Context: an optimization exercise on an open-source flow, tuned for a short achievable clock period and few clock cycles. The choices shown serve that exercise and are no tape-out recipe. At most, simulation tests tie the RTL to the original design; equivalence was not proved. The series may have gaps, and a smaller design here may also do less where the tests do not look. Only the layout flow was run in runs 2 and 4; the RTL was not checked for function there. In run 6 the design's own scripts or RTL, not TritonCTS, make the clock network. The flow treats the clock pin as an ideal source. Dropping or thinning the clock tree relies on that and would not hold on a real chip. No activity file was given, so power comes from the tool's default toggle rates.

### A small window of the routed layout, run 1

Region (297, 297) to (317, 317) microns. Cells in gray, sequential cells in the stronger gray; small squares are vias.
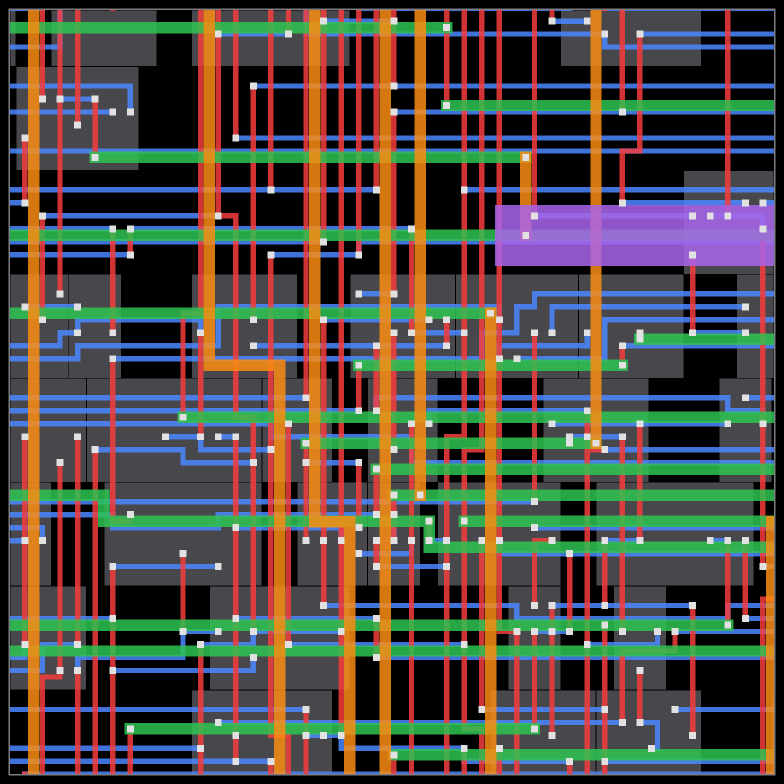
### Gate families picked out, run 1

The bar under the picture is 100 microns long.
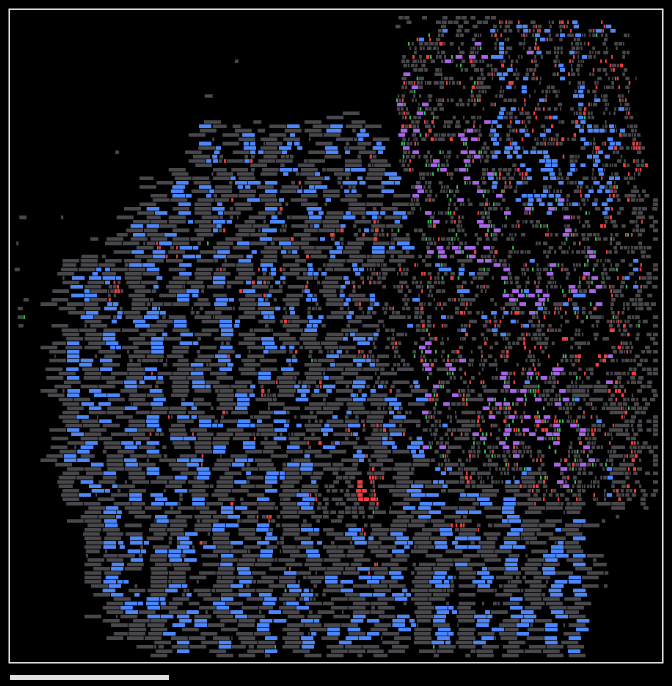
### Routing congestion map, run 1

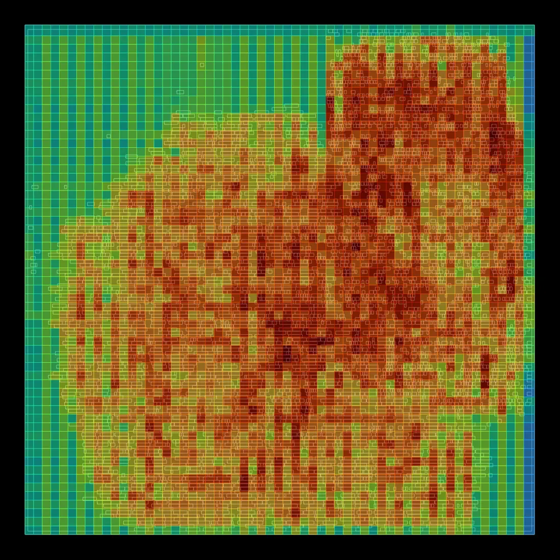
**flow/design.v**
```verilog
module alu(
			rega,
			regb,
			control,
			out_alu,
			cout,
			equal,
			zero,
			overflow
			);
parameter DATA_WIDTH = 16;
parameter OP_SIZE = 4;
localparam SHIFT_BITS = (DATA_WIDTH==32) ? 5 : 4;
    input 		[DATA_WIDTH-1:0] rega;
    input 		[DATA_WIDTH-1:0] regb;
	input 		[OP_SIZE-1:0] 	control;
    output reg 	[DATA_WIDTH-1:0]	out_alu;
    output reg 					cout;
	output reg 					zero;
	output reg					equal;
	output reg                  overflow;
	reg 		[DATA_WIDTH:0]	pre_out;
always @(rega or regb or control)
begin
	equal = (rega == regb) ? 1'b1 : 1'b0;
	overflow = 1'b0;
	pre_out = {1'b0, {DATA_WIDTH{1'b0}}};
	case (control)
		4'd0  : begin
					pre_out = ({1'b0, rega} + {1'b0, regb});
					overflow = (~(rega[DATA_WIDTH-1] ^ regb[DATA_WIDTH-1])) & (pre_out[DATA_WIDTH-1] ^ rega[DATA_WIDTH-1]);
				end
		4'd1  : begin
					pre_out = ({1'b0, rega} - {1'b0, regb});
					overflow = ((rega[DATA_WIDTH-1] ^ regb[DATA_WIDTH-1])) & (pre_out[DATA_WIDTH-1] ^ rega[DATA_WIDTH-1]);
				end
		4'd2  : pre_out = {1'b0, (rega & regb)};
		4'd3   : pre_out = {1'b0, (rega | regb)};
		4'd4  : pre_out = {1'b0, (rega ^ regb)};
		4'd5 : pre_out = {1'b0, (rega << regb[SHIFT_BITS-1:0])};
		4'd6 : pre_out = {1'b0, (rega >> regb[SHIFT_BITS-1:0])};
		4'd7  : pre_out = {1'b0, ({ {DATA_WIDTH-1{1'b0}}, ($signed(rega) < $signed(regb)) } )};
		4'd8  : pre_out = {1'b0, ~(rega | regb)};
		4'd9 : pre_out = {1'b0, ({ {DATA_WIDTH-1{1'b0}}, (rega < regb) } )};
		4'd10  : pre_out = {1'b0, (rega << regb[SHIFT_BITS-1:0])};
		4'd11 : pre_out = {1'b0, {DATA_WIDTH{1'b0}}};
		4'd12 : pre_out = {1'b0, $signed(rega) >>> regb[SHIFT_BITS-1:0]};
		4'd13 : begin
					pre_out = ({1'b0, rega} - {1'b0, regb});
					overflow = 1'b0;
				end
		4'd14 : begin
					pre_out = ({1'b0, rega} + {1'b0, regb});
					overflow = 1'b0;
				end
		4'd15  : pre_out = {1'b0, (rega >> regb[SHIFT_BITS-1:0])};
		default: begin
					pre_out = {1'b0, {DATA_WIDTH{1'b0}}};
					overflow = 1'b0;
				end
	endcase
end
always @(pre_out)
begin
		out_alu = pre_out[DATA_WIDTH-1:0];
		cout = pre_out[DATA_WIDTH];
		if (out_alu == {DATA_WIDTH{1'b0}})
			zero = 1'b1;
		else
			zero = 1'b0;
end		
endmodule
module regfile (
	clk, 
	w_data, 
	w_ena, 
	r1_data, 
	r2_data, 
	w_addr, 
	r1_addr, 
	r2_addr
	);
parameter MEM_WIDTH = 16;
parameter MEM_DEPTH = 31;
parameter ADDR_WIDTH = 5;  
input clk;
input w_ena;
input [MEM_WIDTH-1:0] w_data;
input [ADDR_WIDTH-1:0] w_addr, r1_addr;
input [ADDR_WIDTH-1:0] r2_addr;
output [MEM_WIDTH-1:0]r1_data;
output [MEM_WIDTH-1:0]r2_data;
reg [MEM_WIDTH-1:0]MEM[0:MEM_DEPTH];
assign r1_data = (r1_addr == 5'd0) ? {MEM_WIDTH{1'b0}} : MEM[r1_addr];
assign r2_data = (r2_addr == 5'd0) ? {MEM_WIDTH{1'b0}} : MEM[r2_addr];
always @(posedge clk)
begin
	if (w_ena)
		begin
			MEM[w_addr] <= w_data;
		end
end
endmodule
module decoder_mips (
						opcode,
						funct,
                        sa,
						rt_code,
						equalrsrt,
						rsmaior,
						rsmrt,
						rsneg,
						outsaida,
						ctrol,
						rt,
						slt_mux,
						zero_ext,
						jr_ctrl,
                        shift_imm,
                        shift_var,
                        shamt_ext,
                        jal
					);
input	[5:0]	opcode;
input	[5:0]	funct;  
input   [4:0]   sa;
input   [4:0]   rt_code;  
input           equalrsrt;
input           rsmaior;
input           rsmrt;  
input           rsneg;  
output	[7:0]	ctrol;  
output	[3:0]	outsaida;
output reg [31:0] rt;  
output reg slt_mux;  
output reg zero_ext;  
output reg jr_ctrl;  
output          shift_imm;
output          shift_var;
output [31:0]   shamt_ext;
output          jal;
reg jorf;
reg ctrl;
reg addorn;
reg rori;
reg instype;
reg reoral;
reg ref_w_ena;
reg d_mem_wena;
reg [3:0] outsaida_reg;
assign ctrol = {jorf, ctrl, addorn, rori, instype, reoral, ref_w_ena, d_mem_wena};
assign outsaida = outsaida_reg;
assign shift_imm = (opcode == 6'b000000) && ((funct == 6'b000000) || (funct == 6'b000010) || (funct == 6'b000011));
assign shift_var = (opcode == 6'b000000) && ((funct == 6'b000100) || (funct == 6'b000110) || (funct == 6'b000111));
assign shamt_ext = {27'd0, sa};
assign jal = (opcode == 6'b000011);
parameter ADD  = 4'd0;
parameter SUB  = 4'd1;
parameter AND  = 4'd2;
parameter OR   = 4'd3;
parameter XOR  = 4'd4;
parameter SLLV = 4'd5;
parameter SRLV = 4'd6;
parameter SLT  = 4'd7;
parameter NOR  = 4'd8;
parameter SLTU = 4'd9;
parameter SLL  = 4'd10;
parameter COMP = 4'd11;
parameter SRAV = 4'd12;
parameter SUBU = 4'd13;
parameter ADDU = 4'd14;
parameter SRL  = 4'd15;
parameter ADDI = 3'b000;
parameter ADDIU = 3'b001;
parameter SLTI = 3'b010;
parameter SLTIU = 3'b011;
parameter ANDI = 3'b100;
parameter ORI = 3'b101;
parameter XORI = 3'b110;
parameter LUI = 3'b111;
parameter BEQ = 2'b00;
parameter BNE = 2'b01;
parameter BLEZ = 2'b10;
parameter BGTZ = 2'b11;
always @(opcode or funct or rt_code or equalrsrt or rsmaior or rsmrt or rsneg)
begin
	rt = 32'd0;
    slt_mux = 1'b0;
    zero_ext = 1'b0;
    jr_ctrl = 1'b0;
	if(opcode[5] == 1'b1)
			begin
				if (opcode[3] == 1'b1)
					begin
						jorf = 1'b0;
						ctrl = 1'b0;
						addorn = 1'b0;
						rori = 1'b0;
						outsaida_reg = ADD;
						instype = 1'b0;
						reoral = 1'b0;
						ref_w_ena = 1'b0;
						d_mem_wena = 1'b1;
                        zero_ext = 1'b0;
					end
				else
					begin
						jorf = 1'b0;
						ctrl = 1'b0;
						addorn = 1'b0;
						rori = 1'b0;
						outsaida_reg = ADD;
						instype = 1'b1;
						reoral = 1'b0;
						ref_w_ena = 1'b1;
						d_mem_wena = 1'b0;
                        zero_ext = 1'b0;
					end
			end
	else
		begin
			if(opcode[3] == 1'b1)
				begin
					case(opcode[2:0])
						ADDI :	begin
									jorf = 1'b0;
									ctrl = 1'b0;
									addorn = 1'b0;
									rori = 1'b0;
									outsaida_reg = ADD;
									instype = 1'b1;
									reoral = 1'b1;
									ref_w_ena = 1'b1;
                                    slt_mux = 1'b0;
									d_mem_wena = 1'b0;
                                    zero_ext = 1'b0;
								end
						ADDIU : begin
									jorf = 1'b0;
									ctrl = 1'b0;
									addorn = 1'b0;
									rori = 1'b0;
									outsaida_reg = ADDU;
									instype = 1'b1;
									reoral = 1'b1;
									ref_w_ena = 1'b1;
                                    slt_mux = 1'b0;
									d_mem_wena = 1'b0;
                                    zero_ext = 1'b0;
								end
						ANDI :	begin
									jorf = 1'b0;
									ctrl = 1'b0;
									addorn = 1'b0;
									rori = 1'b0;
									outsaida_reg = AND;
									instype = 1'b1;
									reoral = 1'b1;
									ref_w_ena = 1'b1;
                                    slt_mux = 1'b0;
									d_mem_wena = 1'b0;
                                    zero_ext = 1'b1;
								end
						ORI : 	begin
									jorf = 1'b0;
									ctrl = 1'b0;
									addorn = 1'b0;
									rori = 1'b0;
									outsaida_reg = OR;
									instype = 1'b1;
									reoral = 1'b1;
									ref_w_ena = 1'b1;
                                    slt_mux = 1'b0;
									d_mem_wena = 1'b0;
                                    zero_ext = 1'b1;
								end
						XORI : 	begin
									jorf = 1'b0;
									ctrl = 1'b0;
									addorn = 1'b0;
									rori = 1'b0;
									outsaida_reg = XOR;
									instype = 1'b1;
									reoral = 1'b1;
									ref_w_ena = 1'b1;
                                    slt_mux = 1'b0;
									d_mem_wena = 1'b0;
                                    zero_ext = 1'b1;
								end
						LUI : 	begin
									jorf = 1'b0;
									ctrl = 1'b0;
									addorn = 1'b0;
									rori = 1'b0;
									outsaida_reg = ADD;
									instype = 1'b1;
									reoral = 1'b1;
									ref_w_ena = 1'b1;
                                    slt_mux = 1'b0;
									d_mem_wena = 1'b0;
                                    zero_ext = 1'b0;
								end
						SLTI : 	begin
									if (rsmaior == 1'b0)
									rt = 32'd1;
									else
									rt = 32'd0;
									jorf = 1'b0;
									ctrl = 1'b0;
									addorn = 1'b0;
									rori = 1'b0;
									outsaida_reg = 0;
									instype = 1'b1;
									reoral = 1'b1;  
									ref_w_ena = 1'b1;
                                    slt_mux = 1'b1;
									d_mem_wena = 1'b0;
                                    zero_ext = 1'b0;
								end
						SLTIU : begin
									if (rsmaior == 1'b0)
									rt = 32'd1;
									else
									rt = 32'd0;
									jorf = 1'b0;
									ctrl = 1'b0;
									addorn = 1'b0;
									rori = 1'b0;
									outsaida_reg = 0;
									instype = 1'b1;
									reoral = 1'b1;  
									ref_w_ena = 1'b1;
                                    slt_mux = 1'b1;
									d_mem_wena = 1'b0;
                                    zero_ext = 1'b0;
								end
					endcase
				end
			else if (opcode[2] == 1'b1)
				begin
					case(opcode[1:0])
						BEQ :	begin  
									rori = 1'b1;  
									outsaida_reg = COMP;  
									instype = 1'b1;
									reoral = 1'b1;  
									ref_w_ena = 1'b0;
									d_mem_wena = 1'b0;
                                    zero_ext = 1'b0;
								if (equalrsrt == 1'b1)
									begin
										addorn = 1'b0;
										ctrl = 1'b0;
										jorf = 1'b1;
									end
								else
									begin
										addorn = 1'b0;
										ctrl = 1'b0;
										jorf = 1'b0;
									end
								end
						BNE :	begin  
									rori = 1'b1;  
									outsaida_reg = COMP;  
									instype = 1'b1;
									reoral = 1'b1;  
									ref_w_ena = 1'b0;
									d_mem_wena = 1'b0;
                                    zero_ext = 1'b0;
								if (equalrsrt == 1'b0)
									begin
										addorn = 1'b0;
										ctrl = 1'b0;
										jorf = 1'b1;
									end
								else
									begin
										addorn = 1'b0;
										ctrl = 1'b0;
										jorf = 1'b0;
									end
								end
						BGTZ :	begin  
									rori = 1'b1;  
									outsaida_reg = COMP;  
									instype = 1'b1;
									reoral = 1'b1;  
									ref_w_ena = 1'b0;
									d_mem_wena = 1'b0;
                                    zero_ext = 1'b0;
								if (!equalrsrt && !rsneg)
									begin
										addorn = 1'b0;
										ctrl = 1'b0;
										jorf = 1'b1;
									end
								else
									begin
										addorn = 1'b0;
										ctrl = 1'b0;
										jorf = 1'b0;
									end
								end
						BLEZ : 	begin  
									rori = 1'b1;  
									outsaida_reg = COMP;  
									instype = 1'b1;
									reoral = 1'b1;  
									ref_w_ena = 1'b0;
									d_mem_wena = 1'b0;
                                    zero_ext = 1'b0;
								if (equalrsrt || rsneg)
									begin
										addorn = 1'b0;
										ctrl = 1'b0;
										jorf = 1'b1;
									end
								else
									begin
										addorn = 1'b0;
										ctrl = 1'b0;
										jorf = 1'b0;
									end
								end
					endcase
				end
			else if (opcode == 6'b000001)
				begin
					rori = 1'b1;
					outsaida_reg = COMP;
					instype = 1'b1;
					reoral = 1'b1;
					ref_w_ena = 1'b0;
					d_mem_wena = 1'b0;
                    zero_ext = 1'b0;
					addorn = 1'b0;
					ctrl = 1'b0;
					if (rt_code == 5'b00000)  
						begin
							if (rsneg)
								jorf = 1'b1;
							else
								jorf = 1'b0;
						end
					else  
						begin
							if (!rsneg)
								jorf = 1'b1;
							else
								jorf = 1'b0;
						end
				end
			else if (opcode[1:0] == 2'b0)
				begin
					if (funct == 6'b001000)
						begin
						jorf = 1'b1;
						ctrl = 1'b0;
						addorn = 1'b0;
						rori = 1'b0;
						outsaida_reg = 0;
						instype = 1'b0;
						reoral = 1'b0;
						ref_w_ena = 1'b0;
						d_mem_wena = 1'b0;
                        zero_ext = 1'b0;
                        jr_ctrl = 1'b1;
						end
					else if (funct == 6'b001001)
						begin
						jorf = 1'b1;
						ctrl = 1'b0;
						addorn = 1'b0;
						rori = 1'b0;
						outsaida_reg = 0;
						instype = 1'b0;
						reoral = 1'b0;
						ref_w_ena = 1'b0;
						d_mem_wena = 1'b0;
                        zero_ext = 1'b0;
                        jr_ctrl = 1'b1;
						end
					else if (funct == 6'b000000 || funct == 6'b000010 || funct == 6'b000011 || 
                             funct == 6'b000100 || funct == 6'b000110 || funct == 6'b000111)
						begin
							jorf = 1'b0;
							ctrl = 1'b0;
							addorn = 1'b1;
							rori = 1'b1;  
							if (funct == 6'b000000)      outsaida_reg = SLL;
							else if (funct == 6'b000010) outsaida_reg = SRL;
							else if (funct == 6'b000011) outsaida_reg = SRAV;
							else if (funct == 6'b000100) outsaida_reg = SLLV;
							else if (funct == 6'b000110) outsaida_reg = SRLV;
							else                         outsaida_reg = SRAV;
							instype = 1'b0;
							reoral = 1'b1;
							ref_w_ena = 1'b1;
							d_mem_wena = 1'b0;
                            zero_ext = 1'b0;
						end
					else
					begin
					if (funct == 6'b101010)
						begin
							jorf = 1'b0;
							ctrl = 1'b0;
							addorn = 1'b1;
							rori = 1'b1;
							outsaida_reg = SLT;
							instype = 1'b0;
							reoral = 1'b1;
							ref_w_ena = 1'b1;
                            slt_mux = 1'b0;
							d_mem_wena = 1'b0;
                            zero_ext = 1'b0;
						end
					else if (funct == 6'b101011)
						begin
							jorf = 1'b0;
							ctrl = 1'b0;
							addorn = 1'b1;
							rori = 1'b1;
							outsaida_reg = SLTU;
							instype = 1'b0;
							reoral = 1'b1;
							ref_w_ena = 1'b1;
                            slt_mux = 1'b0;
							d_mem_wena = 1'b0;
                            zero_ext = 1'b0;
						end
					else
					case (funct)
						6'b100000: 	begin  
									jorf = 1'b0;
									ctrl = 1'b0;
									addorn = 1'b1;
									rori = 1'b1;
									outsaida_reg = ADD;
									instype = 1'b0;
									reoral = 1'b1;
									ref_w_ena = 1'b1;
                                    slt_mux = 1'b0;
									d_mem_wena = 1'b0;
                                    zero_ext = 1'b0;
								end
						6'b100001:	begin  
									jorf = 1'b0;
									ctrl = 1'b0;
									addorn = 1'b1;
									rori = 1'b1;
									outsaida_reg = ADDU;
									instype = 1'b0;
									reoral = 1'b1;
									ref_w_ena = 1'b1;
                                    slt_mux = 1'b0;
									d_mem_wena = 1'b0;
                                    zero_ext = 1'b0;
								end
						6'b100010:	begin  
									jorf = 1'b0;
									ctrl = 1'b0;
									addorn = 1'b1;
									rori = 1'b1;
									outsaida_reg = SUB;
									instype = 1'b0;
									reoral = 1'b1;
									ref_w_ena = 1'b1;
                                    slt_mux = 1'b0;
									d_mem_wena = 1'b0;
                                    zero_ext = 1'b0;
								end
						6'b100011:	begin  
									jorf = 1'b0;
									ctrl = 1'b0;
									addorn = 1'b1;
									rori = 1'b1;
									outsaida_reg = SUBU;
									instype = 1'b0;
									reoral = 1'b1;
									ref_w_ena = 1'b1;
                                    slt_mux = 1'b0;
									d_mem_wena = 1'b0;
                                    zero_ext = 1'b0;
								end
						6'b100100:	begin  
									jorf = 1'b0;
									ctrl = 1'b0;
									addorn = 1'b1;
									rori = 1'b1;
									outsaida_reg = AND;
									instype = 1'b0;
									reoral = 1'b1;
									ref_w_ena = 1'b1;
                                    slt_mux = 1'b0;
									d_mem_wena = 1'b0;
                                    zero_ext = 1'b0;
								end
						6'b100101:	begin  
									jorf = 1'b0;
									ctrl = 1'b0;
									addorn = 1'b1;
									rori = 1'b1;
									outsaida_reg = OR;
									instype = 1'b0;
									reoral = 1'b1;
									ref_w_ena = 1'b1;
                                    slt_mux = 1'b0;
									d_mem_wena = 1'b0;
                                    zero_ext = 1'b0;
								end
						6'b100110:	begin  
									jorf = 1'b0;
									ctrl = 1'b0;
									addorn = 1'b1;
									rori = 1'b1;
									outsaida_reg = XOR;
									instype = 1'b0;
									reoral = 1'b1;
									ref_w_ena = 1'b1;
                                    slt_mux = 1'b0;
									d_mem_wena = 1'b0;
                                    zero_ext = 1'b0;
								end
						6'b100111:	begin  
									jorf = 1'b0;
									ctrl = 1'b0;
									addorn = 1'b1;
									rori = 1'b1;
									outsaida_reg = NOR;
									instype = 1'b0;
									reoral = 1'b1;
									ref_w_ena = 1'b1;
                                    slt_mux = 1'b0;
									d_mem_wena = 1'b0;
                                    zero_ext = 1'b0;
								end
						default: begin
									jorf = 1'b0;
									ctrl = 1'b0;
									addorn = 1'b1;
									rori = 1'b1;
									outsaida_reg = ADD;
									instype = 1'b0;
									reoral = 1'b1;
									ref_w_ena = 1'b1;
                                    slt_mux = 1'b0;
									d_mem_wena = 1'b0;
                                    zero_ext = 1'b0;
								end
					endcase
				end
			end
			else if (opcode[0] == 1'b1)
				begin
					jorf = 1'b1;
					ctrl = 1'b1;
					addorn = 1'b0;
					rori = 1'b0;
					outsaida_reg = 0;
					instype = 1'b0;
					reoral = 1'b0;
					ref_w_ena = 1'b0;
					d_mem_wena = 1'b0;
                    zero_ext = 1'b0;
				end
			else
				begin
					jorf = 1'b1;
					ctrl = 1'b1;
					addorn = 1'b0;
					rori = 1'b0;
					outsaida_reg = 0;
					instype = 1'b0;
					reoral = 1'b0;
					ref_w_ena = 1'b0;
					d_mem_wena = 1'b0;
                    zero_ext = 1'b0;
				end
		end
end
endmodule
module MIPS (
			clock,
			reset,
			imem_addr,
			imem_data,
			dmem_addr,
			dmem_wdata,
			dmem_we,
			dmem_rdata
			);
input clock;  
input reset;  
output [31:0] imem_addr;
input  [31:0] imem_data;
output [31:0] dmem_addr;
output [31:0] dmem_wdata;
output        dmem_we;
input  [31:0] dmem_rdata;
reg [31:0]program_counter;
reg [31:0]new_pc;
wire [31:0]instruction;
wire [31:0]sign_exted;
wire [31:0]rs_data;
wire [31:0]rt_data;
wire [31:0]regstb;
wire [31:0]rega_in;
wire [31:0]alu_out;
wire [31:0]readmem;
reg [31:0]writeback;
wire [31:0]writeback_comb;
wire [4:0]dest;
wire [31:0]new_jump_pc;
wire [31:0]imorsigex;
wire [0:0]zero_ext;
wire jr_ctrl;
wire rsneg;
wire [7:0] ctrol_bus;
wire [3:0] aluop;
wire [31:0] uc_data;
wire slt_mux;
wire jorf, ctrl, addorn, rori, instype, reoral, ref_w_ena, d_mem_wena;
assign {jorf, ctrl, addorn, rori, instype, reoral, ref_w_ena, d_mem_wena} = ctrol_bus;
reg equalrsrt;
reg rsmaior, rsmrt;
reg [31:0] np_jump;
wire [31:0] pc_jump;
wire alu_cout, alu_equal, alu_zero;
wire alu_overflow;
always @(posedge clock or negedge reset)
begin
	if(!reset)
		program_counter <= 32'd0;
	else
		program_counter <= np_jump;
end
assign imem_addr = program_counter;
assign instruction = imem_data;
always @(program_counter)
begin
	new_pc = program_counter + 32'd1;
end
always @(jorf, pc_jump, new_pc)
begin
	np_jump = jorf ? pc_jump : new_pc;
end
regfile #(.MEM_WIDTH(32)) REG_FILE (
				  .clk(clock), 
				  .w_data(writeback_comb),  
				  .w_ena(ref_w_ena_final), 
				  .r1_data(rs_data), 
				  .r2_data(rt_data), 
				  .w_addr(dest),
				  .r1_addr(instruction[25:21]), 
				  .r2_addr(instruction[20:16])
				);
assign sign_exted = (instruction[31:26] == 6'b001111) ? {instruction[15:0], 16'd0} :  
                    (zero_ext ? {16'd0, instruction[15:0]} 
                              : { {16{instruction[15]}}, instruction[15:0] }); 
decoder_mips INSTR_DEC (
						.opcode(instruction[31:26]),
						.funct(instruction[5:0]),
                        .sa(instruction[10:6]),
						.rt_code(instruction[20:16]),
						.equalrsrt(equalrsrt),
						.rsmaior(rsmaior),
						.rsmrt(rsmrt),
						.rsneg(rsneg),
						.outsaida(aluop),
						.ctrol(ctrol_bus),
						.rt(uc_data),
						.slt_mux(slt_mux),
						.zero_ext(zero_ext),
						.jr_ctrl(jr_ctrl),
                        .shift_imm(is_shift_special_imm),
                        .shift_var(is_shift_special_var),
                        .shamt_ext(shamt_ext),
                        .jal(jal)
						);
assign pc_jump = ctrl ? { {6'd0},instruction[25:0]} : (jr_ctrl ? rs_data : new_jump_pc);
wire is_shift_special_imm;
wire is_shift_special_var;
wire [31:0] shamt_ext;
assign regstb = is_shift_special_imm ? shamt_ext :
                (is_shift_special_var ? rs_data :
                 (rori ? rt_data : sign_exted));
assign rega_in = (is_shift_special_imm || is_shift_special_var) ? rt_data : rs_data;
alu #(.DATA_WIDTH(32)) ALU (
		  .rega(rega_in),
		  .regb(regstb),
		  .control(aluop),
		  .out_alu(alu_out),
		  .cout(alu_cout),
		  .equal(alu_equal),
		  .zero(alu_zero),
          .overflow(alu_overflow)
		);
wire jal;
assign dest = jal ? 5'd31 : (instype ? instruction[20:16] : instruction[15:11]) ;
assign new_jump_pc = addorn ? new_pc : (new_pc + sign_exted) ;
always @(rs_data, rt_data)
begin
	if ( rs_data == rt_data )
	equalrsrt = 1'b1;
	else
	equalrsrt = 1'b0;
end
assign rsneg = rs_data[31];
always @(rs_data, sign_exted)
begin
	if ( rs_data < sign_exted )
	rsmaior = 1'b0;
	else
	rsmaior = 1'b1;
end
always @(rs_data, rt_data)
begin
	if (rs_data < rt_data )
	rsmrt = 1'b1;
	else
	rsmrt = 1'b0;
end
assign dmem_addr = alu_out;
assign dmem_wdata = rt_data;
assign dmem_we = d_mem_wena;
assign readmem = dmem_rdata;
assign writeback_comb = jal ? new_pc : (slt_mux ? uc_data : (reoral ? alu_out : readmem));
wire signed_op_add_sub = (instruction[31:26] == 6'b000000) &&
                         ((instruction[5:0] == 6'b100000) || (instruction[5:0] == 6'b100010));
wire signed_op_addi    = (instruction[31:26] == 6'b001000);
wire ovf_trap_active   = (alu_overflow && (signed_op_add_sub || signed_op_addi));
wire ref_w_ena_final   = (ovf_trap_active ? 1'b0 : (ref_w_ena || jal));
always @(posedge clock or negedge reset)
begin
	if(!reset)
		writeback <= 32'd0;
	else
		writeback <= writeback_comb;
end
endmodule
```
**flow/run.sh**
```bash
#!/bin/bash
# synth_recipe.tcl (not shown) runs the flow's synth.tcl, then flattens the netlist and writes it again
# the make line also repeats each setting of config.mk as NAME=value (left out here)
make -C /OpenROAD-flow-scripts/flow DESIGN_CONFIG=/design/flow/config.mk WORK_HOME=/design/flow/orfs CLKGATE_MAP_FILE= SYNTH_SCRIPT=/design/flow/synth_recipe.tcl finish
```
**flow/config.mk**
```make
export PLATFORM = sky130hd
export DESIGN_NAME = MIPS
export DESIGN_NICKNAME = MIPS
export VERILOG_FILES = /design/flow/design.v
export SDC_FILE = /design/flow/constraint.sdc
export NUM_CORES = 4
export LEC_CHECK = 0
export CAP_MARGIN = 20
export CORE_MARGIN = 2
export CORE_UTILIZATION = 40
export SLEW_MARGIN = 20
```
**flow/constraint.sdc**
```tcl
create_clock -name core_clock -period 14.0 [get_ports {clock}]
set_input_delay 2.8000 -clock core_clock [delete_from_list [all_inputs] [get_ports {clock}]]
set_output_delay 2.8000 -clock core_clock [all_outputs]
set_load 0.01 [all_outputs]
```
==> flow_summary_export.csv, run 1 <==
group,metric,value,unit
route,ant_nets,0,
logic_synthesis,ys_ff_latch,1056,
route,wirelength_met1,103000,microns
logic_synthesis,synth_simple_gate_area_share,7.69,%
die,dieArea,167000,sq um
logic_synthesis,synth_top_area_cell,"edfxtp_1",
global_route,grt_usage,32.2,%
clocking,hold_buffers,0,
clocking,clkSinkCount,1056,
logic_synthesis,muxShareOfSynthArea,23.8,%
power,switching_share,34.4,%
status,status,"no timing/DRC/antenna violations",
power,power.static_leakage,26.0,nW
critical_path,critical-path-top-delay-family,"multiplexers",
worst_hold_path,hp-start,"program_counter[11]",
final_layout,buffers,449,
power,power_frac_clock,29.4,%
sta,maxSlewViolCount,0,
global_route,use_met1,43.2,%
placed_design,dp.cells,7250,
logic_synthesis,syn_nets,5191,
final_layout,final_area,74700,sq um
final_layout,clkCellAreaFrac,4.81,%
logic_synthesis,synth-edff-count,1024,
sta,worst_hold_slack,0.654,ns
global_route,grtUsageMet2,48.0,%
clocking,cts_setup_buffers,0,
sta,rsz0062_at_grt,"false",
final_layout,largest_reg_flops,1024,
global_route,first_global_vias,48000,
critical_path,crit_type,"in2out",
logic_synthesis,yosysSeqAreaShare,48.1,%
route,vias,50700,
route,drtIter0Drc,7889,
power,p_sw,0.00345,W
die,ioPinCount,163,
final_layout,fin_nets,5403,
final_layout,seq-cell-share,42.2,%
logic_synthesis,yosysMostFrequentCell,"edfxtp_1",
worst_hold_path,whs_endpoint,"program_counter[11]",
critical_path,cp.depth,21,
power,totalPowerFinal,0.0100,W
critical_path,crit_chain,"clkbuf_8 > buf_4 > mux4_2 > mux4_2 > nand2_1 > nand3_1 > mux2i_1 > inv_1 > ha_1 > a21o_1 > a21oi_1 > o221a_2 > nand3_1 > o21a_1 > o211ai_1 > a211oi_1 > buf_4 > nand4_1 > o31a_1 > o22a_1 > clkdlybuf4s50_1",
critical_path,worst-path-max-fanout,34,
logic_synthesis,synth_top_cell_area_share,46.9,%
logic_synthesis,synth-compound-area-share,11.9,%
final_layout,final_cell_mix,"1,024 x edfxtp_1, 481 x mux4_2, 369 x mux2i_1",
placed_design,place_congestion,1.05,
sta,report.final.hold_viol_count,0,
final_layout,final_core_util,45.9,%
flow_run,max_cap_violations,0,
critical_path,reg2reg_depth,24,
final_layout,seq_area,31600,sq um
clocking,cts_buffers,109,
critical_path,start_kind,"primary input",
route,met3WireLength,32700,microns
clocking,ctsResizeCount,0,
global_route,grt_pass1_wl,380000,microns
clocking,root_buffer,"clkbuf_16",
logic_synthesis,yosys.area_share.xor_xnor,1.51,%
sta,slew_headroom,18.6,%
global_route,overflow,0,
critical_path,crit_start,"imem_data[16]",
sta,tightest_slew,1.21,ns
power,power_frac_comb,32.5,%
route,firstDrtPassIters,8,
final_layout,syn_to_final_growth,13.9,%
placed_design,post_dp_cell_area,71100,sq um
final_layout,inverters,188,
die,die_h,409,microns
clocking,clkSlewWorstSetupHoldPaths,0.06,ns
logic_synthesis,synth.area.top_cells,"edfxtp_1 47%, mux4_2 17%, mux2i_1 5.6%",
logic_synthesis,synth_top_flop_cell,"edfxtp_1",
critical_path,ff2ff_setup_slack,5.25,ns
power,p_clk,0.00294,W
logic_synthesis,syn_area,65600,sq um
critical_path,r2r_end,"REG_FILE.MEM[20][11]",
critical_path,critPathArrivalTime,10.47,ns
placed_design,dp_slack,0.987,ns
logic_synthesis,yosys_warnings,4,
final_layout,nMultiInputCombCells,3383,
final_layout,n_antenna_cell,4,
clocking,cts_max_path_buffers,3,
route,wl_per_cell,36.8,microns
clocking,htreeDepth,3,
route,wl,275000,microns
critical_path,cp_slowest_cell,"mux2i_1",
critical_path,reg2reg_from,"REG_FILE.MEM[5][11]",
logic_synthesis,synthAdderAreaFrac,2.91,%
die,coreArea,163000,sq um
sta,post-route-period-util,94.8,%
route,top_layer,"met5",
die,die-width,409,microns
sta,setup_tns,0,ns
worst_hold_path,hold_depth,2,
global_route,antenna_found_initial,12,
die,initial_core_util,40.3,%
critical_path,crit_end,"dmem_addr[25]",
clocking,cts_tree,"done",
critical_path,crit_buf_inv,5,
placed_design,dpl.hpwl,194000,microns
final_layout,buf_share,5.66,%
power,largestPowerGroup,"sequential cells",
power,ir_drop,0.105,mV
final_layout,multiInputGateArea,31900,sq um
sta,setup_slack,0.727,ns
logic_synthesis,synth-async-reset-ratio,3.03,%
final_layout,num-fill-cells,14300,
Testbench counts for the RTL of run 1, summed over its fixed seeds: cycles 25,201.
Back to the opening pictures, 'A small window of the routed layout':
| layer | color |
|---|---|
| M4 | orange |
| M5 | purple |
| M1 | blue |
| M2 | red |
| M3 | green |
cells with their middle in the window: 31
sequential cells in the window: 0
most frequent: buf_4 (5), mux2i_1 (3), nand2_1 (3)

Back to the opening pictures, 'Gate families picked out':
| family | color | cells |
|---|---|---|
| mux cells | blue | 927 |
| nand cells | red | 481 |
| fa/ha/maj cells | purple | 151 |
| inv cells | green | 188 |
multi-input combinational area share: 42.7%
final std cells w/o fill: 7,458
commonest non-fill, non-tap cell in the layout: edfxtp_1

Back to the opening pictures, 'Routing congestion map':
GRT busiest layer: met2
met3 usage: 7.44%

### PDN straps and rails, run 1

Pins as bars on the die edge.
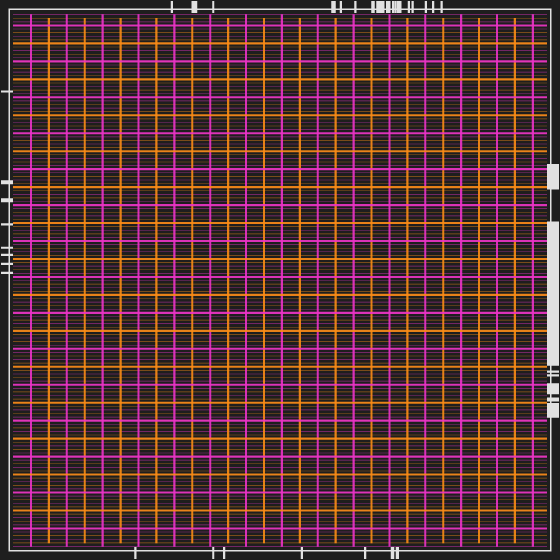

## Run 2: files that changed since run 1, shown whole
removed: flow/run.sh
==> flow/design.v <==
module alu (
	input      [31:0] a,          
	input      [31:0] b,          
	input      [31:0] sv,         
	input      [4:0]  shamt,
	input             sub,        
	input             sh_right,
	input             sh_arith,
	input             sel_add,
	input             sel_and,
	input             sel_or,
	input             sel_xor,
	input             sel_nor,
	input             sel_sh,
	input             sel_slt,    
	input             sel_sltu,   
	input             sel_link,
	input      [31:0] link,
	output     [31:0] result,
	output     [31:0] sum,
	output            overflow
);
wire [31:0] bx = b ^ {32{sub}};
wire [32:0] s33 = {1'b0, a} + {1'b0, bx} + {32'd0, sub};
assign sum = s33[31:0];
assign overflow = (a[31] == bx[31]) && (sum[31] != a[31]);
wire lt_s = sum[31] ^ overflow;
wire lt_u = ~s33[32];
wire [31:0] sin;
genvar i;
generate for (i = 0; i < 32; i = i + 1) begin : rev_in
	assign sin[i] = sh_right ? sv[i] : sv[31-i];
end endgenerate
wire        fill = sh_arith & sv[31];
wire [31:0] sr = $signed({fill, sin}) >>> shamt;
wire [31:0] sres;
generate for (i = 0; i < 32; i = i + 1) begin : rev_out
	assign sres[i] = sh_right ? sr[i] : sr[31-i];
end endgenerate
assign result = ({32{sel_add}}  & sum)
              | ({32{sel_and}}  & (a & b))
              | ({32{sel_or}}   & (a | b))
              | ({32{sel_xor}}  & (a ^ b))
              | ({32{sel_nor}}  & ~(a | b))
              | ({32{sel_sh}}   & sres)
              | ({32{sel_link}} & link)
              | {31'd0, (sel_slt & lt_s) | (sel_sltu & lt_u)};
endmodule
module regfile (
	input             clk,
	input             w_ena,
	input      [4:0]  w_addr,
	input      [31:0] w_data,
	input      [4:0]  r1_addr,
	input      [4:0]  r2_addr,
	output     [31:0] r1_data,
	output     [31:0] r2_data
);
reg [31:0] MEM [1:31];
assign r1_data = (r1_addr == 5'd0) ? 32'd0 : MEM[r1_addr];
assign r2_data = (r2_addr == 5'd0) ? 32'd0 : MEM[r2_addr];
always @(posedge clk)
	if (w_ena && (w_addr != 5'd0))
		MEM[w_addr] <= w_data;
endmodule
module decoder_mips (
	input  [31:0] ir,
	output        uses_rs,
	output        uses_rt,
	output        writes,       
	output [4:0]  dest,
	output [31:0] imm,          
	output        b_imm,        
	output        sub,
	output        sh_right,
	output        sh_arith,
	output        sh_var,
	output        sel_add,
	output        sel_and,
	output        sel_or,
	output        sel_xor,
	output        sel_nor,
	output        sel_sh,
	output        sel_slt,
	output        sel_sltu,
	output        sel_link,
	output        ovf_chk,
	output        is_load,
	output        is_store,
	output        is_br,        
	output        br_eq,        
	output        br_ne,        
	output        br_neg,       
	output        br_pos,       
	output        is_j,         
	output        is_jr         
);
wire [5:0] op = ir[31:26];
wire [5:0] fn = ir[5:0];
wire       rtype = (op == 6'b000000);
wire f_shimm = rtype && (fn == 6'h00 || fn == 6'h02 || fn == 6'h03);
wire f_shvar = rtype && (fn == 6'h04 || fn == 6'h06 || fn == 6'h07);
wire f_jr    = rtype && (fn == 6'h08 || fn == 6'h09);
wire f_add   = rtype && (fn == 6'h20 || fn == 6'h21);
wire f_sub   = rtype && (fn == 6'h22 || fn == 6'h23);
wire f_and   = rtype && (fn == 6'h24);
wire f_or    = rtype && (fn == 6'h25);
wire f_xor   = rtype && (fn == 6'h26);
wire f_nor   = rtype && (fn == 6'h27);
wire f_slt   = rtype && (fn == 6'h2a);
wire f_sltu  = rtype && (fn == 6'h2b);
wire o_addi  = (op == 6'h08);
wire o_addiu = (op == 6'h09);
wire o_slti  = (op == 6'h0a) || (op == 6'h0b);
wire o_andi  = (op == 6'h0c);
wire o_ori   = (op == 6'h0d);
wire o_xori  = (op == 6'h0e);
wire o_lui   = (op == 6'h0f);
wire o_lw    = (op[5] == 1'b1) && (op[3] == 1'b0);
wire o_sw    = (op[5] == 1'b1) && (op[3] == 1'b1);
wire o_regim = (op == 6'h01);
wire o_b4    = (op[5:2] == 4'b0001);
wire o_j     = (op == 6'h02) || (op == 6'h03);
wire o_jal   = (op == 6'h03);
wire o_iarith = (op[5:3] == 3'b001);
assign is_load  = o_lw;
assign is_store = o_sw;
assign is_br    = o_b4 || o_regim;
assign br_eq    = o_b4 && (op[1:0] == 2'b00 || op[1:0] == 2'b10);
assign br_ne    = o_b4 && (op[1:0] == 2'b01 || op[1:0] == 2'b11);
assign br_neg   = (o_b4 && op[1:0] == 2'b10) || (o_regim && ir[20:16] == 5'd0);
assign br_pos   = (o_b4 && op[1:0] == 2'b11) || (o_regim && ir[20:16] != 5'd0);
assign is_j     = o_j;
assign is_jr    = f_jr;
assign uses_rs = !o_j && !f_shimm;
assign uses_rt = (rtype && !f_jr) || o_b4 || o_sw;
assign writes = (rtype && !f_jr) || o_iarith || o_lw || o_jal;
assign dest   = o_jal ? 5'd31 : (rtype ? ir[15:11] : ir[20:16]);
wire zext = o_andi || o_ori || o_xori;
assign imm = f_shimm ? {27'd0, ir[10:6]} :
             o_lui   ? {ir[15:0], 16'd0} :
             zext    ? {16'd0, ir[15:0]} :
                       {{16{ir[15]}}, ir[15:0]};
assign b_imm = !rtype;
assign sub      = f_sub || f_slt || f_sltu || o_slti;
assign sh_right = fn[1];
assign sh_arith = fn[0];
assign sh_var   = f_shvar;
assign sel_sh   = f_shimm || f_shvar;
assign sel_add  = f_add || f_sub || o_addi || o_addiu || o_lui || o_lw || o_sw ||
                  (rtype && !(f_shimm || f_shvar || f_jr || f_and || f_or || f_xor || f_nor || f_slt || f_sltu || f_sub || f_add));
assign sel_and  = f_and || o_andi;
assign sel_or   = f_or  || o_ori;
assign sel_xor  = f_xor || o_xori;
assign sel_nor  = f_nor;
assign sel_slt  = f_slt;
assign sel_sltu = f_sltu || o_slti;
assign sel_link = o_jal;
assign ovf_chk  = (rtype && (fn == 6'h20 || fn == 6'h22)) || o_addi;
endmodule
module MIPS (
	clock,
	reset,
	imem_addr,
	imem_data,
	dmem_addr,
	dmem_wdata,
	dmem_we,
	dmem_rdata
);
input         clock;
input         reset;
output [31:0] imem_addr;
input  [31:0] imem_data;
output [31:0] dmem_addr;
output [31:0] dmem_wdata;
output        dmem_we;
input  [31:0] dmem_rdata;
reg [31:0] pc;
reg        btb_valid;          
reg [31:0] btb_pc, btb_tgt;
reg        id_valid;
reg [31:0] id_ir;
reg [31:0] id_pc;
reg        id_btb;             
reg        ex_valid;
reg [31:0] ex_a, ex_b, ex_imm, ex_pc1, ex_tgt;
reg [4:0]  ex_dest;
reg        ex_writes, ex_ovf_chk, ex_load, ex_store;
reg        ex_b_imm, ex_sub, ex_sh_right, ex_sh_arith, ex_sh_var;
reg        ex_sel_add, ex_sel_and, ex_sel_or, ex_sel_xor, ex_sel_nor, ex_sel_sh,
           ex_sel_slt, ex_sel_sltu, ex_sel_link;
reg        ex_br, ex_br_eq, ex_br_ne, ex_br_neg, ex_br_pos, ex_jr, ex_pred;
reg        ex_fa_mem, ex_fb_mem;
reg        mem_we_r;           
reg [4:0]  mem_dest;
reg        mem_load;
reg [31:0] mem_res;
reg        st_we;
reg [31:0] st_addr, st_data;
reg        wb_we;
reg [4:0]  wb_dest;
reg [31:0] wb_val;
wire [4:0] id_rs = id_ir[25:21];
wire [4:0] id_rt = id_ir[20:16];
wire        d_uses_rs, d_uses_rt, d_writes, d_b_imm, d_sub, d_sh_right, d_sh_arith, d_sh_var;
wire        d_sel_add, d_sel_and, d_sel_or, d_sel_xor, d_sel_nor, d_sel_sh, d_sel_slt,
            d_sel_sltu, d_sel_link, d_ovf_chk, d_load, d_store;
wire        d_br, d_br_eq, d_br_ne, d_br_neg, d_br_pos, d_j, d_jr;
wire [4:0]  d_dest;
wire [31:0] d_imm;
decoder_mips INSTR_DEC (
	.ir(id_ir),
	.uses_rs(d_uses_rs), .uses_rt(d_uses_rt), .writes(d_writes), .dest(d_dest),
	.imm(d_imm), .b_imm(d_b_imm), .sub(d_sub), .sh_right(d_sh_right),
	.sh_arith(d_sh_arith), .sh_var(d_sh_var),
	.sel_add(d_sel_add), .sel_and(d_sel_and), .sel_or(d_sel_or), .sel_xor(d_sel_xor),
	.sel_nor(d_sel_nor), .sel_sh(d_sel_sh), .sel_slt(d_sel_slt), .sel_sltu(d_sel_sltu),
	.sel_link(d_sel_link), .ovf_chk(d_ovf_chk), .is_load(d_load), .is_store(d_store),
	.is_br(d_br), .br_eq(d_br_eq), .br_ne(d_br_ne), .br_neg(d_br_neg), .br_pos(d_br_pos),
	.is_j(d_j), .is_jr(d_jr)
);
wire [31:0] rf_rs, rf_rt;
regfile REG_FILE (
	.clk(clock),
	.w_ena(wb_we),
	.w_addr(wb_dest),
	.w_data(wb_val),
	.r1_addr(id_rs),
	.r2_addr(id_rt),
	.r1_data(rf_rs),
	.r2_data(rf_rt)
);
wire        byp_rs = wb_we && (wb_dest == id_rs) && (id_rs != 5'd0);
wire        byp_rt = wb_we && (wb_dest == id_rt) && (id_rt != 5'd0);
wire        mfw_rs = mem_we_r && (mem_dest == id_rs);
wire        mfw_rt = mem_we_r && (mem_dest == id_rt);
wire [31:0] mem_val = mem_load ? dmem_rdata : mem_res;
wire [31:0] id_a = mfw_rs ? mem_val : (byp_rs ? wb_val : rf_rs);
wire [31:0] id_b = mfw_rt ? mem_val : (byp_rt ? wb_val : rf_rt);
wire [31:0] id_pc1   = id_pc + 32'd1;
wire [31:0] id_btgt  = id_pc1 + {{16{id_ir[15]}}, id_ir[15:0]};
wire [31:0] id_jtgt  = {6'd0, id_ir[25:0]};
wire ex_ld_hit = ex_valid && ex_load && (ex_dest != 5'd0) &&
                 ((d_uses_rs && ex_dest == id_rs) || (d_uses_rt && ex_dest == id_rt));
wire [31:0] fa = ex_fa_mem ? mem_res : ex_a;
wire [31:0] fb = ex_fb_mem ? mem_res : ex_b;
wire [31:0] alu_res, alu_sum;
wire        alu_ovf;
alu ALU (
	.a(fa),
	.b(ex_b_imm ? ex_imm : fb),
	.sv(fb),
	.shamt(ex_sh_var ? fa[4:0] : ex_imm[4:0]),
	.sub(ex_sub),
	.sh_right(ex_sh_right),
	.sh_arith(ex_sh_arith),
	.sel_add(ex_sel_add), .sel_and(ex_sel_and), .sel_or(ex_sel_or), .sel_xor(ex_sel_xor),
	.sel_nor(ex_sel_nor), .sel_sh(ex_sel_sh), .sel_slt(ex_sel_slt), .sel_sltu(ex_sel_sltu),
	.sel_link(ex_sel_link),
	.link(ex_pc1),
	.result(alu_res),
	.sum(alu_sum),
	.overflow(alu_ovf)
);
wire ex_wr_now = ex_valid && ex_writes && !(ex_ovf_chk && alu_ovf);
wire br_equal = (fa == fb);
wire br_taken = (ex_br_eq && br_equal) ||
                (ex_br_ne && !br_equal && !(ex_br_pos && fa[31])) ||
                (ex_br_neg && fa[31]) ||
                (ex_br_pos && !ex_br_ne && !fa[31]);
wire        ex_redirect = ex_valid && (ex_jr || (ex_br && (br_taken != ex_pred)));
wire [31:0] ex_target   = ex_jr ? fa : (ex_pred ? ex_pc1 : ex_tgt);
wire stall       = id_valid && ex_ld_hit;
wire id_go       = id_valid && !stall && !ex_redirect;
wire id_pred     = d_br && id_ir[15];                  
wire id_redirect = id_go && (d_j || (id_pred && !id_btb));
wire btb_hit     = btb_valid && (pc == btb_pc);
always @(posedge clock or negedge reset) begin
	if (!reset) begin
		pc       <= 32'd0;
		btb_valid <= 1'b0;
		id_valid <= 1'b0;
		ex_valid <= 1'b0;
		mem_we_r <= 1'b0;
		st_we    <= 1'b0;
		wb_we    <= 1'b0;
	end else begin
		if (ex_redirect)      pc <= ex_target;
		else if (stall)       pc <= pc;
		else if (id_redirect) pc <= d_j ? id_jtgt : id_btgt;
		else if (btb_hit)     pc <= btb_tgt;
		else                  pc <= pc + 32'd1;
		if (id_valid && id_pred && !id_btb)
			btb_valid <= 1'b1;
		if (!stall || ex_redirect)
			id_valid <= !ex_redirect && !id_redirect;
		ex_valid <= id_go;
		mem_we_r <= ex_wr_now;
		st_we    <= ex_valid && ex_store;
		wb_we    <= mem_we_r;
	end
end
always @(posedge clock) begin
	if (!stall) begin
		id_ir <= imem_data;
		id_pc <= pc;
		id_btb <= btb_hit;
	end
	if (id_valid && id_pred && !id_btb) begin
		btb_pc  <= id_pc;
		btb_tgt <= id_btgt;
	end
	ex_a        <= id_a;
	ex_b        <= id_b;
	ex_imm      <= d_imm;
	ex_pc1      <= id_pc1;
	ex_tgt      <= id_btgt;
	ex_dest     <= d_dest;
	ex_writes   <= d_writes && (d_dest != 5'd0);
	ex_ovf_chk  <= d_ovf_chk;
	ex_load     <= d_load;
	ex_store    <= d_store;
	ex_b_imm    <= d_b_imm;
	ex_sub      <= d_sub;
	ex_sh_right <= d_sh_right;
	ex_sh_arith <= d_sh_arith;
	ex_sh_var   <= d_sh_var;
	ex_sel_add  <= d_sel_add;
	ex_sel_and  <= d_sel_and;
	ex_sel_or   <= d_sel_or;
	ex_sel_xor  <= d_sel_xor;
	ex_sel_nor  <= d_sel_nor;
	ex_sel_sh   <= d_sel_sh;
	ex_sel_slt  <= d_sel_slt;
	ex_sel_sltu <= d_sel_sltu;
	ex_sel_link <= d_sel_link;
	ex_br       <= d_br;
	ex_br_eq    <= d_br_eq;
	ex_br_ne    <= d_br_ne;
	ex_br_neg   <= d_br_neg;
	ex_br_pos   <= d_br_pos;
	ex_jr       <= d_jr;
	ex_pred     <= id_pred;
	ex_fa_mem   <= ex_wr_now && (ex_dest == id_rs);
	ex_fb_mem   <= ex_wr_now && (ex_dest == id_rt);
	mem_dest <= ex_dest;
	mem_load <= ex_load;
	mem_res  <= alu_res;
	if (ex_valid && (ex_load || ex_store))
		st_addr <= alu_sum;
	if (ex_valid && ex_store)
		st_data <= fb;
	wb_dest <= mem_dest;
	wb_val  <= mem_val;
end
assign imem_addr  = pc;
assign dmem_addr  = st_addr;
assign dmem_wdata = st_data;
assign dmem_we    = st_we;
endmodule
==> flow/flow/run.sh <==
#!/bin/bash
# Standard ORFS layout (standard.sh, unchanged synthesis), with the
# resizer asked to keep a setup margin well beyond the default so that it
# keeps optimising paths that already meet the 14 ns clock.
set -uo pipefail
MARGIN=$(cat flow/margin.txt 2>/dev/null || echo 10)
bash standard.sh SETUP_SLACK_MARGIN=$MARGIN finish > flow_standard.log 2>&1
==> flow/flow/margin.txt <==
10
==> flow/standard.sh <==
#!/bin/bash
# synth_recipe.tcl (not shown) runs the flow's synth.tcl, then flattens the netlist and writes it again
# the make line also repeats each setting of config.mk as NAME=value (left out here)
make -C /OpenROAD-flow-scripts/flow DESIGN_CONFIG=/design/flow/config.mk WORK_HOME=/design/flow/orfs CLKGATE_MAP_FILE= SYNTH_SCRIPT=/design/flow/synth_recipe.tcl "${@:-finish}"
==> flow/config.mk <==
export PLATFORM = sky130hd
export DESIGN_NAME = MIPS
export DESIGN_NICKNAME = MIPS
export VERILOG_FILES = /design/flow/design.v
export SDC_FILE = /design/flow/constraint.sdc
export NUM_CORES = 4
export LEC_CHECK = 0
export ABC_CLOCK_PERIOD_IN_PS = 3000
export CAP_MARGIN = 20
export CORE_MARGIN = 2
export CORE_UTILIZATION = 40
export SLEW_MARGIN = 20
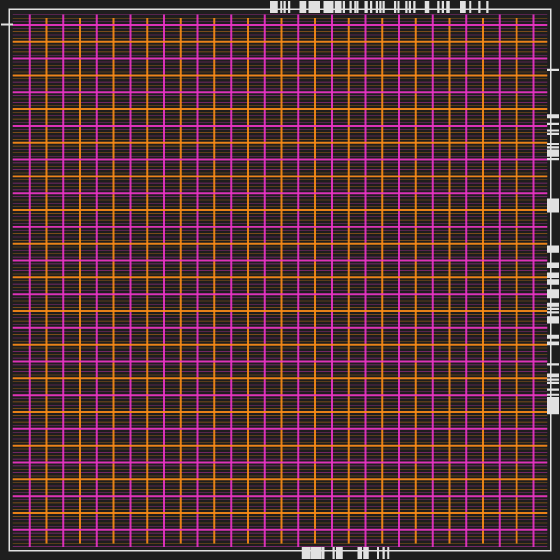
*PDN straps and rails, run 2*
Pins as bars on the die edge.
| net | color |
|---|---|
| VDD | orange |
| VSS | magenta |
rows: 158
signal pins: 163
met1 rails: 159
peak supply drop: 0.115 mV
Die Span X: 436 microns
CORE AREA: 186,000 sq um
chip height: 436 microns

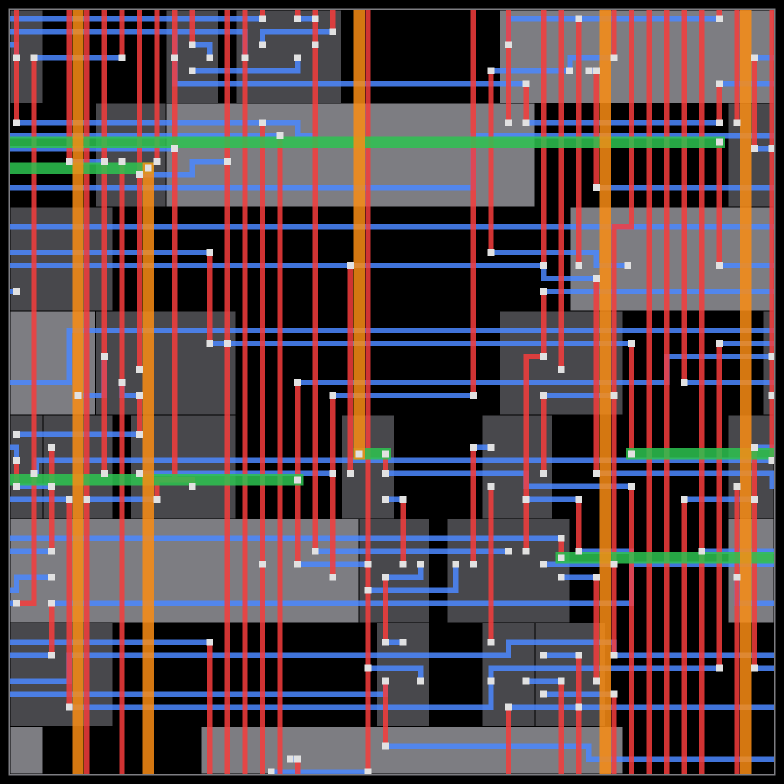
*A small window of the routed layout, run 2*
Region (317, 317) to (337, 337) microns. Cells in gray, sequential cells in the stronger gray; small squares are vias.
| layer | color |
|---|---|
| M3 | green |
| M2 | red |
| M4 | orange |
| M1 | blue |
cells with their middle in the window: 18
sequential cells in the window: 4
most frequent: a21oi_1 (4), nand2_1 (3), dfrtp_2 (2)
netlist names of flops here include: pc (2)

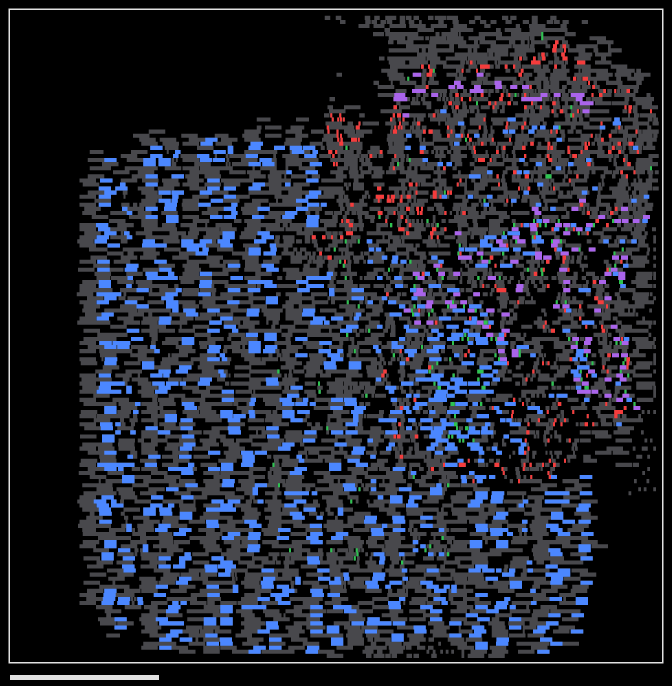
*Gate families picked out, run 2*
The bar under the picture is 100 microns long.
| family | color | cells |
|---|---|---|
| nand cells | red | 384 |
| mux cells | blue | 965 |
| fa/ha/maj cells | purple | 133 |
| inv cells | green | 158 |
final std cells w/o fill: 7,891
multi-input combinational area share: 37.1%

==> run 2 against run 1 <==
Against the previous run:
- cell area up 17%
- power rose by 41%
- die area is 14% higher
- global-route usage decreased by 5.6 points
- clock power increased by 49%
- critical path depth is 20 lower
- sequential cell count up 444
- sequential power rose by 66%
- wire length is 5.7% lower
- cell count rose by 5.8%
- hold slack got worse by 0.27 ns
- worst setup slack gained 8.9 ns
- critical path type is now reg2out
- largest power group unchanged
- highest routed layer unchanged
==> flow_summary_export.csv, run 2 <==
group,metric,value,unit
clocking,clkSinkCount,1500,
final_layout,final_area,87700,sq um
global_route,top_usage_layer,"met2",
power,largestPowerGroup,"sequential cells",
clocking,clkSlewWorstSetupHoldPaths,0.06,ns
critical_path,crit_chain,"buf_2",
route,wl,259000,microns
final_layout,multiInputGateArea,32500,sq um
final_layout,buf_share,4.41,%
logic_synthesis,synth-edff-count,1185,
final_layout,final_core_util,47.3,%
final_layout,nMultiInputCombCells,3022,
sta,tightest_slew,1.14,ns
logic_synthesis,synth_top_area_cell,"edfxtp_1",
final_layout,n_antenna_cell,4,
power,power.static_leakage,30.4,nW
clocking,cts_tree,"done",
global_route,grt_usage,26.5,%
final_layout,final_cell_mix,"1,185 x edfxtp_1, 592 x mux4_2, 237 x dfxtp_1",
final_layout,clkCellAreaFrac,6.18,%
critical_path,crit_start,"st_data[0]",
placed_design,dp.cells,7420,
logic_synthesis,yosys.area_share.xor_xnor,3.28,%
global_route,grt_pass1_wl,360000,microns
critical_path,reg2reg_from,"ex_fb_mem",
critical_path,critical-path-top-delay-family,"flip-flops",
final_layout,syn_to_final_growth,17.3,%
die,ioPinCount,163,
logic_synthesis,synth_top_flop_cell,"edfxtp_1",
power,p_clk,0.00437,W
sta,maxSlewViolCount,0,
critical_path,crit_buf_inv,1,
route,vias,49500,
logic_synthesis,synth.area.top_cells,"edfxtp_1 48%, mux4_2 18%, dfxtp_1 7.4%",
clocking,htreeDepth,4,
power,p_sw,0.00459,W
final_layout,seq_area,42200,sq um
final_layout,num-fill-cells,15900,
route,firstDrtPassIters,9,
critical_path,reg2reg_depth,17,
logic_synthesis,muxShareOfSynthArea,23.0,%
flow_run,max_cap_violations,0,
worst_hold_path,hp-start,"mem_dest[1]",
power,power_frac_comb,24.3,%
critical_path,r2r_end,"mem_res[30]",
route,met3WireLength,21900,microns
clocking,cts_setup_buffers,102,
critical_path,crit_end,"dmem_wdata[0]",
worst_hold_path,whs_endpoint,"wb_dest[1]",
worst_hold_path,hold_depth,0,
power,totalPowerFinal,0.0142,W
route,ant_nets,0,
critical_path,cp_slowest_cell,"edfxtp_1",
clocking,hold_buffers,0,
placed_design,dp_slack,8.62,ns
global_route,use_met1,35.5,%
critical_path,start_kind,"register",
logic_synthesis,synth_top_cell_area_share,47.6,%
global_route,met3_usage,4.58,%
status,status,"no timing/DRC/antenna violations",
sta,slew_headroom,21.8,%
power,power_frac_clock,30.9,%
global_route,antenna_found_initial,9,
critical_path,critPathArrivalTime,1.58,ns
sta,rsz0062_at_grt,"true",
global_route,grtUsageMet2,42.2,%
final_layout,layout_commonest_cell,"edfxtp_1",
logic_synthesis,yosys_warnings,2,
final_layout,largest_reg_flops,992,
clocking,cts_max_path_buffers,3,
## Run 3: what changed since run 2
--- a/flow/design.v
+++ b/flow/design.v
@@ -177,12 +177,9 @@
 output        dmem_we;
 input  [31:0] dmem_rdata;
 reg [31:0] pc;
-reg        btb_valid;          
-reg [31:0] btb_pc, btb_tgt;
 reg        id_valid;
 reg [31:0] id_ir;
 reg [31:0] id_pc;
-reg        id_btb;             
 reg        ex_valid;
 reg [31:0] ex_a, ex_b, ex_imm, ex_pc1, ex_tgt;
 reg [4:0]  ex_dest;
@@ -191,7 +188,7 @@
 reg        ex_sel_add, ex_sel_and, ex_sel_or, ex_sel_xor, ex_sel_nor, ex_sel_sh,
            ex_sel_slt, ex_sel_sltu, ex_sel_link;
 reg        ex_br, ex_br_eq, ex_br_ne, ex_br_neg, ex_br_pos, ex_jr, ex_pred;
-reg        ex_fa_mem, ex_fb_mem;
+reg        ex_fa_mem, ex_fa_wb, ex_fb_mem, ex_fb_wb;
 reg        mem_we_r;           
 reg [4:0]  mem_dest;
 reg        mem_load;
@@ -233,18 +230,15 @@
 );
 wire        byp_rs = wb_we && (wb_dest == id_rs) && (id_rs != 5'd0);
 wire        byp_rt = wb_we && (wb_dest == id_rt) && (id_rt != 5'd0);
-wire        mfw_rs = mem_we_r && (mem_dest == id_rs);
-wire        mfw_rt = mem_we_r && (mem_dest == id_rt);
-wire [31:0] mem_val = mem_load ? dmem_rdata : mem_res;
-wire [31:0] id_a = mfw_rs ? mem_val : (byp_rs ? wb_val : rf_rs);
-wire [31:0] id_b = mfw_rt ? mem_val : (byp_rt ? wb_val : rf_rt);
+wire [31:0] id_a = byp_rs ? wb_val : rf_rs;
+wire [31:0] id_b = byp_rt ? wb_val : rf_rt;
 wire [31:0] id_pc1   = id_pc + 32'd1;
 wire [31:0] id_btgt  = id_pc1 + {{16{id_ir[15]}}, id_ir[15:0]};
 wire [31:0] id_jtgt  = {6'd0, id_ir[25:0]};
 wire ex_ld_hit = ex_valid && ex_load && (ex_dest != 5'd0) &&
                  ((d_uses_rs && ex_dest == id_rs) || (d_uses_rt && ex_dest == id_rt));
-wire [31:0] fa = ex_fa_mem ? mem_res : ex_a;
-wire [31:0] fb = ex_fb_mem ? mem_res : ex_b;
+wire [31:0] fa = ex_fa_mem && mem_we_r ? mem_res : (ex_fa_wb ? wb_val : ex_a);
+wire [31:0] fb = ex_fb_mem && mem_we_r ? mem_res : (ex_fb_wb ? wb_val : ex_b);
 wire [31:0] alu_res, alu_sum;
 wire        alu_ovf;
 alu ALU (
@@ -263,7 +257,6 @@
 	.sum(alu_sum),
 	.overflow(alu_ovf)
 );
-wire ex_wr_now = ex_valid && ex_writes && !(ex_ovf_chk && alu_ovf);
 wire br_equal = (fa == fb);
 wire br_taken = (ex_br_eq && br_equal) ||
                 (ex_br_ne && !br_equal && !(ex_br_pos && fa[31])) ||
@@ -274,12 +267,10 @@
 wire stall       = id_valid && ex_ld_hit;
 wire id_go       = id_valid && !stall && !ex_redirect;
 wire id_pred     = d_br && id_ir[15];                  
-wire id_redirect = id_go && (d_j || (id_pred && !id_btb));
-wire btb_hit     = btb_valid && (pc == btb_pc);
+wire id_redirect = id_go && (d_j || id_pred);
 always @(posedge clock or negedge reset) begin
 	if (!reset) begin
 		pc       <= 32'd0;
-		btb_valid <= 1'b0;
 		id_valid <= 1'b0;
 		ex_valid <= 1'b0;
 		mem_we_r <= 1'b0;
@@ -289,14 +280,11 @@
 		if (ex_redirect)      pc <= ex_target;
 		else if (stall)       pc <= pc;
 		else if (id_redirect) pc <= d_j ? id_jtgt : id_btgt;
-		else if (btb_hit)     pc <= btb_tgt;
 		else                  pc <= pc + 32'd1;
-		if (id_valid && id_pred && !id_btb)
-			btb_valid <= 1'b1;
 		if (!stall || ex_redirect)
 			id_valid <= !ex_redirect && !id_redirect;
 		ex_valid <= id_go;
-		mem_we_r <= ex_wr_now;
+		mem_we_r <= ex_valid && ex_writes && !(ex_ovf_chk && alu_ovf);
 		st_we    <= ex_valid && ex_store;
 		wb_we    <= mem_we_r;
 	end
@@ -305,11 +293,6 @@
 	if (!stall) begin
 		id_ir <= imem_data;
 		id_pc <= pc;
-		id_btb <= btb_hit;
-	end
-	if (id_valid && id_pred && !id_btb) begin
-		btb_pc  <= id_pc;
-		btb_tgt <= id_btgt;
 	end
 	ex_a        <= id_a;
 	ex_b        <= id_b;
@@ -342,8 +325,10 @@
 	ex_br_pos   <= d_br_pos;
 	ex_jr       <= d_jr;
 	ex_pred     <= id_pred;
-	ex_fa_mem   <= ex_wr_now && (ex_dest == id_rs);
-	ex_fb_mem   <= ex_wr_now && (ex_dest == id_rt);
+	ex_fa_mem   <= ex_valid && ex_writes && (ex_dest == id_rs);
+	ex_fa_wb    <= mem_we_r && (mem_dest == id_rs);
+	ex_fb_mem   <= ex_valid && ex_writes && (ex_dest == id_rt);
+	ex_fb_wb    <= mem_we_r && (mem_dest == id_rt);
 	mem_dest <= ex_dest;
 	mem_load <= ex_load;
 	mem_res  <= alu_res;
@@ -352,7 +337,7 @@
 	if (ex_valid && ex_store)
 		st_data <= fb;
 	wb_dest <= mem_dest;
-	wb_val  <= mem_val;
+	wb_val  <= mem_load ? dmem_rdata : mem_res;
 end
 assign imem_addr  = pc;
 assign dmem_addr  = st_addr;
==> flow/run.sh (new file) <==
#!/bin/bash
# synth_recipe.tcl (not shown) runs the flow's synth.tcl, then flattens the netlist and writes it again
# the make line also repeats each setting of config.mk as NAME=value (left out here)
make -C /OpenROAD-flow-scripts/flow DESIGN_CONFIG=/design/flow/config.mk WORK_HOME=/design/flow/orfs CLKGATE_MAP_FILE= SYNTH_SCRIPT=/design/flow/synth_recipe.tcl finish
--- a/flow/config.mk
+++ b/flow/config.mk
@@ -5,7 +5,6 @@
 export SDC_FILE = /design/flow/constraint.sdc
 export NUM_CORES = 4
 export LEC_CHECK = 0
-export ABC_CLOCK_PERIOD_IN_PS = 3000
 export CAP_MARGIN = 20
 export CORE_MARGIN = 2
 export CORE_UTILIZATION = 40
removed: flow/flow/run.sh
removed: flow/flow/margin.txt
removed: flow/standard.sh
==> run 3 against run 2 <==
Against the previous run:
- hold slack better by 0.014 ns
- still clean on timing, DRC and antenna
- critical endpoint is now mem_we_r
- critical path depth up 16
- highest routed layer unchanged
- largest power group unchanged
- sequential share of layout area is 1.1 points higher
==> flow_summary_export.csv, run 3 <==
group,metric,value,unit
critical_path,crit_chain,"buf_4 > nand2_4 > mux2i_1 > nor2_1 > a21oi_1 > xnor2_1 > ha_1 > nand2_1 > o21ai_0 > a21o_1 > a21o_1 > a21oi_1 > o31ai_1 > a31oi_1 > o21ai_1 > xnor2_1 > a31oi_1",
placed_design,dp.cells,7221,
critical_path,cp.depth,17,
logic_synthesis,synth-async-reset-ratio,2.58,%
critical_path,critical-path-top-delay-family,"compound AO/OA/AOI/OAI gates",
sta,slew_headroom,19.1,%
final_layout,largest_reg_flops,992,
global_route,use_met1,34.3,%
power,power_frac_comb,21.6,%
logic_synthesis,yosys.area_share.xor_xnor,2.25,%
critical_path,reg2reg_depth,17,
final_layout,clkCellAreaFrac,6.34,%
route,vias,46600,
final_layout,final_cell_mix,"1,120 x edfxtp_1, 564 x mux4_2, 333 x mux2i_1",
sta,post-route-period-util,38.7,%
die,taps,2355,
worst_hold_path,whs_endpoint,"wb_dest[3]",
status,status,"no timing/DRC/antenna violations",
placed_design,io_buffers,162,
clocking,clkSlewWorstSetupHoldPaths,0.06,ns
clocking,insertion_delay,0.82,ns
worst_hold_path,hold_depth,0,
die,ioPinCount,163,
route,wl_per_cell,32.5,microns
critical_path,crit_buf_inv,1,
final_layout,seq_area,40200,sq um
power,power.static_leakage,28.3,nW
final_layout,num-fill-cells,15600,
power,p_sw,0.00406,W
logic_synthesis,synth_top_family_by_area,"multiplexers",
final_layout,buffers,281,
sta,fmax,185,MHz
clocking,ctsResizeCount,0,
final_layout,buf_share,3.17,%
final_layout,final_core_util,45.7,%
logic_synthesis,synth.area.top_cells,"edfxtp_1 47%, mux4_2 18%, dfxtp_1 7.7%",
logic_synthesis,synth_top_cell_area_share,46.7,%
flow_run,max_cap_violations,0,
critical_path,r2r_end,"mem_we_r",
placed_design,dp_slack,8.69,ns
final_layout,final_area,81700,sq um
logic_synthesis,synthCells,4926,
critical_path,crit_end,"mem_we_r",
logic_synthesis,synth_top_area_cell,"edfxtp_1",
logic_synthesis,synth.distinct_cells,93,
global_route,grt_pass1_wl,345000,microns
final_layout,multiInputGateArea,30300,sq um
sta,maxSlewViolCount,0,
critical_path,ff2ff_setup_slack,8.58,ns
critical_path,required,14.67,ns
placed_design,dpl.hpwl,158000,microns
final_layout,largest-register,"REG_FILE.MEM",
final_layout,syn_to_final_growth,13.4,%
clocking,cts_tree,"done",
final_layout,n_antenna_cell,2,
critical_path,reg2reg_from,"mem_we_r",
route,met3WireLength,18100,microns
logic_synthesis,synth-compound-area-share,7.48,%
global_route,grt_usage,26.2,%
logic_synthesis,syn_nets,5125,
power,largestPowerGroup,"sequential cells",
logic_synthesis,yosys_warnings,2,
sta,tightest_slew,1.18,ns
clocking,cts_buffers,157,
logic_synthesis,yosysSeqAreaShare,55.7,%
power,power_frac_clock,32.7,%
final_layout,clock_buffer_count,205,
clocking,hold_buffers,0,
worst_hold_path,hp-start,"mem_dest[3]",
logic_synthesis,synth-edff-count,1120,
clocking,cts_max_path_buffers,3,
power,totalPowerFinal,0.0129,W
global_route,top_usage_layer,"met2",
sta,rsz0062_at_grt,"false",
critical_path,worst-path-max-fanout,29,
power,p_clk,0.00420,W
route,ant_nets,0,
power,comb_cell_power,0.00278,W
final_layout,nMultiInputCombCells,3016,
clocking,root_buffer,"clkbuf_16",
critical_path,cp_slowest_cell,"mux2i_1",
critical_path,critPathArrivalTime,6.09,ns
global_route,met3_usage,4.34,%
logic_synthesis,muxShareOfSynthArea,24.0,%
final_layout,layout_commonest_cell,"edfxtp_1",
clocking,htreeDepth,4,
die,rows,155,
final_layout,largest_cell_class,"sequential cells",
logic_synthesis,synth_top_flop_cell,"edfxtp_1",
sta,period_needed,5.42,ns
final_layout,drive_gt1_share,22.0,%
global_route,grtUsageMet2,42.5,%
sta,report.final.hold_viol_count,0,
route,firstDrtPassIters,9,
critical_path,start_kind,"register",
global_route,antenna_found_initial,8,
critical_path,crit_start,"mem_we_r",
clocking,cts_setup_buffers,0,
clocking,clkSinkCount,1436,
Testbench counts for the RTL of run 3, summed over its fixed seeds: cycles 29,973.
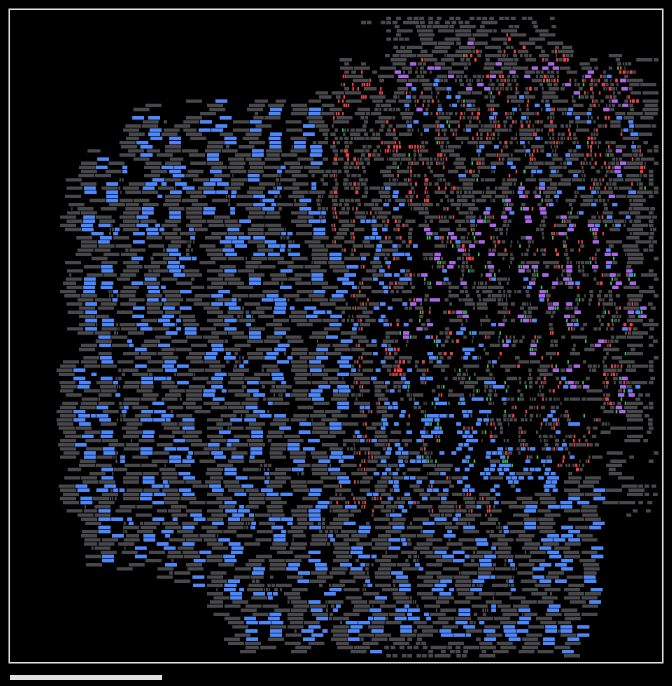
*Gate families picked out, run 3*
The bar under the picture is 100 microns long.
| family | color | cells |
|---|---|---|
| mux cells | blue | 1,006 |
| fa/ha/maj cells | purple | 133 |
| nand cells | red | 449 |
| inv cells | green | 134 |
final std cells w/o fill: 7,501
multi-input combinational area share: 37.0%

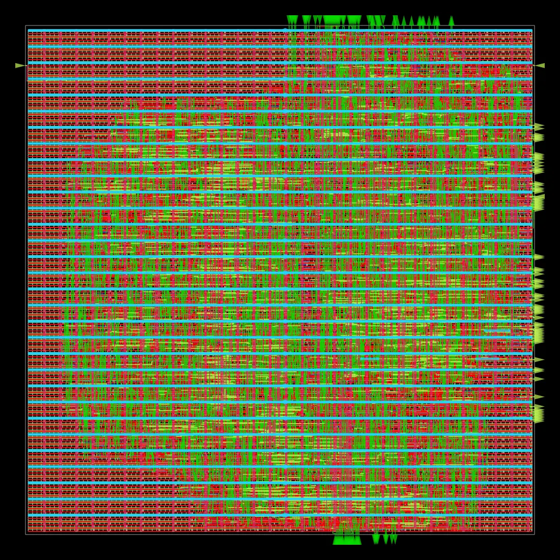
*Final layout, run 3*
final WL: 244,000 microns
chip height: 428 microns
Die Span X: 428 microns

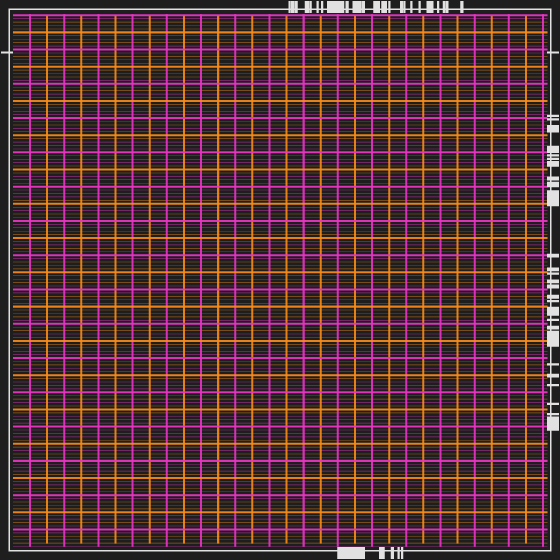
*PDN straps and rails, run 3*
Pins as bars on the die edge.
| net | color |
|---|---|
| VSS | magenta |
| VDD | orange |
met4 straps: 31
signal pins: 163
rows: 155
peak supply drop: 0.139 mV
CORE AREA: 179,000 sq um

## Run 4: files that changed since run 3, shown whole
removed: flow/run.sh
==> flow/design.v <==
module alu (
	input      [31:0] a,          
	input      [31:0] b,          
	input      [31:0] sv,         
	input      [4:0]  shamt,
	input             sub,        
	input             sh_right,
	input             sh_arith,
	input             sel_add,
	input             sel_and,
	input             sel_or,
	input             sel_xor,
	input             sel_nor,
	input             sel_sh,
	input             sel_slt,    
	input             sel_sltu,   
	input             sel_link,
	input      [31:0] link,
	output     [31:0] result,
	output     [31:0] sum,
	output            overflow
);
wire [31:0] bx = b ^ {32{sub}};
wire [31:0] p0 = a ^ bx;
wire [31:0] g0 = (a & bx) | {31'd0, p0[0] & sub};
wire [31:0] g1, p1, g2, p2, g3, p3, g4, p4, g5, p5;
genvar i;
generate for (i = 0; i < 32; i = i + 1) begin : ks
	if (i >= 1)  begin assign g1[i] = g0[i] | (p0[i] & g0[i-1]);  assign p1[i] = p0[i] & p0[i-1];  end
	else         begin assign g1[i] = g0[i];                        assign p1[i] = p0[i];            end
	if (i >= 2)  begin assign g2[i] = g1[i] | (p1[i] & g1[i-2]);  assign p2[i] = p1[i] & p1[i-2];  end
	else         begin assign g2[i] = g1[i];                        assign p2[i] = p1[i];            end
	if (i >= 4)  begin assign g3[i] = g2[i] | (p2[i] & g2[i-4]);  assign p3[i] = p2[i] & p2[i-4];  end
	else         begin assign g3[i] = g2[i];                        assign p3[i] = p2[i];            end
	if (i >= 8)  begin assign g4[i] = g3[i] | (p3[i] & g3[i-8]);  assign p4[i] = p3[i] & p3[i-8];  end
	else         begin assign g4[i] = g3[i];                        assign p4[i] = p3[i];            end
	if (i >= 16) begin assign g5[i] = g4[i] | (p4[i] & g4[i-16]); assign p5[i] = p4[i] & p4[i-16]; end
	else         begin assign g5[i] = g4[i];                        assign p5[i] = p4[i];            end
end endgenerate
wire [32:0] c = {g5, sub};           
assign sum = p0 ^ c[31:0];
assign overflow = c[31] ^ c[32];
wire lt_s = sum[31] ^ overflow;
wire lt_u = ~c[32];
wire [31:0] sl = sv << shamt;
wire [31:0] sr = $signed({sh_arith & sv[31], sv}) >>> shamt;
wire [31:0] sres = sh_right ? sr : sl;
assign result = ({32{sel_add}}  & sum)
              | ({32{sel_and}}  & (a & b))
              | ({32{sel_or}}   & (a | b))
              | ({32{sel_xor}}  & (a ^ b))
              | ({32{sel_nor}}  & ~(a | b))
              | ({32{sel_sh}}   & sres)
              | ({32{sel_link}} & link)
              | {31'd0, (sel_slt & lt_s) | (sel_sltu & lt_u)};
endmodule
module regfile (
	input             clk,
	input             w_ena,
	input      [4:0]  w_addr,
	input      [31:0] w_data,
	input      [4:0]  r1_addr,
	input      [4:0]  r2_addr,
	output     [31:0] r1_data,
	output     [31:0] r2_data
);
reg [31:0] MEM [1:31];
assign r1_data = (r1_addr == 5'd0) ? 32'd0 : MEM[r1_addr];
assign r2_data = (r2_addr == 5'd0) ? 32'd0 : MEM[r2_addr];
always @(posedge clk)
	if (w_ena && (w_addr != 5'd0))
		MEM[w_addr] <= w_data;
endmodule
module decoder_mips (
	input  [31:0] ir,
	output        uses_rs,
	output        uses_rt,
	output        writes,       
	output [4:0]  dest,
	output [31:0] imm,          
	output        b_imm,        
	output        sub,
	output        sh_right,
	output        sh_arith,
	output        sh_var,
	output        sel_add,
	output        sel_and,
	output        sel_or,
	output        sel_xor,
	output        sel_nor,
	output        sel_sh,
	output        sel_slt,
	output        sel_sltu,
	output        sel_link,
	output        ovf_chk,
	output        is_load,
	output        is_store,
	output        is_br,        
	output        br_eq,        
	output        br_ne,        
	output        br_neg,       
	output        br_pos,       
	output        is_j,         
	output        is_jr         
);
wire [5:0] op = ir[31:26];
wire [5:0] fn = ir[5:0];
wire       rtype = (op == 6'b000000);
wire f_shimm = rtype && (fn == 6'h00 || fn == 6'h02 || fn == 6'h03);
wire f_shvar = rtype && (fn == 6'h04 || fn == 6'h06 || fn == 6'h07);
wire f_jr    = rtype && (fn == 6'h08 || fn == 6'h09);
wire f_add   = rtype && (fn == 6'h20 || fn == 6'h21);
wire f_sub   = rtype && (fn == 6'h22 || fn == 6'h23);
wire f_and   = rtype && (fn == 6'h24);
wire f_or    = rtype && (fn == 6'h25);
wire f_xor   = rtype && (fn == 6'h26);
wire f_nor   = rtype && (fn == 6'h27);
wire f_slt   = rtype && (fn == 6'h2a);
wire f_sltu  = rtype && (fn == 6'h2b);
wire o_addi  = (op == 6'h08);
wire o_addiu = (op == 6'h09);
wire o_slti  = (op == 6'h0a) || (op == 6'h0b);
wire o_andi  = (op == 6'h0c);
wire o_ori   = (op == 6'h0d);
wire o_xori  = (op == 6'h0e);
wire o_lui   = (op == 6'h0f);
wire o_lw    = (op[5] == 1'b1) && (op[3] == 1'b0);
wire o_sw    = (op[5] == 1'b1) && (op[3] == 1'b1);
wire o_regim = (op == 6'h01);
wire o_b4    = (op[5:2] == 4'b0001);
wire o_j     = (op == 6'h02) || (op == 6'h03);
wire o_jal   = (op == 6'h03);
wire o_iarith = (op[5:3] == 3'b001);
assign is_load  = o_lw;
assign is_store = o_sw;
assign is_br    = o_b4 || o_regim;
assign br_eq    = o_b4 && (op[1:0] == 2'b00 || op[1:0] == 2'b10);
assign br_ne    = o_b4 && (op[1:0] == 2'b01 || op[1:0] == 2'b11);
assign br_neg   = (o_b4 && op[1:0] == 2'b10) || (o_regim && ir[20:16] == 5'd0);
assign br_pos   = (o_b4 && op[1:0] == 2'b11) || (o_regim && ir[20:16] != 5'd0);
assign is_j     = o_j;
assign is_jr    = f_jr;
assign uses_rs = !o_j && !f_shimm;
assign uses_rt = (rtype && !f_jr) || o_b4 || o_sw;
assign writes = (rtype && !f_jr) || o_iarith || o_lw || o_jal;
assign dest   = o_jal ? 5'd31 : (rtype ? ir[15:11] : ir[20:16]);
wire zext = o_andi || o_ori || o_xori;
assign imm = f_shimm ? {27'd0, ir[10:6]} :
             o_lui   ? {ir[15:0], 16'd0} :
             zext    ? {16'd0, ir[15:0]} :
                       {{16{ir[15]}}, ir[15:0]};
assign b_imm = !rtype;
assign sub      = f_sub || f_slt || f_sltu || o_slti;
assign sh_right = fn[1];
assign sh_arith = fn[0];
assign sh_var   = f_shvar;
assign sel_sh   = f_shimm || f_shvar;
assign sel_add  = f_add || f_sub || o_addi || o_addiu || o_lui || o_lw || o_sw ||
                  (rtype && !(f_shimm || f_shvar || f_jr || f_and || f_or || f_xor || f_nor || f_slt || f_sltu || f_sub || f_add));
assign sel_and  = f_and || o_andi;
assign sel_or   = f_or  || o_ori;
assign sel_xor  = f_xor || o_xori;
assign sel_nor  = f_nor;
assign sel_slt  = f_slt;
assign sel_sltu = f_sltu || o_slti;
assign sel_link = o_jal;
assign ovf_chk  = (rtype && (fn == 6'h20 || fn == 6'h22)) || o_addi;
endmodule
module MIPS (
	clock,
	reset,
	imem_addr,
	imem_data,
	dmem_addr,
	dmem_wdata,
	dmem_we,
	dmem_rdata
);
input         clock;
input         reset;
output [31:0] imem_addr;
input  [31:0] imem_data;
output [31:0] dmem_addr;
output [31:0] dmem_wdata;
output        dmem_we;
input  [31:0] dmem_rdata;
reg [31:0] pc;
reg        btb_valid;          
reg [31:0] btb_pc, btb_tgt;
reg        id_valid;
reg [31:0] id_ir;
reg [31:0] id_pc;
reg        id_btb;             
reg        ex_valid;
reg [31:0] ex_a, ex_b, ex_t, ex_pc1, ex_tgt;
reg [4:0]  ex_sa;
reg [4:0]  ex_dest;
reg        ex_writes, ex_ovf_chk, ex_load, ex_store;
reg        ex_sub, ex_sh_right, ex_sh_arith, ex_sh_var;
reg        ex_sel_add, ex_sel_and, ex_sel_or, ex_sel_xor, ex_sel_nor, ex_sel_sh,
           ex_sel_slt, ex_sel_sltu, ex_sel_link;
reg        ex_br, ex_br_eq, ex_br_ne, ex_br_neg, ex_br_pos, ex_jr, ex_pred;
reg        ex_fa_mem, ex_fb_mem, ex_ft_mem;
reg        mem_we_r;           
reg [4:0]  mem_dest;
reg        mem_load;
reg [31:0] mem_res;
reg        st_we;
reg [31:0] st_addr, st_data;
reg        wb_we;
reg [4:0]  wb_dest;
reg [31:0] wb_val;
wire [4:0] id_rs = id_ir[25:21];
wire [4:0] id_rt = id_ir[20:16];
wire        d_uses_rs, d_uses_rt, d_writes, d_b_imm, d_sub, d_sh_right, d_sh_arith, d_sh_var;
wire        d_sel_add, d_sel_and, d_sel_or, d_sel_xor, d_sel_nor, d_sel_sh, d_sel_slt,
            d_sel_sltu, d_sel_link, d_ovf_chk, d_load, d_store;
wire        d_br, d_br_eq, d_br_ne, d_br_neg, d_br_pos, d_j, d_jr;
wire [4:0]  d_dest;
wire [31:0] d_imm;
decoder_mips INSTR_DEC (
	.ir(id_ir),
	.uses_rs(d_uses_rs), .uses_rt(d_uses_rt), .writes(d_writes), .dest(d_dest),
	.imm(d_imm), .b_imm(d_b_imm), .sub(d_sub), .sh_right(d_sh_right),
	.sh_arith(d_sh_arith), .sh_var(d_sh_var),
	.sel_add(d_sel_add), .sel_and(d_sel_and), .sel_or(d_sel_or), .sel_xor(d_sel_xor),
	.sel_nor(d_sel_nor), .sel_sh(d_sel_sh), .sel_slt(d_sel_slt), .sel_sltu(d_sel_sltu),
	.sel_link(d_sel_link), .ovf_chk(d_ovf_chk), .is_load(d_load), .is_store(d_store),
	.is_br(d_br), .br_eq(d_br_eq), .br_ne(d_br_ne), .br_neg(d_br_neg), .br_pos(d_br_pos),
	.is_j(d_j), .is_jr(d_jr)
);
wire [31:0] rf_rs, rf_rt;
regfile REG_FILE (
	.clk(clock),
	.w_ena(wb_we),
	.w_addr(wb_dest),
	.w_data(wb_val),
	.r1_addr(id_rs),
	.r2_addr(id_rt),
	.r1_data(rf_rs),
	.r2_data(rf_rt)
);
wire        byp_rs = wb_we && (wb_dest == id_rs) && (id_rs != 5'd0);
wire        byp_rt = wb_we && (wb_dest == id_rt) && (id_rt != 5'd0);
wire        mfw_rs = mem_we_r && (mem_dest == id_rs);
wire        mfw_rt = mem_we_r && (mem_dest == id_rt);
wire [31:0] mem_val = mem_load ? dmem_rdata : mem_res;
wire [31:0] id_a = mfw_rs ? mem_val : (byp_rs ? wb_val : rf_rs);
wire [31:0] id_b = mfw_rt ? mem_val : (byp_rt ? wb_val : rf_rt);
wire [31:0] id_pc1   = id_pc + 32'd1;
wire [31:0] id_btgt  = id_pc1 + {{16{id_ir[15]}}, id_ir[15:0]};
wire [31:0] id_jtgt  = {6'd0, id_ir[25:0]};
wire ex_ld_hit = ex_valid && ex_load && (ex_dest != 5'd0) &&
                 ((d_uses_rs && ex_dest == id_rs) || (d_uses_rt && ex_dest == id_rt));
wire [31:0] fa = ex_fa_mem ? mem_res : ex_a;
wire [31:0] fb = ex_fb_mem ? mem_res : ex_b;    
wire [31:0] ft = ex_ft_mem ? mem_res : ex_t;    
wire [31:0] alu_res, alu_sum;
wire        alu_ovf;
alu ALU (
	.a(fa),
	.b(fb),
	.sv(fb),
	.shamt(ex_sh_var ? fa[4:0] : ex_sa),
	.sub(ex_sub),
	.sh_right(ex_sh_right),
	.sh_arith(ex_sh_arith),
	.sel_add(ex_sel_add), .sel_and(ex_sel_and), .sel_or(ex_sel_or), .sel_xor(ex_sel_xor),
	.sel_nor(ex_sel_nor), .sel_sh(ex_sel_sh), .sel_slt(ex_sel_slt), .sel_sltu(ex_sel_sltu),
	.sel_link(ex_sel_link),
	.link(ex_pc1),
	.result(alu_res),
	.sum(alu_sum),
	.overflow(alu_ovf)
);
wire ex_wr_now = ex_valid && ex_writes && !(ex_ovf_chk && alu_ovf);
wire br_equal = (fa == ft);
wire br_taken = (ex_br_eq && br_equal) ||
                (ex_br_ne && !br_equal && !(ex_br_pos && fa[31])) ||
                (ex_br_neg && fa[31]) ||
                (ex_br_pos && !ex_br_ne && !fa[31]);
wire        ex_redirect = ex_valid && (ex_jr || (ex_br && (br_taken != ex_pred)));
wire [31:0] ex_target   = ex_jr ? fa : (ex_pred ? ex_pc1 : ex_tgt);
wire stall       = id_valid && ex_ld_hit;
wire id_go       = id_valid && !stall && !ex_redirect;
wire id_pred     = d_br && id_ir[15];                  
wire id_redirect = id_go && (d_j || (id_pred && !id_btb));
wire btb_hit     = btb_valid && (pc == btb_pc);
always @(posedge clock or negedge reset) begin
	if (!reset) begin
		pc       <= 32'd0;
		btb_valid <= 1'b0;
		id_valid <= 1'b0;
		ex_valid <= 1'b0;
		mem_we_r <= 1'b0;
		st_we    <= 1'b0;
		wb_we    <= 1'b0;
	end else begin
		if (ex_redirect)      pc <= ex_target;
		else if (stall)       pc <= pc;
		else if (id_redirect) pc <= d_j ? id_jtgt : id_btgt;
		else if (btb_hit)     pc <= btb_tgt;
		else                  pc <= pc + 32'd1;
		if (id_valid && id_pred && !id_btb)
			btb_valid <= 1'b1;
		if (!stall || ex_redirect)
			id_valid <= !ex_redirect && !id_redirect;
		ex_valid <= id_go;
		mem_we_r <= ex_wr_now;
		st_we    <= ex_valid && ex_store;
		wb_we    <= mem_we_r;
	end
end
always @(posedge clock) begin
	if (!stall) begin
		id_ir <= imem_data;
		id_pc <= pc;
		id_btb <= btb_hit;
	end
	if (id_valid && id_pred && !id_btb) begin
		btb_pc  <= id_pc;
		btb_tgt <= id_btgt;
	end
	ex_a        <= id_a;
	ex_b        <= d_b_imm ? d_imm : id_b;
	ex_t        <= id_b;
	ex_sa       <= d_imm[4:0];
	ex_pc1      <= id_pc1;
	ex_tgt      <= id_btgt;
	ex_dest     <= d_dest;
	ex_writes   <= d_writes && (d_dest != 5'd0);
	ex_ovf_chk  <= d_ovf_chk;
	ex_load     <= d_load;
	ex_store    <= d_store;
	ex_sub      <= d_sub;
	ex_sh_right <= d_sh_right;
	ex_sh_arith <= d_sh_arith;
	ex_sh_var   <= d_sh_var;
	ex_sel_add  <= d_sel_add;
	ex_sel_and  <= d_sel_and;
	ex_sel_or   <= d_sel_or;
	ex_sel_xor  <= d_sel_xor;
	ex_sel_nor  <= d_sel_nor;
	ex_sel_sh   <= d_sel_sh;
	ex_sel_slt  <= d_sel_slt;
	ex_sel_sltu <= d_sel_sltu;
	ex_sel_link <= d_sel_link;
	ex_br       <= d_br;
	ex_br_eq    <= d_br_eq;
	ex_br_ne    <= d_br_ne;
	ex_br_neg   <= d_br_neg;
	ex_br_pos   <= d_br_pos;
	ex_jr       <= d_jr;
	ex_pred     <= id_pred;
	ex_fa_mem   <= ex_wr_now && (ex_dest == id_rs);
	ex_fb_mem   <= ex_wr_now && (ex_dest == id_rt) && !d_b_imm;
	ex_ft_mem   <= ex_wr_now && (ex_dest == id_rt);
	mem_dest <= ex_dest;
	mem_load <= ex_load;
	mem_res  <= alu_res;
	st_addr  <= alu_sum;    
	st_data  <= ft;
	wb_dest <= mem_dest;
	wb_val  <= mem_val;
end
assign imem_addr  = pc;
assign dmem_addr  = st_addr;
assign dmem_wdata = st_data;
assign dmem_we    = st_we;
endmodule
==> flow/flow/run.sh <==
#!/bin/bash
# Standard ORFS layout (standard.sh, unchanged synthesis), with the
# resizer asked to keep a setup margin well beyond the default so that it
# keeps optimising paths that already meet the 14 ns clock.
set -uo pipefail
MARGIN=$(cat flow/margin.txt 2>/dev/null || echo 10)
bash standard.sh SETUP_SLACK_MARGIN=$MARGIN finish > flow_standard.log 2>&1
==> flow/flow/margin.txt <==
10
==> flow/standard.sh <==
#!/bin/bash
# synth_recipe.tcl (not shown) runs the flow's synth.tcl, then flattens the netlist and writes it again
# the make line also repeats each setting of config.mk as NAME=value (left out here)
make -C /OpenROAD-flow-scripts/flow DESIGN_CONFIG=/design/flow/config.mk WORK_HOME=/design/flow/orfs CLKGATE_MAP_FILE= SYNTH_SCRIPT=/design/flow/synth_recipe.tcl "${@:-finish}"
==> flow/config.mk <==
export PLATFORM = sky130hd
export DESIGN_NAME = MIPS
export DESIGN_NICKNAME = MIPS
export VERILOG_FILES = /design/flow/design.v
export SDC_FILE = /design/flow/constraint.sdc
export NUM_CORES = 4
export LEC_CHECK = 0
export ABC_CLOCK_PERIOD_IN_PS = 3000
export CAP_MARGIN = 20
export CORE_MARGIN = 2
export CORE_UTILIZATION = 60
export CTS_CLUSTER_DIAMETER = 80
export CTS_CLUSTER_SIZE = 30
export PLACE_DENSITY = 0.72
export SLEW_MARGIN = 20
==> run 4 against run 3 <==
Against the previous run:
- cell area increased by 3.5%
- wire length increased by 6.8%
- first-iteration DRC count increased by 40%
- critical endpoint is now imem_addr[2]
- cell count decreased by 4.5%
==> flow_summary_export.csv, run 4 <==
group,metric,value,unit
critical_path,crit_start,"pc[2]",
final_layout,multi_input_area_share,39.5,%
logic_synthesis,synth_top_area_cell,"edfxtp_1",
logic_synthesis,synth.area.top_cells,"edfxtp_1 45%, mux4_2 16%, dfxtp_1 9.2%",
clocking,root_buffer,"clkbuf_16",
critical_path,r2r_end,"mem_res[8]",
die,ioPinCount,163,
final_layout,final_core_util,67.5,%
status,status,"no timing/DRC/antenna violations",
clocking,hold_buffers,0,
final_layout,seq_area,41700,sq um
final_layout,clock_buffer_count,88,
sta,maxSlewViolCount,0,
logic_synthesis,synth_top_cell_area_share,44.5,%
clocking,insertion_delay,0.75,ns
logic_synthesis,muxShareOfSynthArea,22.8,%
global_route,grt_usage,39.5,%
logic_synthesis,yosys.area_share.xor_xnor,3.14,%
critical_path,cp.depth,1,
worst_hold_path,hp-start,"ex_load",
logic_synthesis,synth-async-reset-ratio,2.52,%
worst_hold_path,hold_depth,0,
critical_path,cp_slowest_cell,"dfrtp_2",
final_layout,buffers,453,
power,comb_cell_power,0.00347,W
clocking,clkSinkCount,1505,
logic_synthesis,synth-compound-area-share,8.74,%
power,power_frac_comb,27.9,%
sta,post-route-period-util,29.9,%
power,largestPowerGroup,"sequential cells",
placed_design,io_buffers,162,
critical_path,required,11.20,ns
sta,fmax,239,MHz
critical_path,crit_end,"imem_addr[2]",
power,power.static_leakage,29.8,nW
clocking,clkSlewWorstSetupHoldPaths,0.11,ns
final_layout,largest_cell_class,"sequential cells",
power,p_sw,0.00432,W
final_layout,final_cell_mix,"1,121 x edfxtp_1, 548 x mux4_2, 339 x mux2i_1",
global_route,grt_pass1_wl,363000,microns
global_route,antenna_found_initial,11,
route,firstDrtPassIters,8,
placed_design,dp.cells,6870,
final_layout,num-fill-cells,8730,
final_layout,drive_gt1_share,26.5,%
critical_path,critical-path-top-delay-family,"flip-flops",
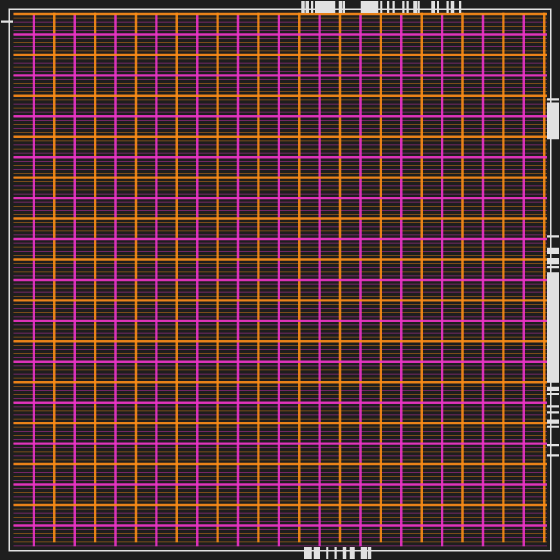
*PDN straps and rails, run 4*
Pins as bars on the die edge.
| net | color |
|---|---|
| VSS | magenta |
| VDD | orange |
met1 rails: 131
rows: 130
met4 straps: 26
met5 straps: 26
signal pins: 163
Die Span X: 359 microns
peak supply drop: 0.148 mV

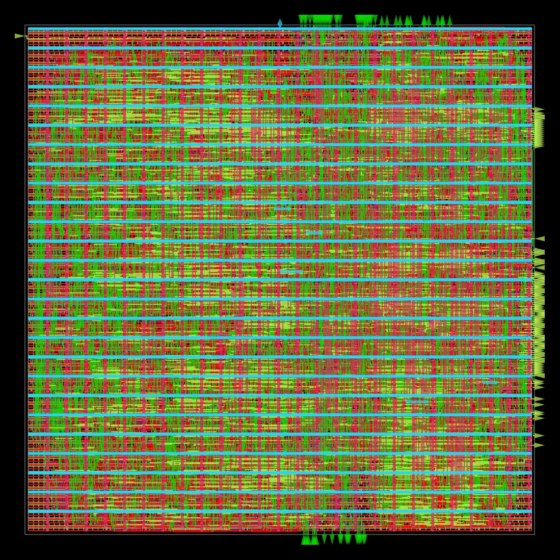
*Final layout, run 4*
full die area: 129,000 sq um
Cell Rows: 130
chip height: 359 microns
design area: 84,600 sq um
final WL: 261,000 microns

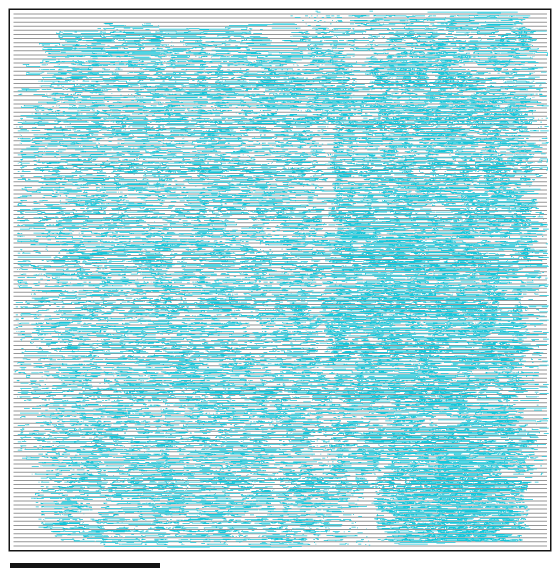
*Met1 routing, run 4*
The bar under the picture is 100 microns long. Supply wires on this layer in gray.
nets with wire on the layer: 5,388
main direction: horizontal
vias: 52,400
met1 Usage GRT: 51.2%

### A small window of the routed layout, run 4

Region (259, 259) to (279, 279) microns. Cells in gray, sequential cells in the stronger gray; small squares are vias.
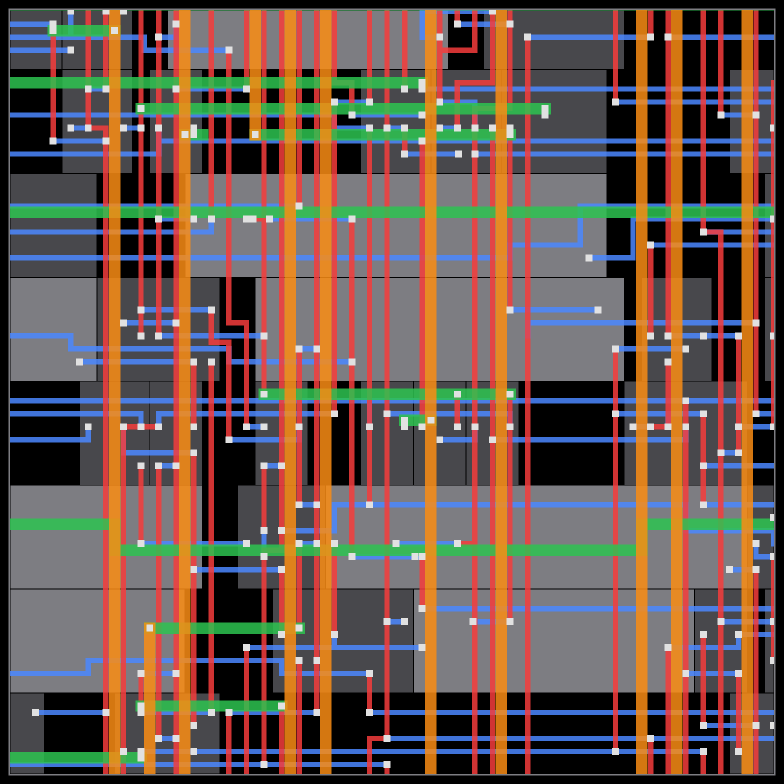

## Run 5: what changed since run 4
--- a/flow/design.v
+++ b/flow/design.v
@@ -185,6 +185,7 @@
 output        dmem_we;
 input  [31:0] dmem_rdata;
 reg [31:0] pc;
+reg [31:0] fetch_addr;         
 reg        btb_valid;          
 reg [31:0] btb_pc, btb_tgt;
 reg        id_valid;
@@ -286,6 +287,10 @@
 wire id_pred     = d_br && id_ir[15];                  
 wire id_redirect = id_go && (d_j || (id_pred && !id_btb));
 wire btb_hit     = btb_valid && (pc == btb_pc);
+wire [31:0] pc_next = ex_redirect ? ex_target :
+                      stall       ? pc :
+                      id_redirect ? (d_j ? id_jtgt : id_btgt) :
+                      btb_hit     ? btb_tgt : pc + 32'd1;
 always @(posedge clock or negedge reset) begin
 	if (!reset) begin
 		pc       <= 32'd0;
@@ -293,25 +298,23 @@
 		id_valid <= 1'b0;
 		ex_valid <= 1'b0;
 		mem_we_r <= 1'b0;
-		st_we    <= 1'b0;
 		wb_we    <= 1'b0;
 	end else begin
-		if (ex_redirect)      pc <= ex_target;
-		else if (stall)       pc <= pc;
-		else if (id_redirect) pc <= d_j ? id_jtgt : id_btgt;
-		else if (btb_hit)     pc <= btb_tgt;
-		else                  pc <= pc + 32'd1;
+		pc <= pc_next;
 		if (id_valid && id_pred && !id_btb)
 			btb_valid <= 1'b1;
 		if (!stall || ex_redirect)
 			id_valid <= !ex_redirect && !id_redirect;
 		ex_valid <= id_go;
 		mem_we_r <= ex_wr_now;
-		st_we    <= ex_valid && ex_store;
 		wb_we    <= mem_we_r;
 	end
 end
 always @(posedge clock) begin
+	fetch_addr <= reset ? pc_next : 32'd0;
+	st_we      <= reset && ex_valid && ex_store;
+end
+always @(posedge clock) begin
 	if (!stall) begin
 		id_ir <= imem_data;
 		id_pc <= pc;
@@ -363,7 +366,7 @@
 	wb_dest <= mem_dest;
 	wb_val  <= mem_val;
 end
-assign imem_addr  = pc;
+assign imem_addr  = fetch_addr;
 assign dmem_addr  = st_addr;
 assign dmem_wdata = st_data;
 assign dmem_we    = st_we;
==> flow/flow/margin.txt (replaced) <==
10.3
--- a/flow/config.mk
+++ b/flow/config.mk
@@ -10,6 +10,6 @@
 export CORE_MARGIN = 2
 export CORE_UTILIZATION = 60
 export CTS_CLUSTER_DIAMETER = 80
-export CTS_CLUSTER_SIZE = 30
+export CTS_CLUSTER_SIZE = 25
 export PLACE_DENSITY = 0.72
 export SLEW_MARGIN = 20
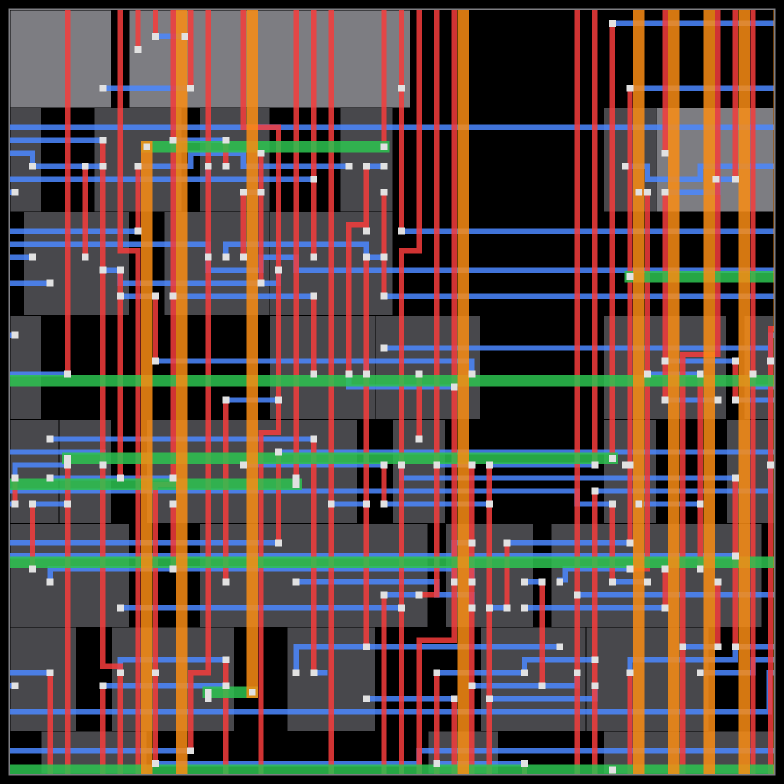
*A small window of the routed layout, run 5*
Region (260, 260) to (280, 280) microns. Cells in gray, sequential cells in the stronger gray; small squares are vias.
| layer | color |
|---|---|
| M2 | red |
| M4 | orange |
| M1 | blue |
| M3 | green |
sequential cells in the window: 1
netlist names of flops here include: ex_pc1 (1)
most frequent: a21o_1 (3), a21oi_2 (3)
cells with their middle in the window: 25

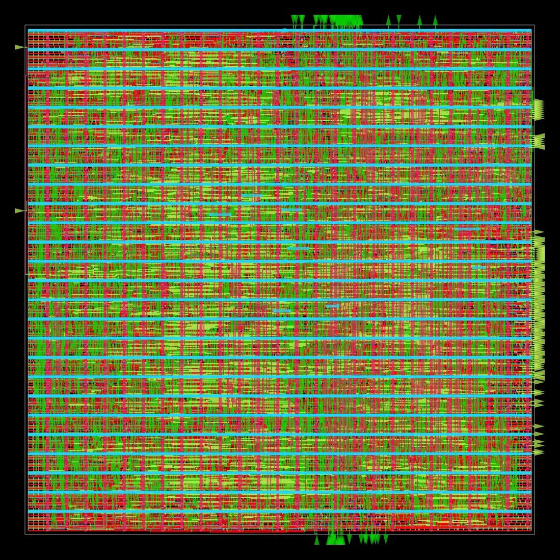
*Final layout, run 5*
Die Span X: 360 microns
chip height: 360 microns
post-layout util: 69.3%
final WL: 266,000 microns
design area: 87,100 sq um

==> run 5 against run 4 <==
Against the previous run:
- register-to-register slack gained 0.07 ns
- maximum frequency rose by 3.0%
- power grew 5.4%
- wire length grew 2.2%
- critical path type unchanged
- via count barely moved
- synthesized cell count about the same
- largest cell class unchanged
==> flow_summary_export.csv, run 5 <==
group,metric,value,unit
critical_path,r2r_end,"pc[27]",
die,rows,130,
status,status,"no timing/DRC/antenna violations",
critical_path,crit_end,"dmem_wdata[12]",
critical_path,required,11.20,ns
final_layout,num-fill-cells,8504,
power,ir_drop,0.142,mV
critical_path,cp_slowest_cell,"dfxtp_4",
logic_synthesis,synth-compound-area-share,8.31,%
power,p_sw,0.00452,W
logic_synthesis,synth.area.top_cells,"edfxtp_1 44%, mux4_2 16%, dfxtp_1 10%",
clocking,insertion_delay,0.74,ns
clocking,hold_buffers,0,
logic_synthesis,synth-async-reset-ratio,2.41,%
logic_synthesis,yosys.area_share.xor_xnor,3.14,%
final_layout,seq_area,42400,sq um
logic_synthesis,synth_top_area_cell,"edfxtp_1",
die,ioPinCount,163,
power,power_frac_comb,28.8,%
power,power.static_leakage,30.5,nW
global_route,grt_usage,40.3,%
final_layout,multi_input_area_share,39.7,%
sta,maxSlewViolCount,0,
logic_synthesis,muxShareOfSynthArea,22.5,%
clocking,root_buffer,"clkbuf_16",
power,largestPowerGroup,"sequential cells",
final_layout,drive_gt1_share,30.0,%
global_route,grt_pass1_wl,372000,microns
worst_hold_path,hp-start,"ex_load",
clocking,clkSinkCount,1537,
final_layout,clock_buffer_count,116,
route,firstDrtPassIters,12,
power,comb_cell_power,0.00378,W
critical_path,crit_start,"st_data[12]",
final_layout,largest_cell_class,"sequential cells",
critical_path,critical-path-top-delay-family,"flip-flops",
die,dieArea,130000,sq um
placed_design,io_buffers,162,
placed_design,dp.cells,6890,
global_route,antenna_found_initial,12,
final_layout,final_cell_mix,"1,121 x edfxtp_1, 556 x mux4_2, 309 x nand2_1",
Testbench counts for the RTL of run 5, summed over its fixed seeds: cycles 28,837.
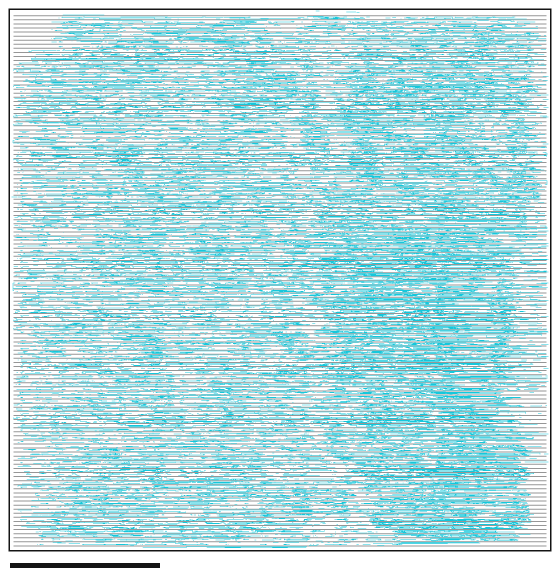
*Met1 routing, run 5*
The bar under the picture is 100 microns long. Supply wires on this layer in gray.
main direction: horizontal
nets with wire on the layer: 5,426
wire length on this layer: 93.6 mm
share of all routed wire: 35%
longest straight run: 97.5 microns
vias: 52,400
met1 Usage GRT: 53.2%

### PDN straps and rails, run 5

Pins as bars on the die edge.
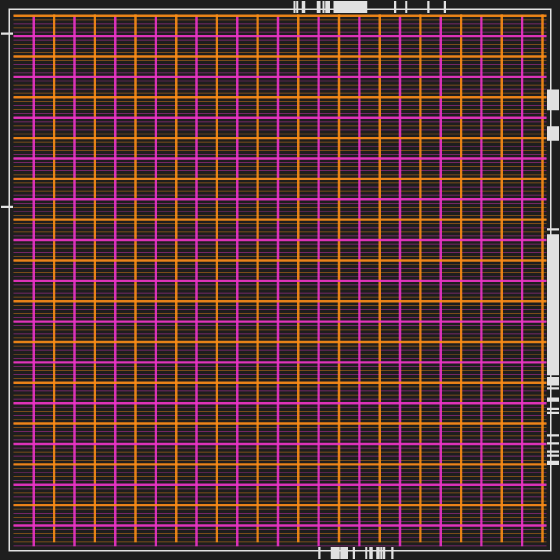

## Run 6: large edit since run 5, in outline
flow/design.v: 373 -> 502 lines; modules unchanged: 1
  alu: edited, 56 -> 56 lines
  ks_add32: new, 23 lines
  regfile: edited, 17 -> 34 lines
  MIPS: edited, 205 -> 294 lines
==> module ks_add32 as of run 6 <==
module ks_add32 (
	input  [31:0] a,
	input  [31:0] b,
	output [31:0] s
);
wire [31:0] p0 = a ^ b;
wire [31:0] g0 = a & b;
wire [31:0] g1, p1, g2, p2, g3, p3, g4, p4, g5;
genvar i;
generate for (i = 0; i < 32; i = i + 1) begin : ks
	if (i >= 1)  begin assign g1[i] = g0[i] | (p0[i] & g0[i-1]);  assign p1[i] = p0[i] & p0[i-1];  end
	else         begin assign g1[i] = g0[i];                        assign p1[i] = p0[i];            end
	if (i >= 2)  begin assign g2[i] = g1[i] | (p1[i] & g1[i-2]);  assign p2[i] = p1[i] & p1[i-2];  end
	else         begin assign g2[i] = g1[i];                        assign p2[i] = p1[i];            end
	if (i >= 4)  begin assign g3[i] = g2[i] | (p2[i] & g2[i-4]);  assign p3[i] = p2[i] & p2[i-4];  end
	else         begin assign g3[i] = g2[i];                        assign p3[i] = p2[i];            end
	if (i >= 8)  begin assign g4[i] = g3[i] | (p3[i] & g3[i-8]);  assign p4[i] = p3[i] & p3[i-8];  end
	else         begin assign g4[i] = g3[i];                        assign p4[i] = p3[i];            end
	if (i >= 16) begin assign g5[i] = g4[i] | (p4[i] & g4[i-16]); end
	else         begin assign g5[i] = g4[i];                        end
end endgenerate
assign s = p0 ^ {g5[30:0], 1'b0};
endmodule
==> module regfile as of run 6 <==
module regfile (
	input             clk,
	input             w_ena,
	input      [4:0]  w_addr,
	input      [31:0] w_data,
	input             w_zero,
	input      [31:0] r1_sel,
	input      [31:0] r2_sel,
	output     [31:0] r1_data,
	output     [31:0] r2_data,
	output            r1_zero,
	output            r2_zero
);
reg  [31:0] R [1:31];
reg  [31:1] Z;
wire [31:0] t1 [0:31];
wire [31:0] t2 [0:31];
assign t1[0] = 32'd0;
assign t2[0] = 32'd0;
genvar i;
generate for (i = 1; i < 32; i = i + 1) begin : rf
	always @(posedge clk)
		if (w_ena && (w_addr == i)) begin
			R[i] <= w_data;
			Z[i] <= w_zero;
		end
	assign t1[i] = t1[i-1] | (R[i] & {32{r1_sel[i]}});
	assign t2[i] = t2[i-1] | (R[i] & {32{r2_sel[i]}});
end endgenerate
assign r1_zero = r1_sel[0] | |(Z & r1_sel[31:1]);
assign r2_zero = r2_sel[0] | |(Z & r2_sel[31:1]);
assign r1_data = t1[31];
assign r2_data = t2[31];
endmodule
==> module alu as of run 6 <==
module alu (
	input      [31:0] a,          
	input      [31:0] b,          
	input      [31:0] sv,         
	input      [4:0]  shamt,
	input             sub,        
	input             sh_right,
	input             sh_arith,
	input             sel_add,
	input             sel_and,
	input             sel_or,
	input             sel_xor,
	input             sel_nor,
	input             sel_sh,
	input             sel_slt,    
	input             sel_sltu,   
	input             sel_link,
	input      [31:0] link,
	output     [31:0] result,
	output     [31:0] sum,
	output            overflow
);
wire [31:0] bx = b;
wire [31:0] p0 = a ^ bx;
wire [31:0] g0 = (a & bx) | {31'd0, p0[0] & sub};
wire [31:0] g1, p1, g2, p2, g3, p3, g4, p4, g5, p5;
genvar i;
generate for (i = 0; i < 32; i = i + 1) begin : ks
	if (i >= 1)  begin assign g1[i] = g0[i] | (p0[i] & g0[i-1]);  assign p1[i] = p0[i] & p0[i-1];  end
	else         begin assign g1[i] = g0[i];                        assign p1[i] = p0[i];            end
	if (i >= 2)  begin assign g2[i] = g1[i] | (p1[i] & g1[i-2]);  assign p2[i] = p1[i] & p1[i-2];  end
	else         begin assign g2[i] = g1[i];                        assign p2[i] = p1[i];            end
	if (i >= 4)  begin assign g3[i] = g2[i] | (p2[i] & g2[i-4]);  assign p3[i] = p2[i] & p2[i-4];  end
	else         begin assign g3[i] = g2[i];                        assign p3[i] = p2[i];            end
	if (i >= 8)  begin assign g4[i] = g3[i] | (p3[i] & g3[i-8]);  assign p4[i] = p3[i] & p3[i-8];  end
	else         begin assign g4[i] = g3[i];                        assign p4[i] = p3[i];            end
	if (i >= 16) begin assign g5[i] = g4[i] | (p4[i] & g4[i-16]); assign p5[i] = p4[i] & p4[i-16]; end
	else         begin assign g5[i] = g4[i];                        assign p5[i] = p4[i];            end
end endgenerate
wire [32:0] c = {g5, sub};           
assign sum = p0 ^ c[31:0];
assign overflow = c[31] ^ c[32];
wire lt_s = sum[31] ^ overflow;
wire lt_u = ~c[32];
wire [31:0] sl = sv << shamt;
wire [31:0] sr = $signed({sh_arith & sv[31], sv}) >>> shamt;
wire [31:0] sres = sh_right ? sr : sl;
assign result = ({32{sel_add}}  & sum)
              | ({32{sel_and}}  & (a & b))
              | ({32{sel_or}}   & (a | b))
              | ({32{sel_xor}}  & (a ^ b))
              | ({32{sel_nor}}  & ~(a | b))
              | ({32{sel_sh}}   & sres)
              | ({32{sel_link}} & link)
              | {31'd0, (sel_slt & lt_s) | (sel_sltu & lt_u)};
endmodule
==> flow/flow/run.sh (replaced) <==
#!/bin/bash
# Standard ORFS layout (standard.sh, unchanged synthesis), with
#  - the resizer asked to keep a setup margin well beyond the default, so that
#    it keeps optimising paths that already meet the 14 ns clock;
#  - a two-level clock tree built by flow/pre_cts.tcl in place of TritonCTS.
set -uo pipefail
MARGIN=$(cat flow/margin.txt 2>/dev/null || echo 10)
bash standard.sh SETUP_SLACK_MARGIN=$MARGIN PRE_CTS_TCL=$PWD/flow/pre_cts.tcl finish > flow_standard.log 2>&1
==> flow/flow/mytree.tcl (new file) <==
proc build_two_level_tree {ncol nrow rcol rrow {frac 0.0}} {
  set db [ord::get_db]
  set block [ord::get_db_block]
  set master [$db findMaster sky130_fd_sc_hd__clkbuf_16]
  set cnet [$block findNet clock]
  set bterm [$block findBTerm clock]
  # clock pin location
  set pin_x 0; set pin_y 0
  foreach bp [$bterm getBPins] {
    set bb [$bp getBBox]
    set pin_x [expr {([$bb xMin] + [$bb xMax]) / 2}]
    set pin_y [expr {([$bb yMin] + [$bb yMax]) / 2}]
  }
  set sinks {}
  foreach it [$cnet getITerms] {
    set inst [$it getInst]
    set loc [$inst getLocation]
    lappend sinks [list $it [lindex $loc 0] [lindex $loc 1]]
  }
  set n [llength $sinks]
  puts "mytree: $n sinks, pin at $pin_x $pin_y"
  # columns by x
  set sx [lsort -integer -index 1 $sinks]
  set percol [expr {double($n) / $ncol}]
  set leaves {}
  for {set c 0} {$c < $ncol} {incr c} {
    set lo [expr {int(round($c * $percol))}]
    set hi [expr {int(round(($c + 1) * $percol)) - 1}]
    set col [lsort -integer -index 2 [lrange $sx $lo $hi]]
    set m [llength $col]
    set perrow [expr {double($m) / $nrow}]
    for {set r 0} {$r < $nrow} {incr r} {
      set a [expr {int(round($r * $perrow))}]
      set b [expr {int(round(($r + 1) * $perrow)) - 1}]
      lappend leaves [list $c $r [lrange $col $a $b]]
    }
  }
  # leaf buffers
  set leafinfo {}
  set k 0
  foreach lf $leaves {
    lassign $lf c r grp
    set xs 0; set ys 0
    foreach s $grp { set xs [expr {$xs + [lindex $s 1]}]; set ys [expr {$ys + [lindex $s 2]}] }
    set g [llength $grp]
    set cx [expr {$xs / $g}]; set cy [expr {$ys / $g}]
    set inst [odb::dbInst_create $block $master "ctree_leaf_$k"]
    $inst setLocation $cx $cy
    $inst setPlacementStatus PLACED
    set net [odb::dbNet_create $block "ctree_leaf_net_$k"]
    $net setSigType CLOCK
    [$inst findITerm X] connect $net
    foreach s $grp {
      set it [lindex $s 0]
      $it disconnect
      $it connect $net
    }
    lappend leafinfo [list $c $r $inst $cx $cy]
    incr k
  }
  # root buffers: one per region of rcol x rrow leaf groups, placed by the pin
  set nreg [expr {($ncol / $rcol) * ($nrow / $rrow)}]
  set j 0
  for {set rc 0} {$rc < $ncol / $rcol} {incr rc} {
    for {set rr 0} {$rr < $nrow / $rrow} {incr rr} {
      # root sits a fraction frac of the way from the clock pin to its leaves
      set lx 0; set ly 0; set ln 0
      foreach li $leafinfo {
        lassign $li c r linst x y
        if {$c / $rcol == $rc && $r / $rrow == $rr} { set lx [expr {$lx + $x}]; set ly [expr {$ly + $y}]; incr ln }
      }
      set rx [expr {int($pin_x + $frac * ($lx / $ln - $pin_x))}]
      set ry [expr {int($pin_y + $frac * ($ly / $ln - $pin_y))}]
      set inst [odb::dbInst_create $block $master "ctree_root_$j"]
      $inst setLocation $rx $ry
      $inst setPlacementStatus PLACED
      set net [odb::dbNet_create $block "ctree_root_net_$j"]
      $net setSigType CLOCK
      [$inst findITerm X] connect $net
      [$inst findITerm A] connect $cnet
      foreach li $leafinfo {
        lassign $li c r linst
        if {$c / $rcol == $rc && $r / $rrow == $rr} { [$linst findITerm A] connect $net }
      }
      incr j
    }
  }
  puts "mytree: [llength $leafinfo] leaf buffers, $j root buffers"
}
==> flow/flow/pre_cts.tcl (new file) <==
# Sourced by ORFS's cts.tcl before clock tree synthesis (PRE_CTS_TCL).
# Builds a balanced two-level clock tree (see mytree.tcl) and turns the
# following clock_tree_synthesis call into a no-op; the rest of the CTS step
# (legalisation, setup and hold repair) runs as usual.
source [file join [file dirname [info script]] mytree.tcl]
build_two_level_tree 8 10 4 5 0.3
global_connect
rename clock_tree_synthesis {}
proc clock_tree_synthesis {args} {
  puts "clock tree already built by pre_cts.tcl"
}
--- a/flow/config.mk
+++ b/flow/config.mk
@@ -9,7 +9,5 @@
 export CAP_MARGIN = 20
 export CORE_MARGIN = 2
-export CORE_UTILIZATION = 60
-export CTS_CLUSTER_DIAMETER = 80
-export CTS_CLUSTER_SIZE = 25
-export PLACE_DENSITY = 0.72
+export CORE_UTILIZATION = 42
+export PLACE_DENSITY = 0.55
 export SLEW_MARGIN = 20
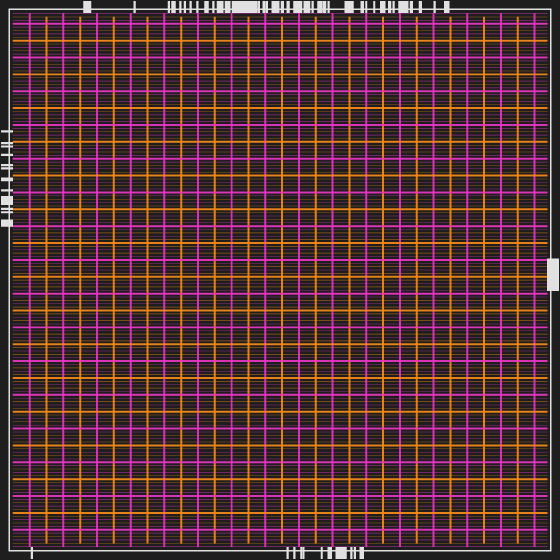
*PDN straps and rails, run 6*
Pins as bars on the die edge.
| net | color |
|---|---|
| VSS | magenta |
| VDD | orange |
rows: 158
met1 rails: 159
signal pins: 163
met5 straps: 31
met4 straps: 31
CORE AREA: 185,000 sq um
chip height: 435 microns
Die Span X: 435 microns
peak supply drop: 0.126 mV

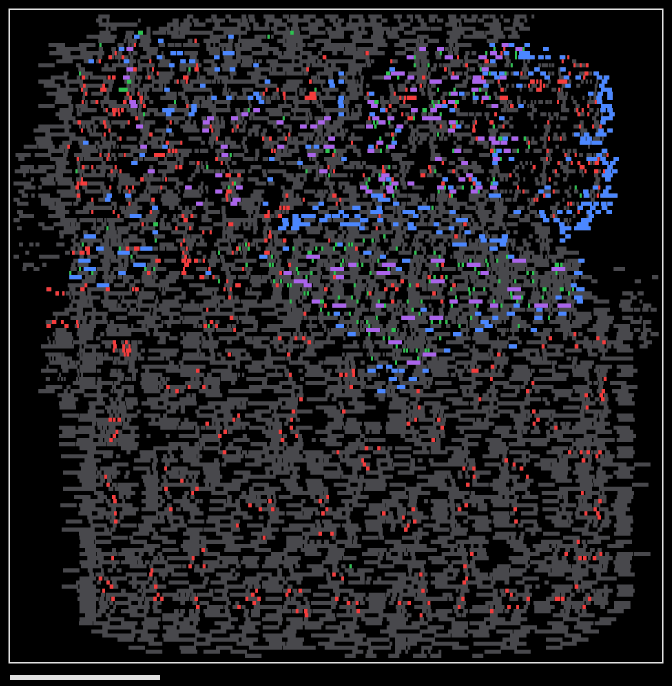
*Gate families picked out, run 6*
The bar under the picture is 100 microns long.
| family | color | cells |
|---|---|---|
| mux cells | blue | 313 |
| fa/ha/maj cells | purple | 130 |
| nand cells | red | 583 |
| inv cells | green | 244 |
multi-input combinational area share: 34.6%
final std cells w/o fill: 9,143

==> run 6 against run 5 <==
Against the previous run:
- still clean
- clock skew up 0.032 ns
- global-route usage fell by 0.81 points
- wire length up 47%
- via count rose by 27%
- synthesized cell count rose by 20%
- worst setup slack improved by 0.11 ns
- clock power down 4%
- hold slack lost 0.055 ns
- critical path depth unchanged
- power up 4.1%
- critical endpoint is now dmem_addr[30]
==> flow_summary_export.csv, run 6 <==
group,metric,value,unit
sta,slew_headroom,14.0,%
route,wl_met2,154000,microns
critical_path,ff2ff_setup_slack,10.20,ns
sta,finalSetupViolCount,0,
final_layout,multiInputGateArea,31400,sq um
global_route,met3_usage,14.4,%
worst_hold_path,whs_endpoint,"mem_load",
sta,tightest_slew,1.29,ns
final_layout,seq-cell-share,52.1,%
logic_synthesis,ys_ff_latch,1728,
power,p_clk,0.00268,W
critical_path,cp_slowest_cell,"dfxtp_2",
critical_path,reg2reg_from,"id_rt_oh[14]",
critical_path,crit_type,"reg2out",
global_route,grt_max_degree,78,
logic_synthesis,synth_top_area_cell,"edfxtp_1",
placed_design,post_dp_cell_area,84400,sq um
placed_design,dpl.hpwl,239000,microns
final_layout,largest-register,"REG_FILE.R",
power,comb_cell_power,0.00390,W
power,p_seq,0.00708,W
sta,period_needed,3.95,ns
worst_hold_path,hp-start,"ex_load",
power,power_frac_comb,28.6,%
global_route,grt_pass1_wl,523000,microns
critical_path,worst-path-max-fanout,1,
final_layout,final_cell_mix,"1,239 x edfxtp_1, 362 x dfxtp_1, 359 x buf_4",
final_layout,num-fill-cells,16400,
power,powerDensity,151,nW/um^2
sta,maxSlewViolCount,0,
final_layout,drive_gt1_share,20.2,%
final_layout,nMultiInputCombCells,3967,
route,vias,66500,
clocking,hold_buffers,0,
sta,setup_slack,10.05,ns
critical_path,required,11.20,ns
critical_path,critPathArrivalTime,1.15,ns
power,totalPowerFinal,0.0137,W
final_layout,layout_commonest_cell,"edfxtp_1",
worst_hold_path,hold_depth,0,
critical_path,crit_start,"st_addr[30]",
power,power_frac_clock,19.6,%
power,largestPowerGroup,"sequential cells",
global_route,antenna_found_initial,26,
critical_path,critical-path-top-delay-family,"flip-flops",
logic_synthesis,synth-async-reset-ratio,2.14,%
logic_synthesis,yosysMostFrequentCell,"edfxtp_1",
critical_path,crit_buf_inv,1,
logic_synthesis,synth-compound-area-share,19.0,%
route,via_per_inst,7.27,
global_route,top_usage_layer,"met2",
sta,setup_tns,0,ns
sta,rsz0062_at_grt,"true",
logic_synthesis,synth_area_per_cell,12.3,sq um
logic_synthesis,syn_area,78200,sq um
sta,post-route-period-util,28.2,%
logic_synthesis,synthTopCellsByCount,"1,239 x edfxtp_1, 452 x dfxtp_1, 390 x nor2_1",
die,rows,158,
die,initial_core_util,42.2,%
route,firstDrtPassIters,7,
critical_path,crit_chain,"buf_6",
route,ant_nets,0,
logic_synthesis,yosys_warnings,3,
critical_path,cp.depth,1,
logic_synthesis,synth.area.top_cells,"edfxtp_1 48%, dfxtp_1 12%, a221oi_1 3.9%",
power,p_sw,0.00476,W
logic_synthesis,synth-edff-count,1239,
critical_path,r2r_end,"ex_zp[2]",
final_layout,largest_cell_class,"sequential cells",
die,dieArea,190000,sq um
clocking,clkSlewWorstSetupHoldPaths,0.11,ns
clocking,ctsResizeCount,694,
power,power.static_leakage,32.3,nW
logic_synthesis,muxShareOfSynthArea,4.17,%
logic_synthesis,yosys.area_share.xor_xnor,3.22,%
logic_synthesis,synth.distinct_cells,96,
critical_path,start_kind,"register",
power,seqPwrFrac,51.8,%
sta,fin_skew,0.0680,ns
global_route,first_global_vias,61900,
placed_design,place_congestion,0.973,
placed_design,dp.cells,8852,
placed_design,io_buffers,162,
route,wl,391000,microns
final_layout,seq_area,47300,sq um
placed_design,dp_slack,8.84,ns
logic_synthesis,syn_nets,6575,
clocking,insertion_delay,0.63,ns
status,status,"no timing/DRC/antenna violations",
die,ioPinCount,163,
route,drc_errors,0,
critical_path,crit_end,"dmem_addr[30]",
logic_synthesis,synth_top_flop_cell,"edfxtp_1",
logic_synthesis,yosysSeqAreaShare,60.4,%
final_layout,fin_nets,6831,
power,internal-power,0.00890,W
logic_synthesis,synth_top_cell_area_share,47.6,%
final_layout,final_area,90800,sq um
logic_synthesis,synthCells,6379,
sta,worst_hold_slack,0.333,ns
route,met3WireLength,61200,microns
logic_synthesis,synth_simple_gate_area_share,7.73,%
route,wl_per_cell,42.8,microns
flow_run,max_cap_violations,0,
final_layout,n_antenna_cell,30,
critical_path,end_kind,"output port",
Testbench counts for the RTL of run 6, summed over its fixed seeds: cycles 27,785.
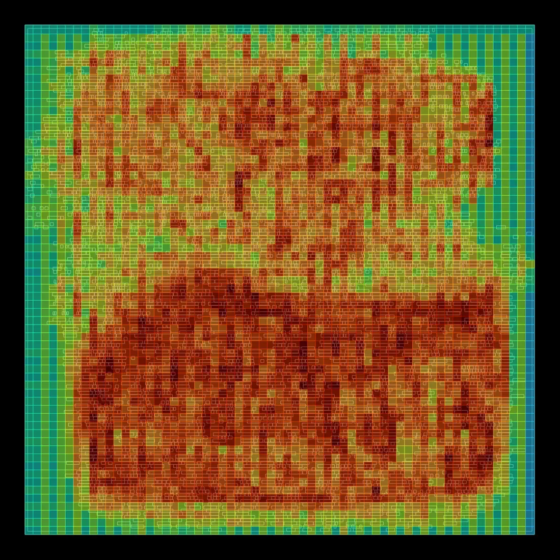
*Routing congestion map, run 6*
met1 Usage GRT: 53.3%
GRT Util Overall: 39.5%
grt met2 use: 53.9%
post-layout util: 49.0%


==> notes/layouts.md <==
Pictures saved along the way, in no particular order.

Final layout.
image #1
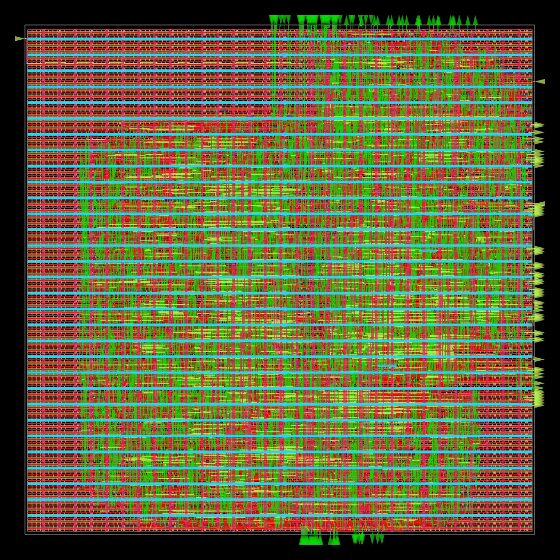
image #2
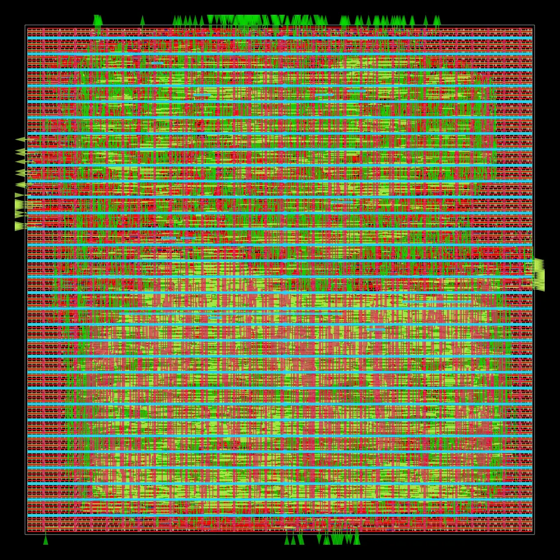
Image #1 is run 2.
Image #2 is run 6.
- most wire: image #2
- most cells: image #2


==> notes/layouts.md <==
Pictures saved along the way, in no particular order.

Routing congestion map.
Plate I
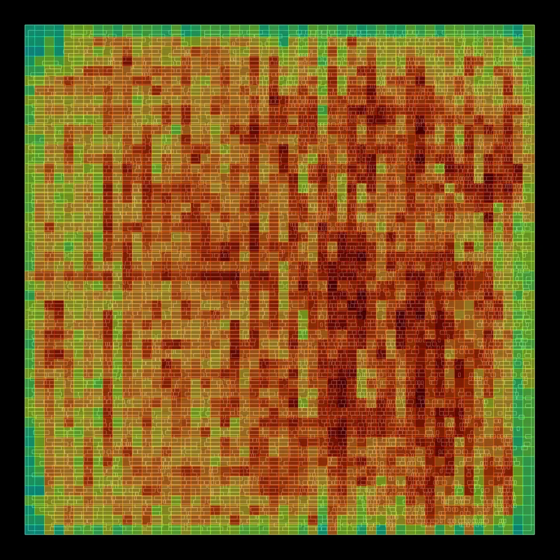
Plate II
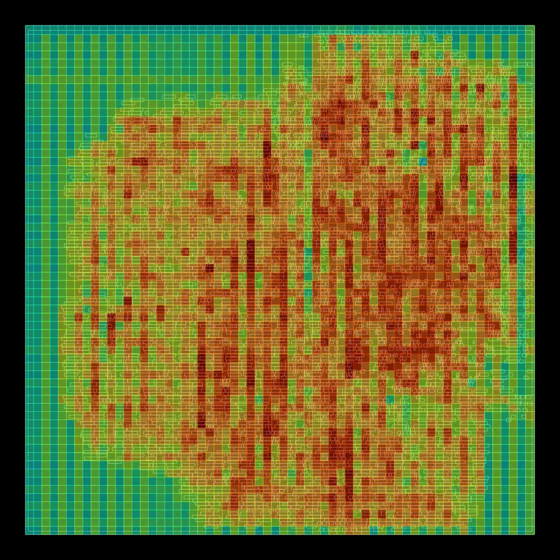
- run 5 = Plate I
- run 3 = Plate II
- highest track usage: Plate I
- highest utilization: Plate I

## static timing again, ports no longer ideal
The flow's constraints put no driver on any port. The routed layouts listed below were extracted and timed again, unchanged, in two steps.
Step 1: set_driving_cell puts a clkbuf_16 on clock and a buf_2 on each other input, an assumption about the parent block.
Step 2 times the ports against the registers' clock, not the clock port: input delays grow and output delays shrink by t, the midpoint of the rising clock arrivals with the driver on.
a / b / c = ideal ports / drivers / drivers and shift; a / b = the first two.
run | shift t [ns] | setup slack, ns | worst data-port slew with drivers (ns)
run 1 | 0.798 | 0.727 / 0.633 / 0.633 | 0.10
run 2 | 0.882 | 9.620 / 9.534 / 9.745 | 0.07
run 3 | 0.893 | 8.581 / 8.581 / 8.581 | 0.06
run 4 | 0.794 | 9.818 / 9.742 / 9.175 | 0.09
run 5 | 0.796 | 9.940 / 9.866 / 9.488 | 0.08
run 6 | 0.694 | 10.049 / 9.957 / 9.603 | 0.09
After both steps every run listed still meets setup and hold. For run 4, which loses most, drivers alone change the setup slack by -0.076 ns; drivers and shift together by -0.643 ns.
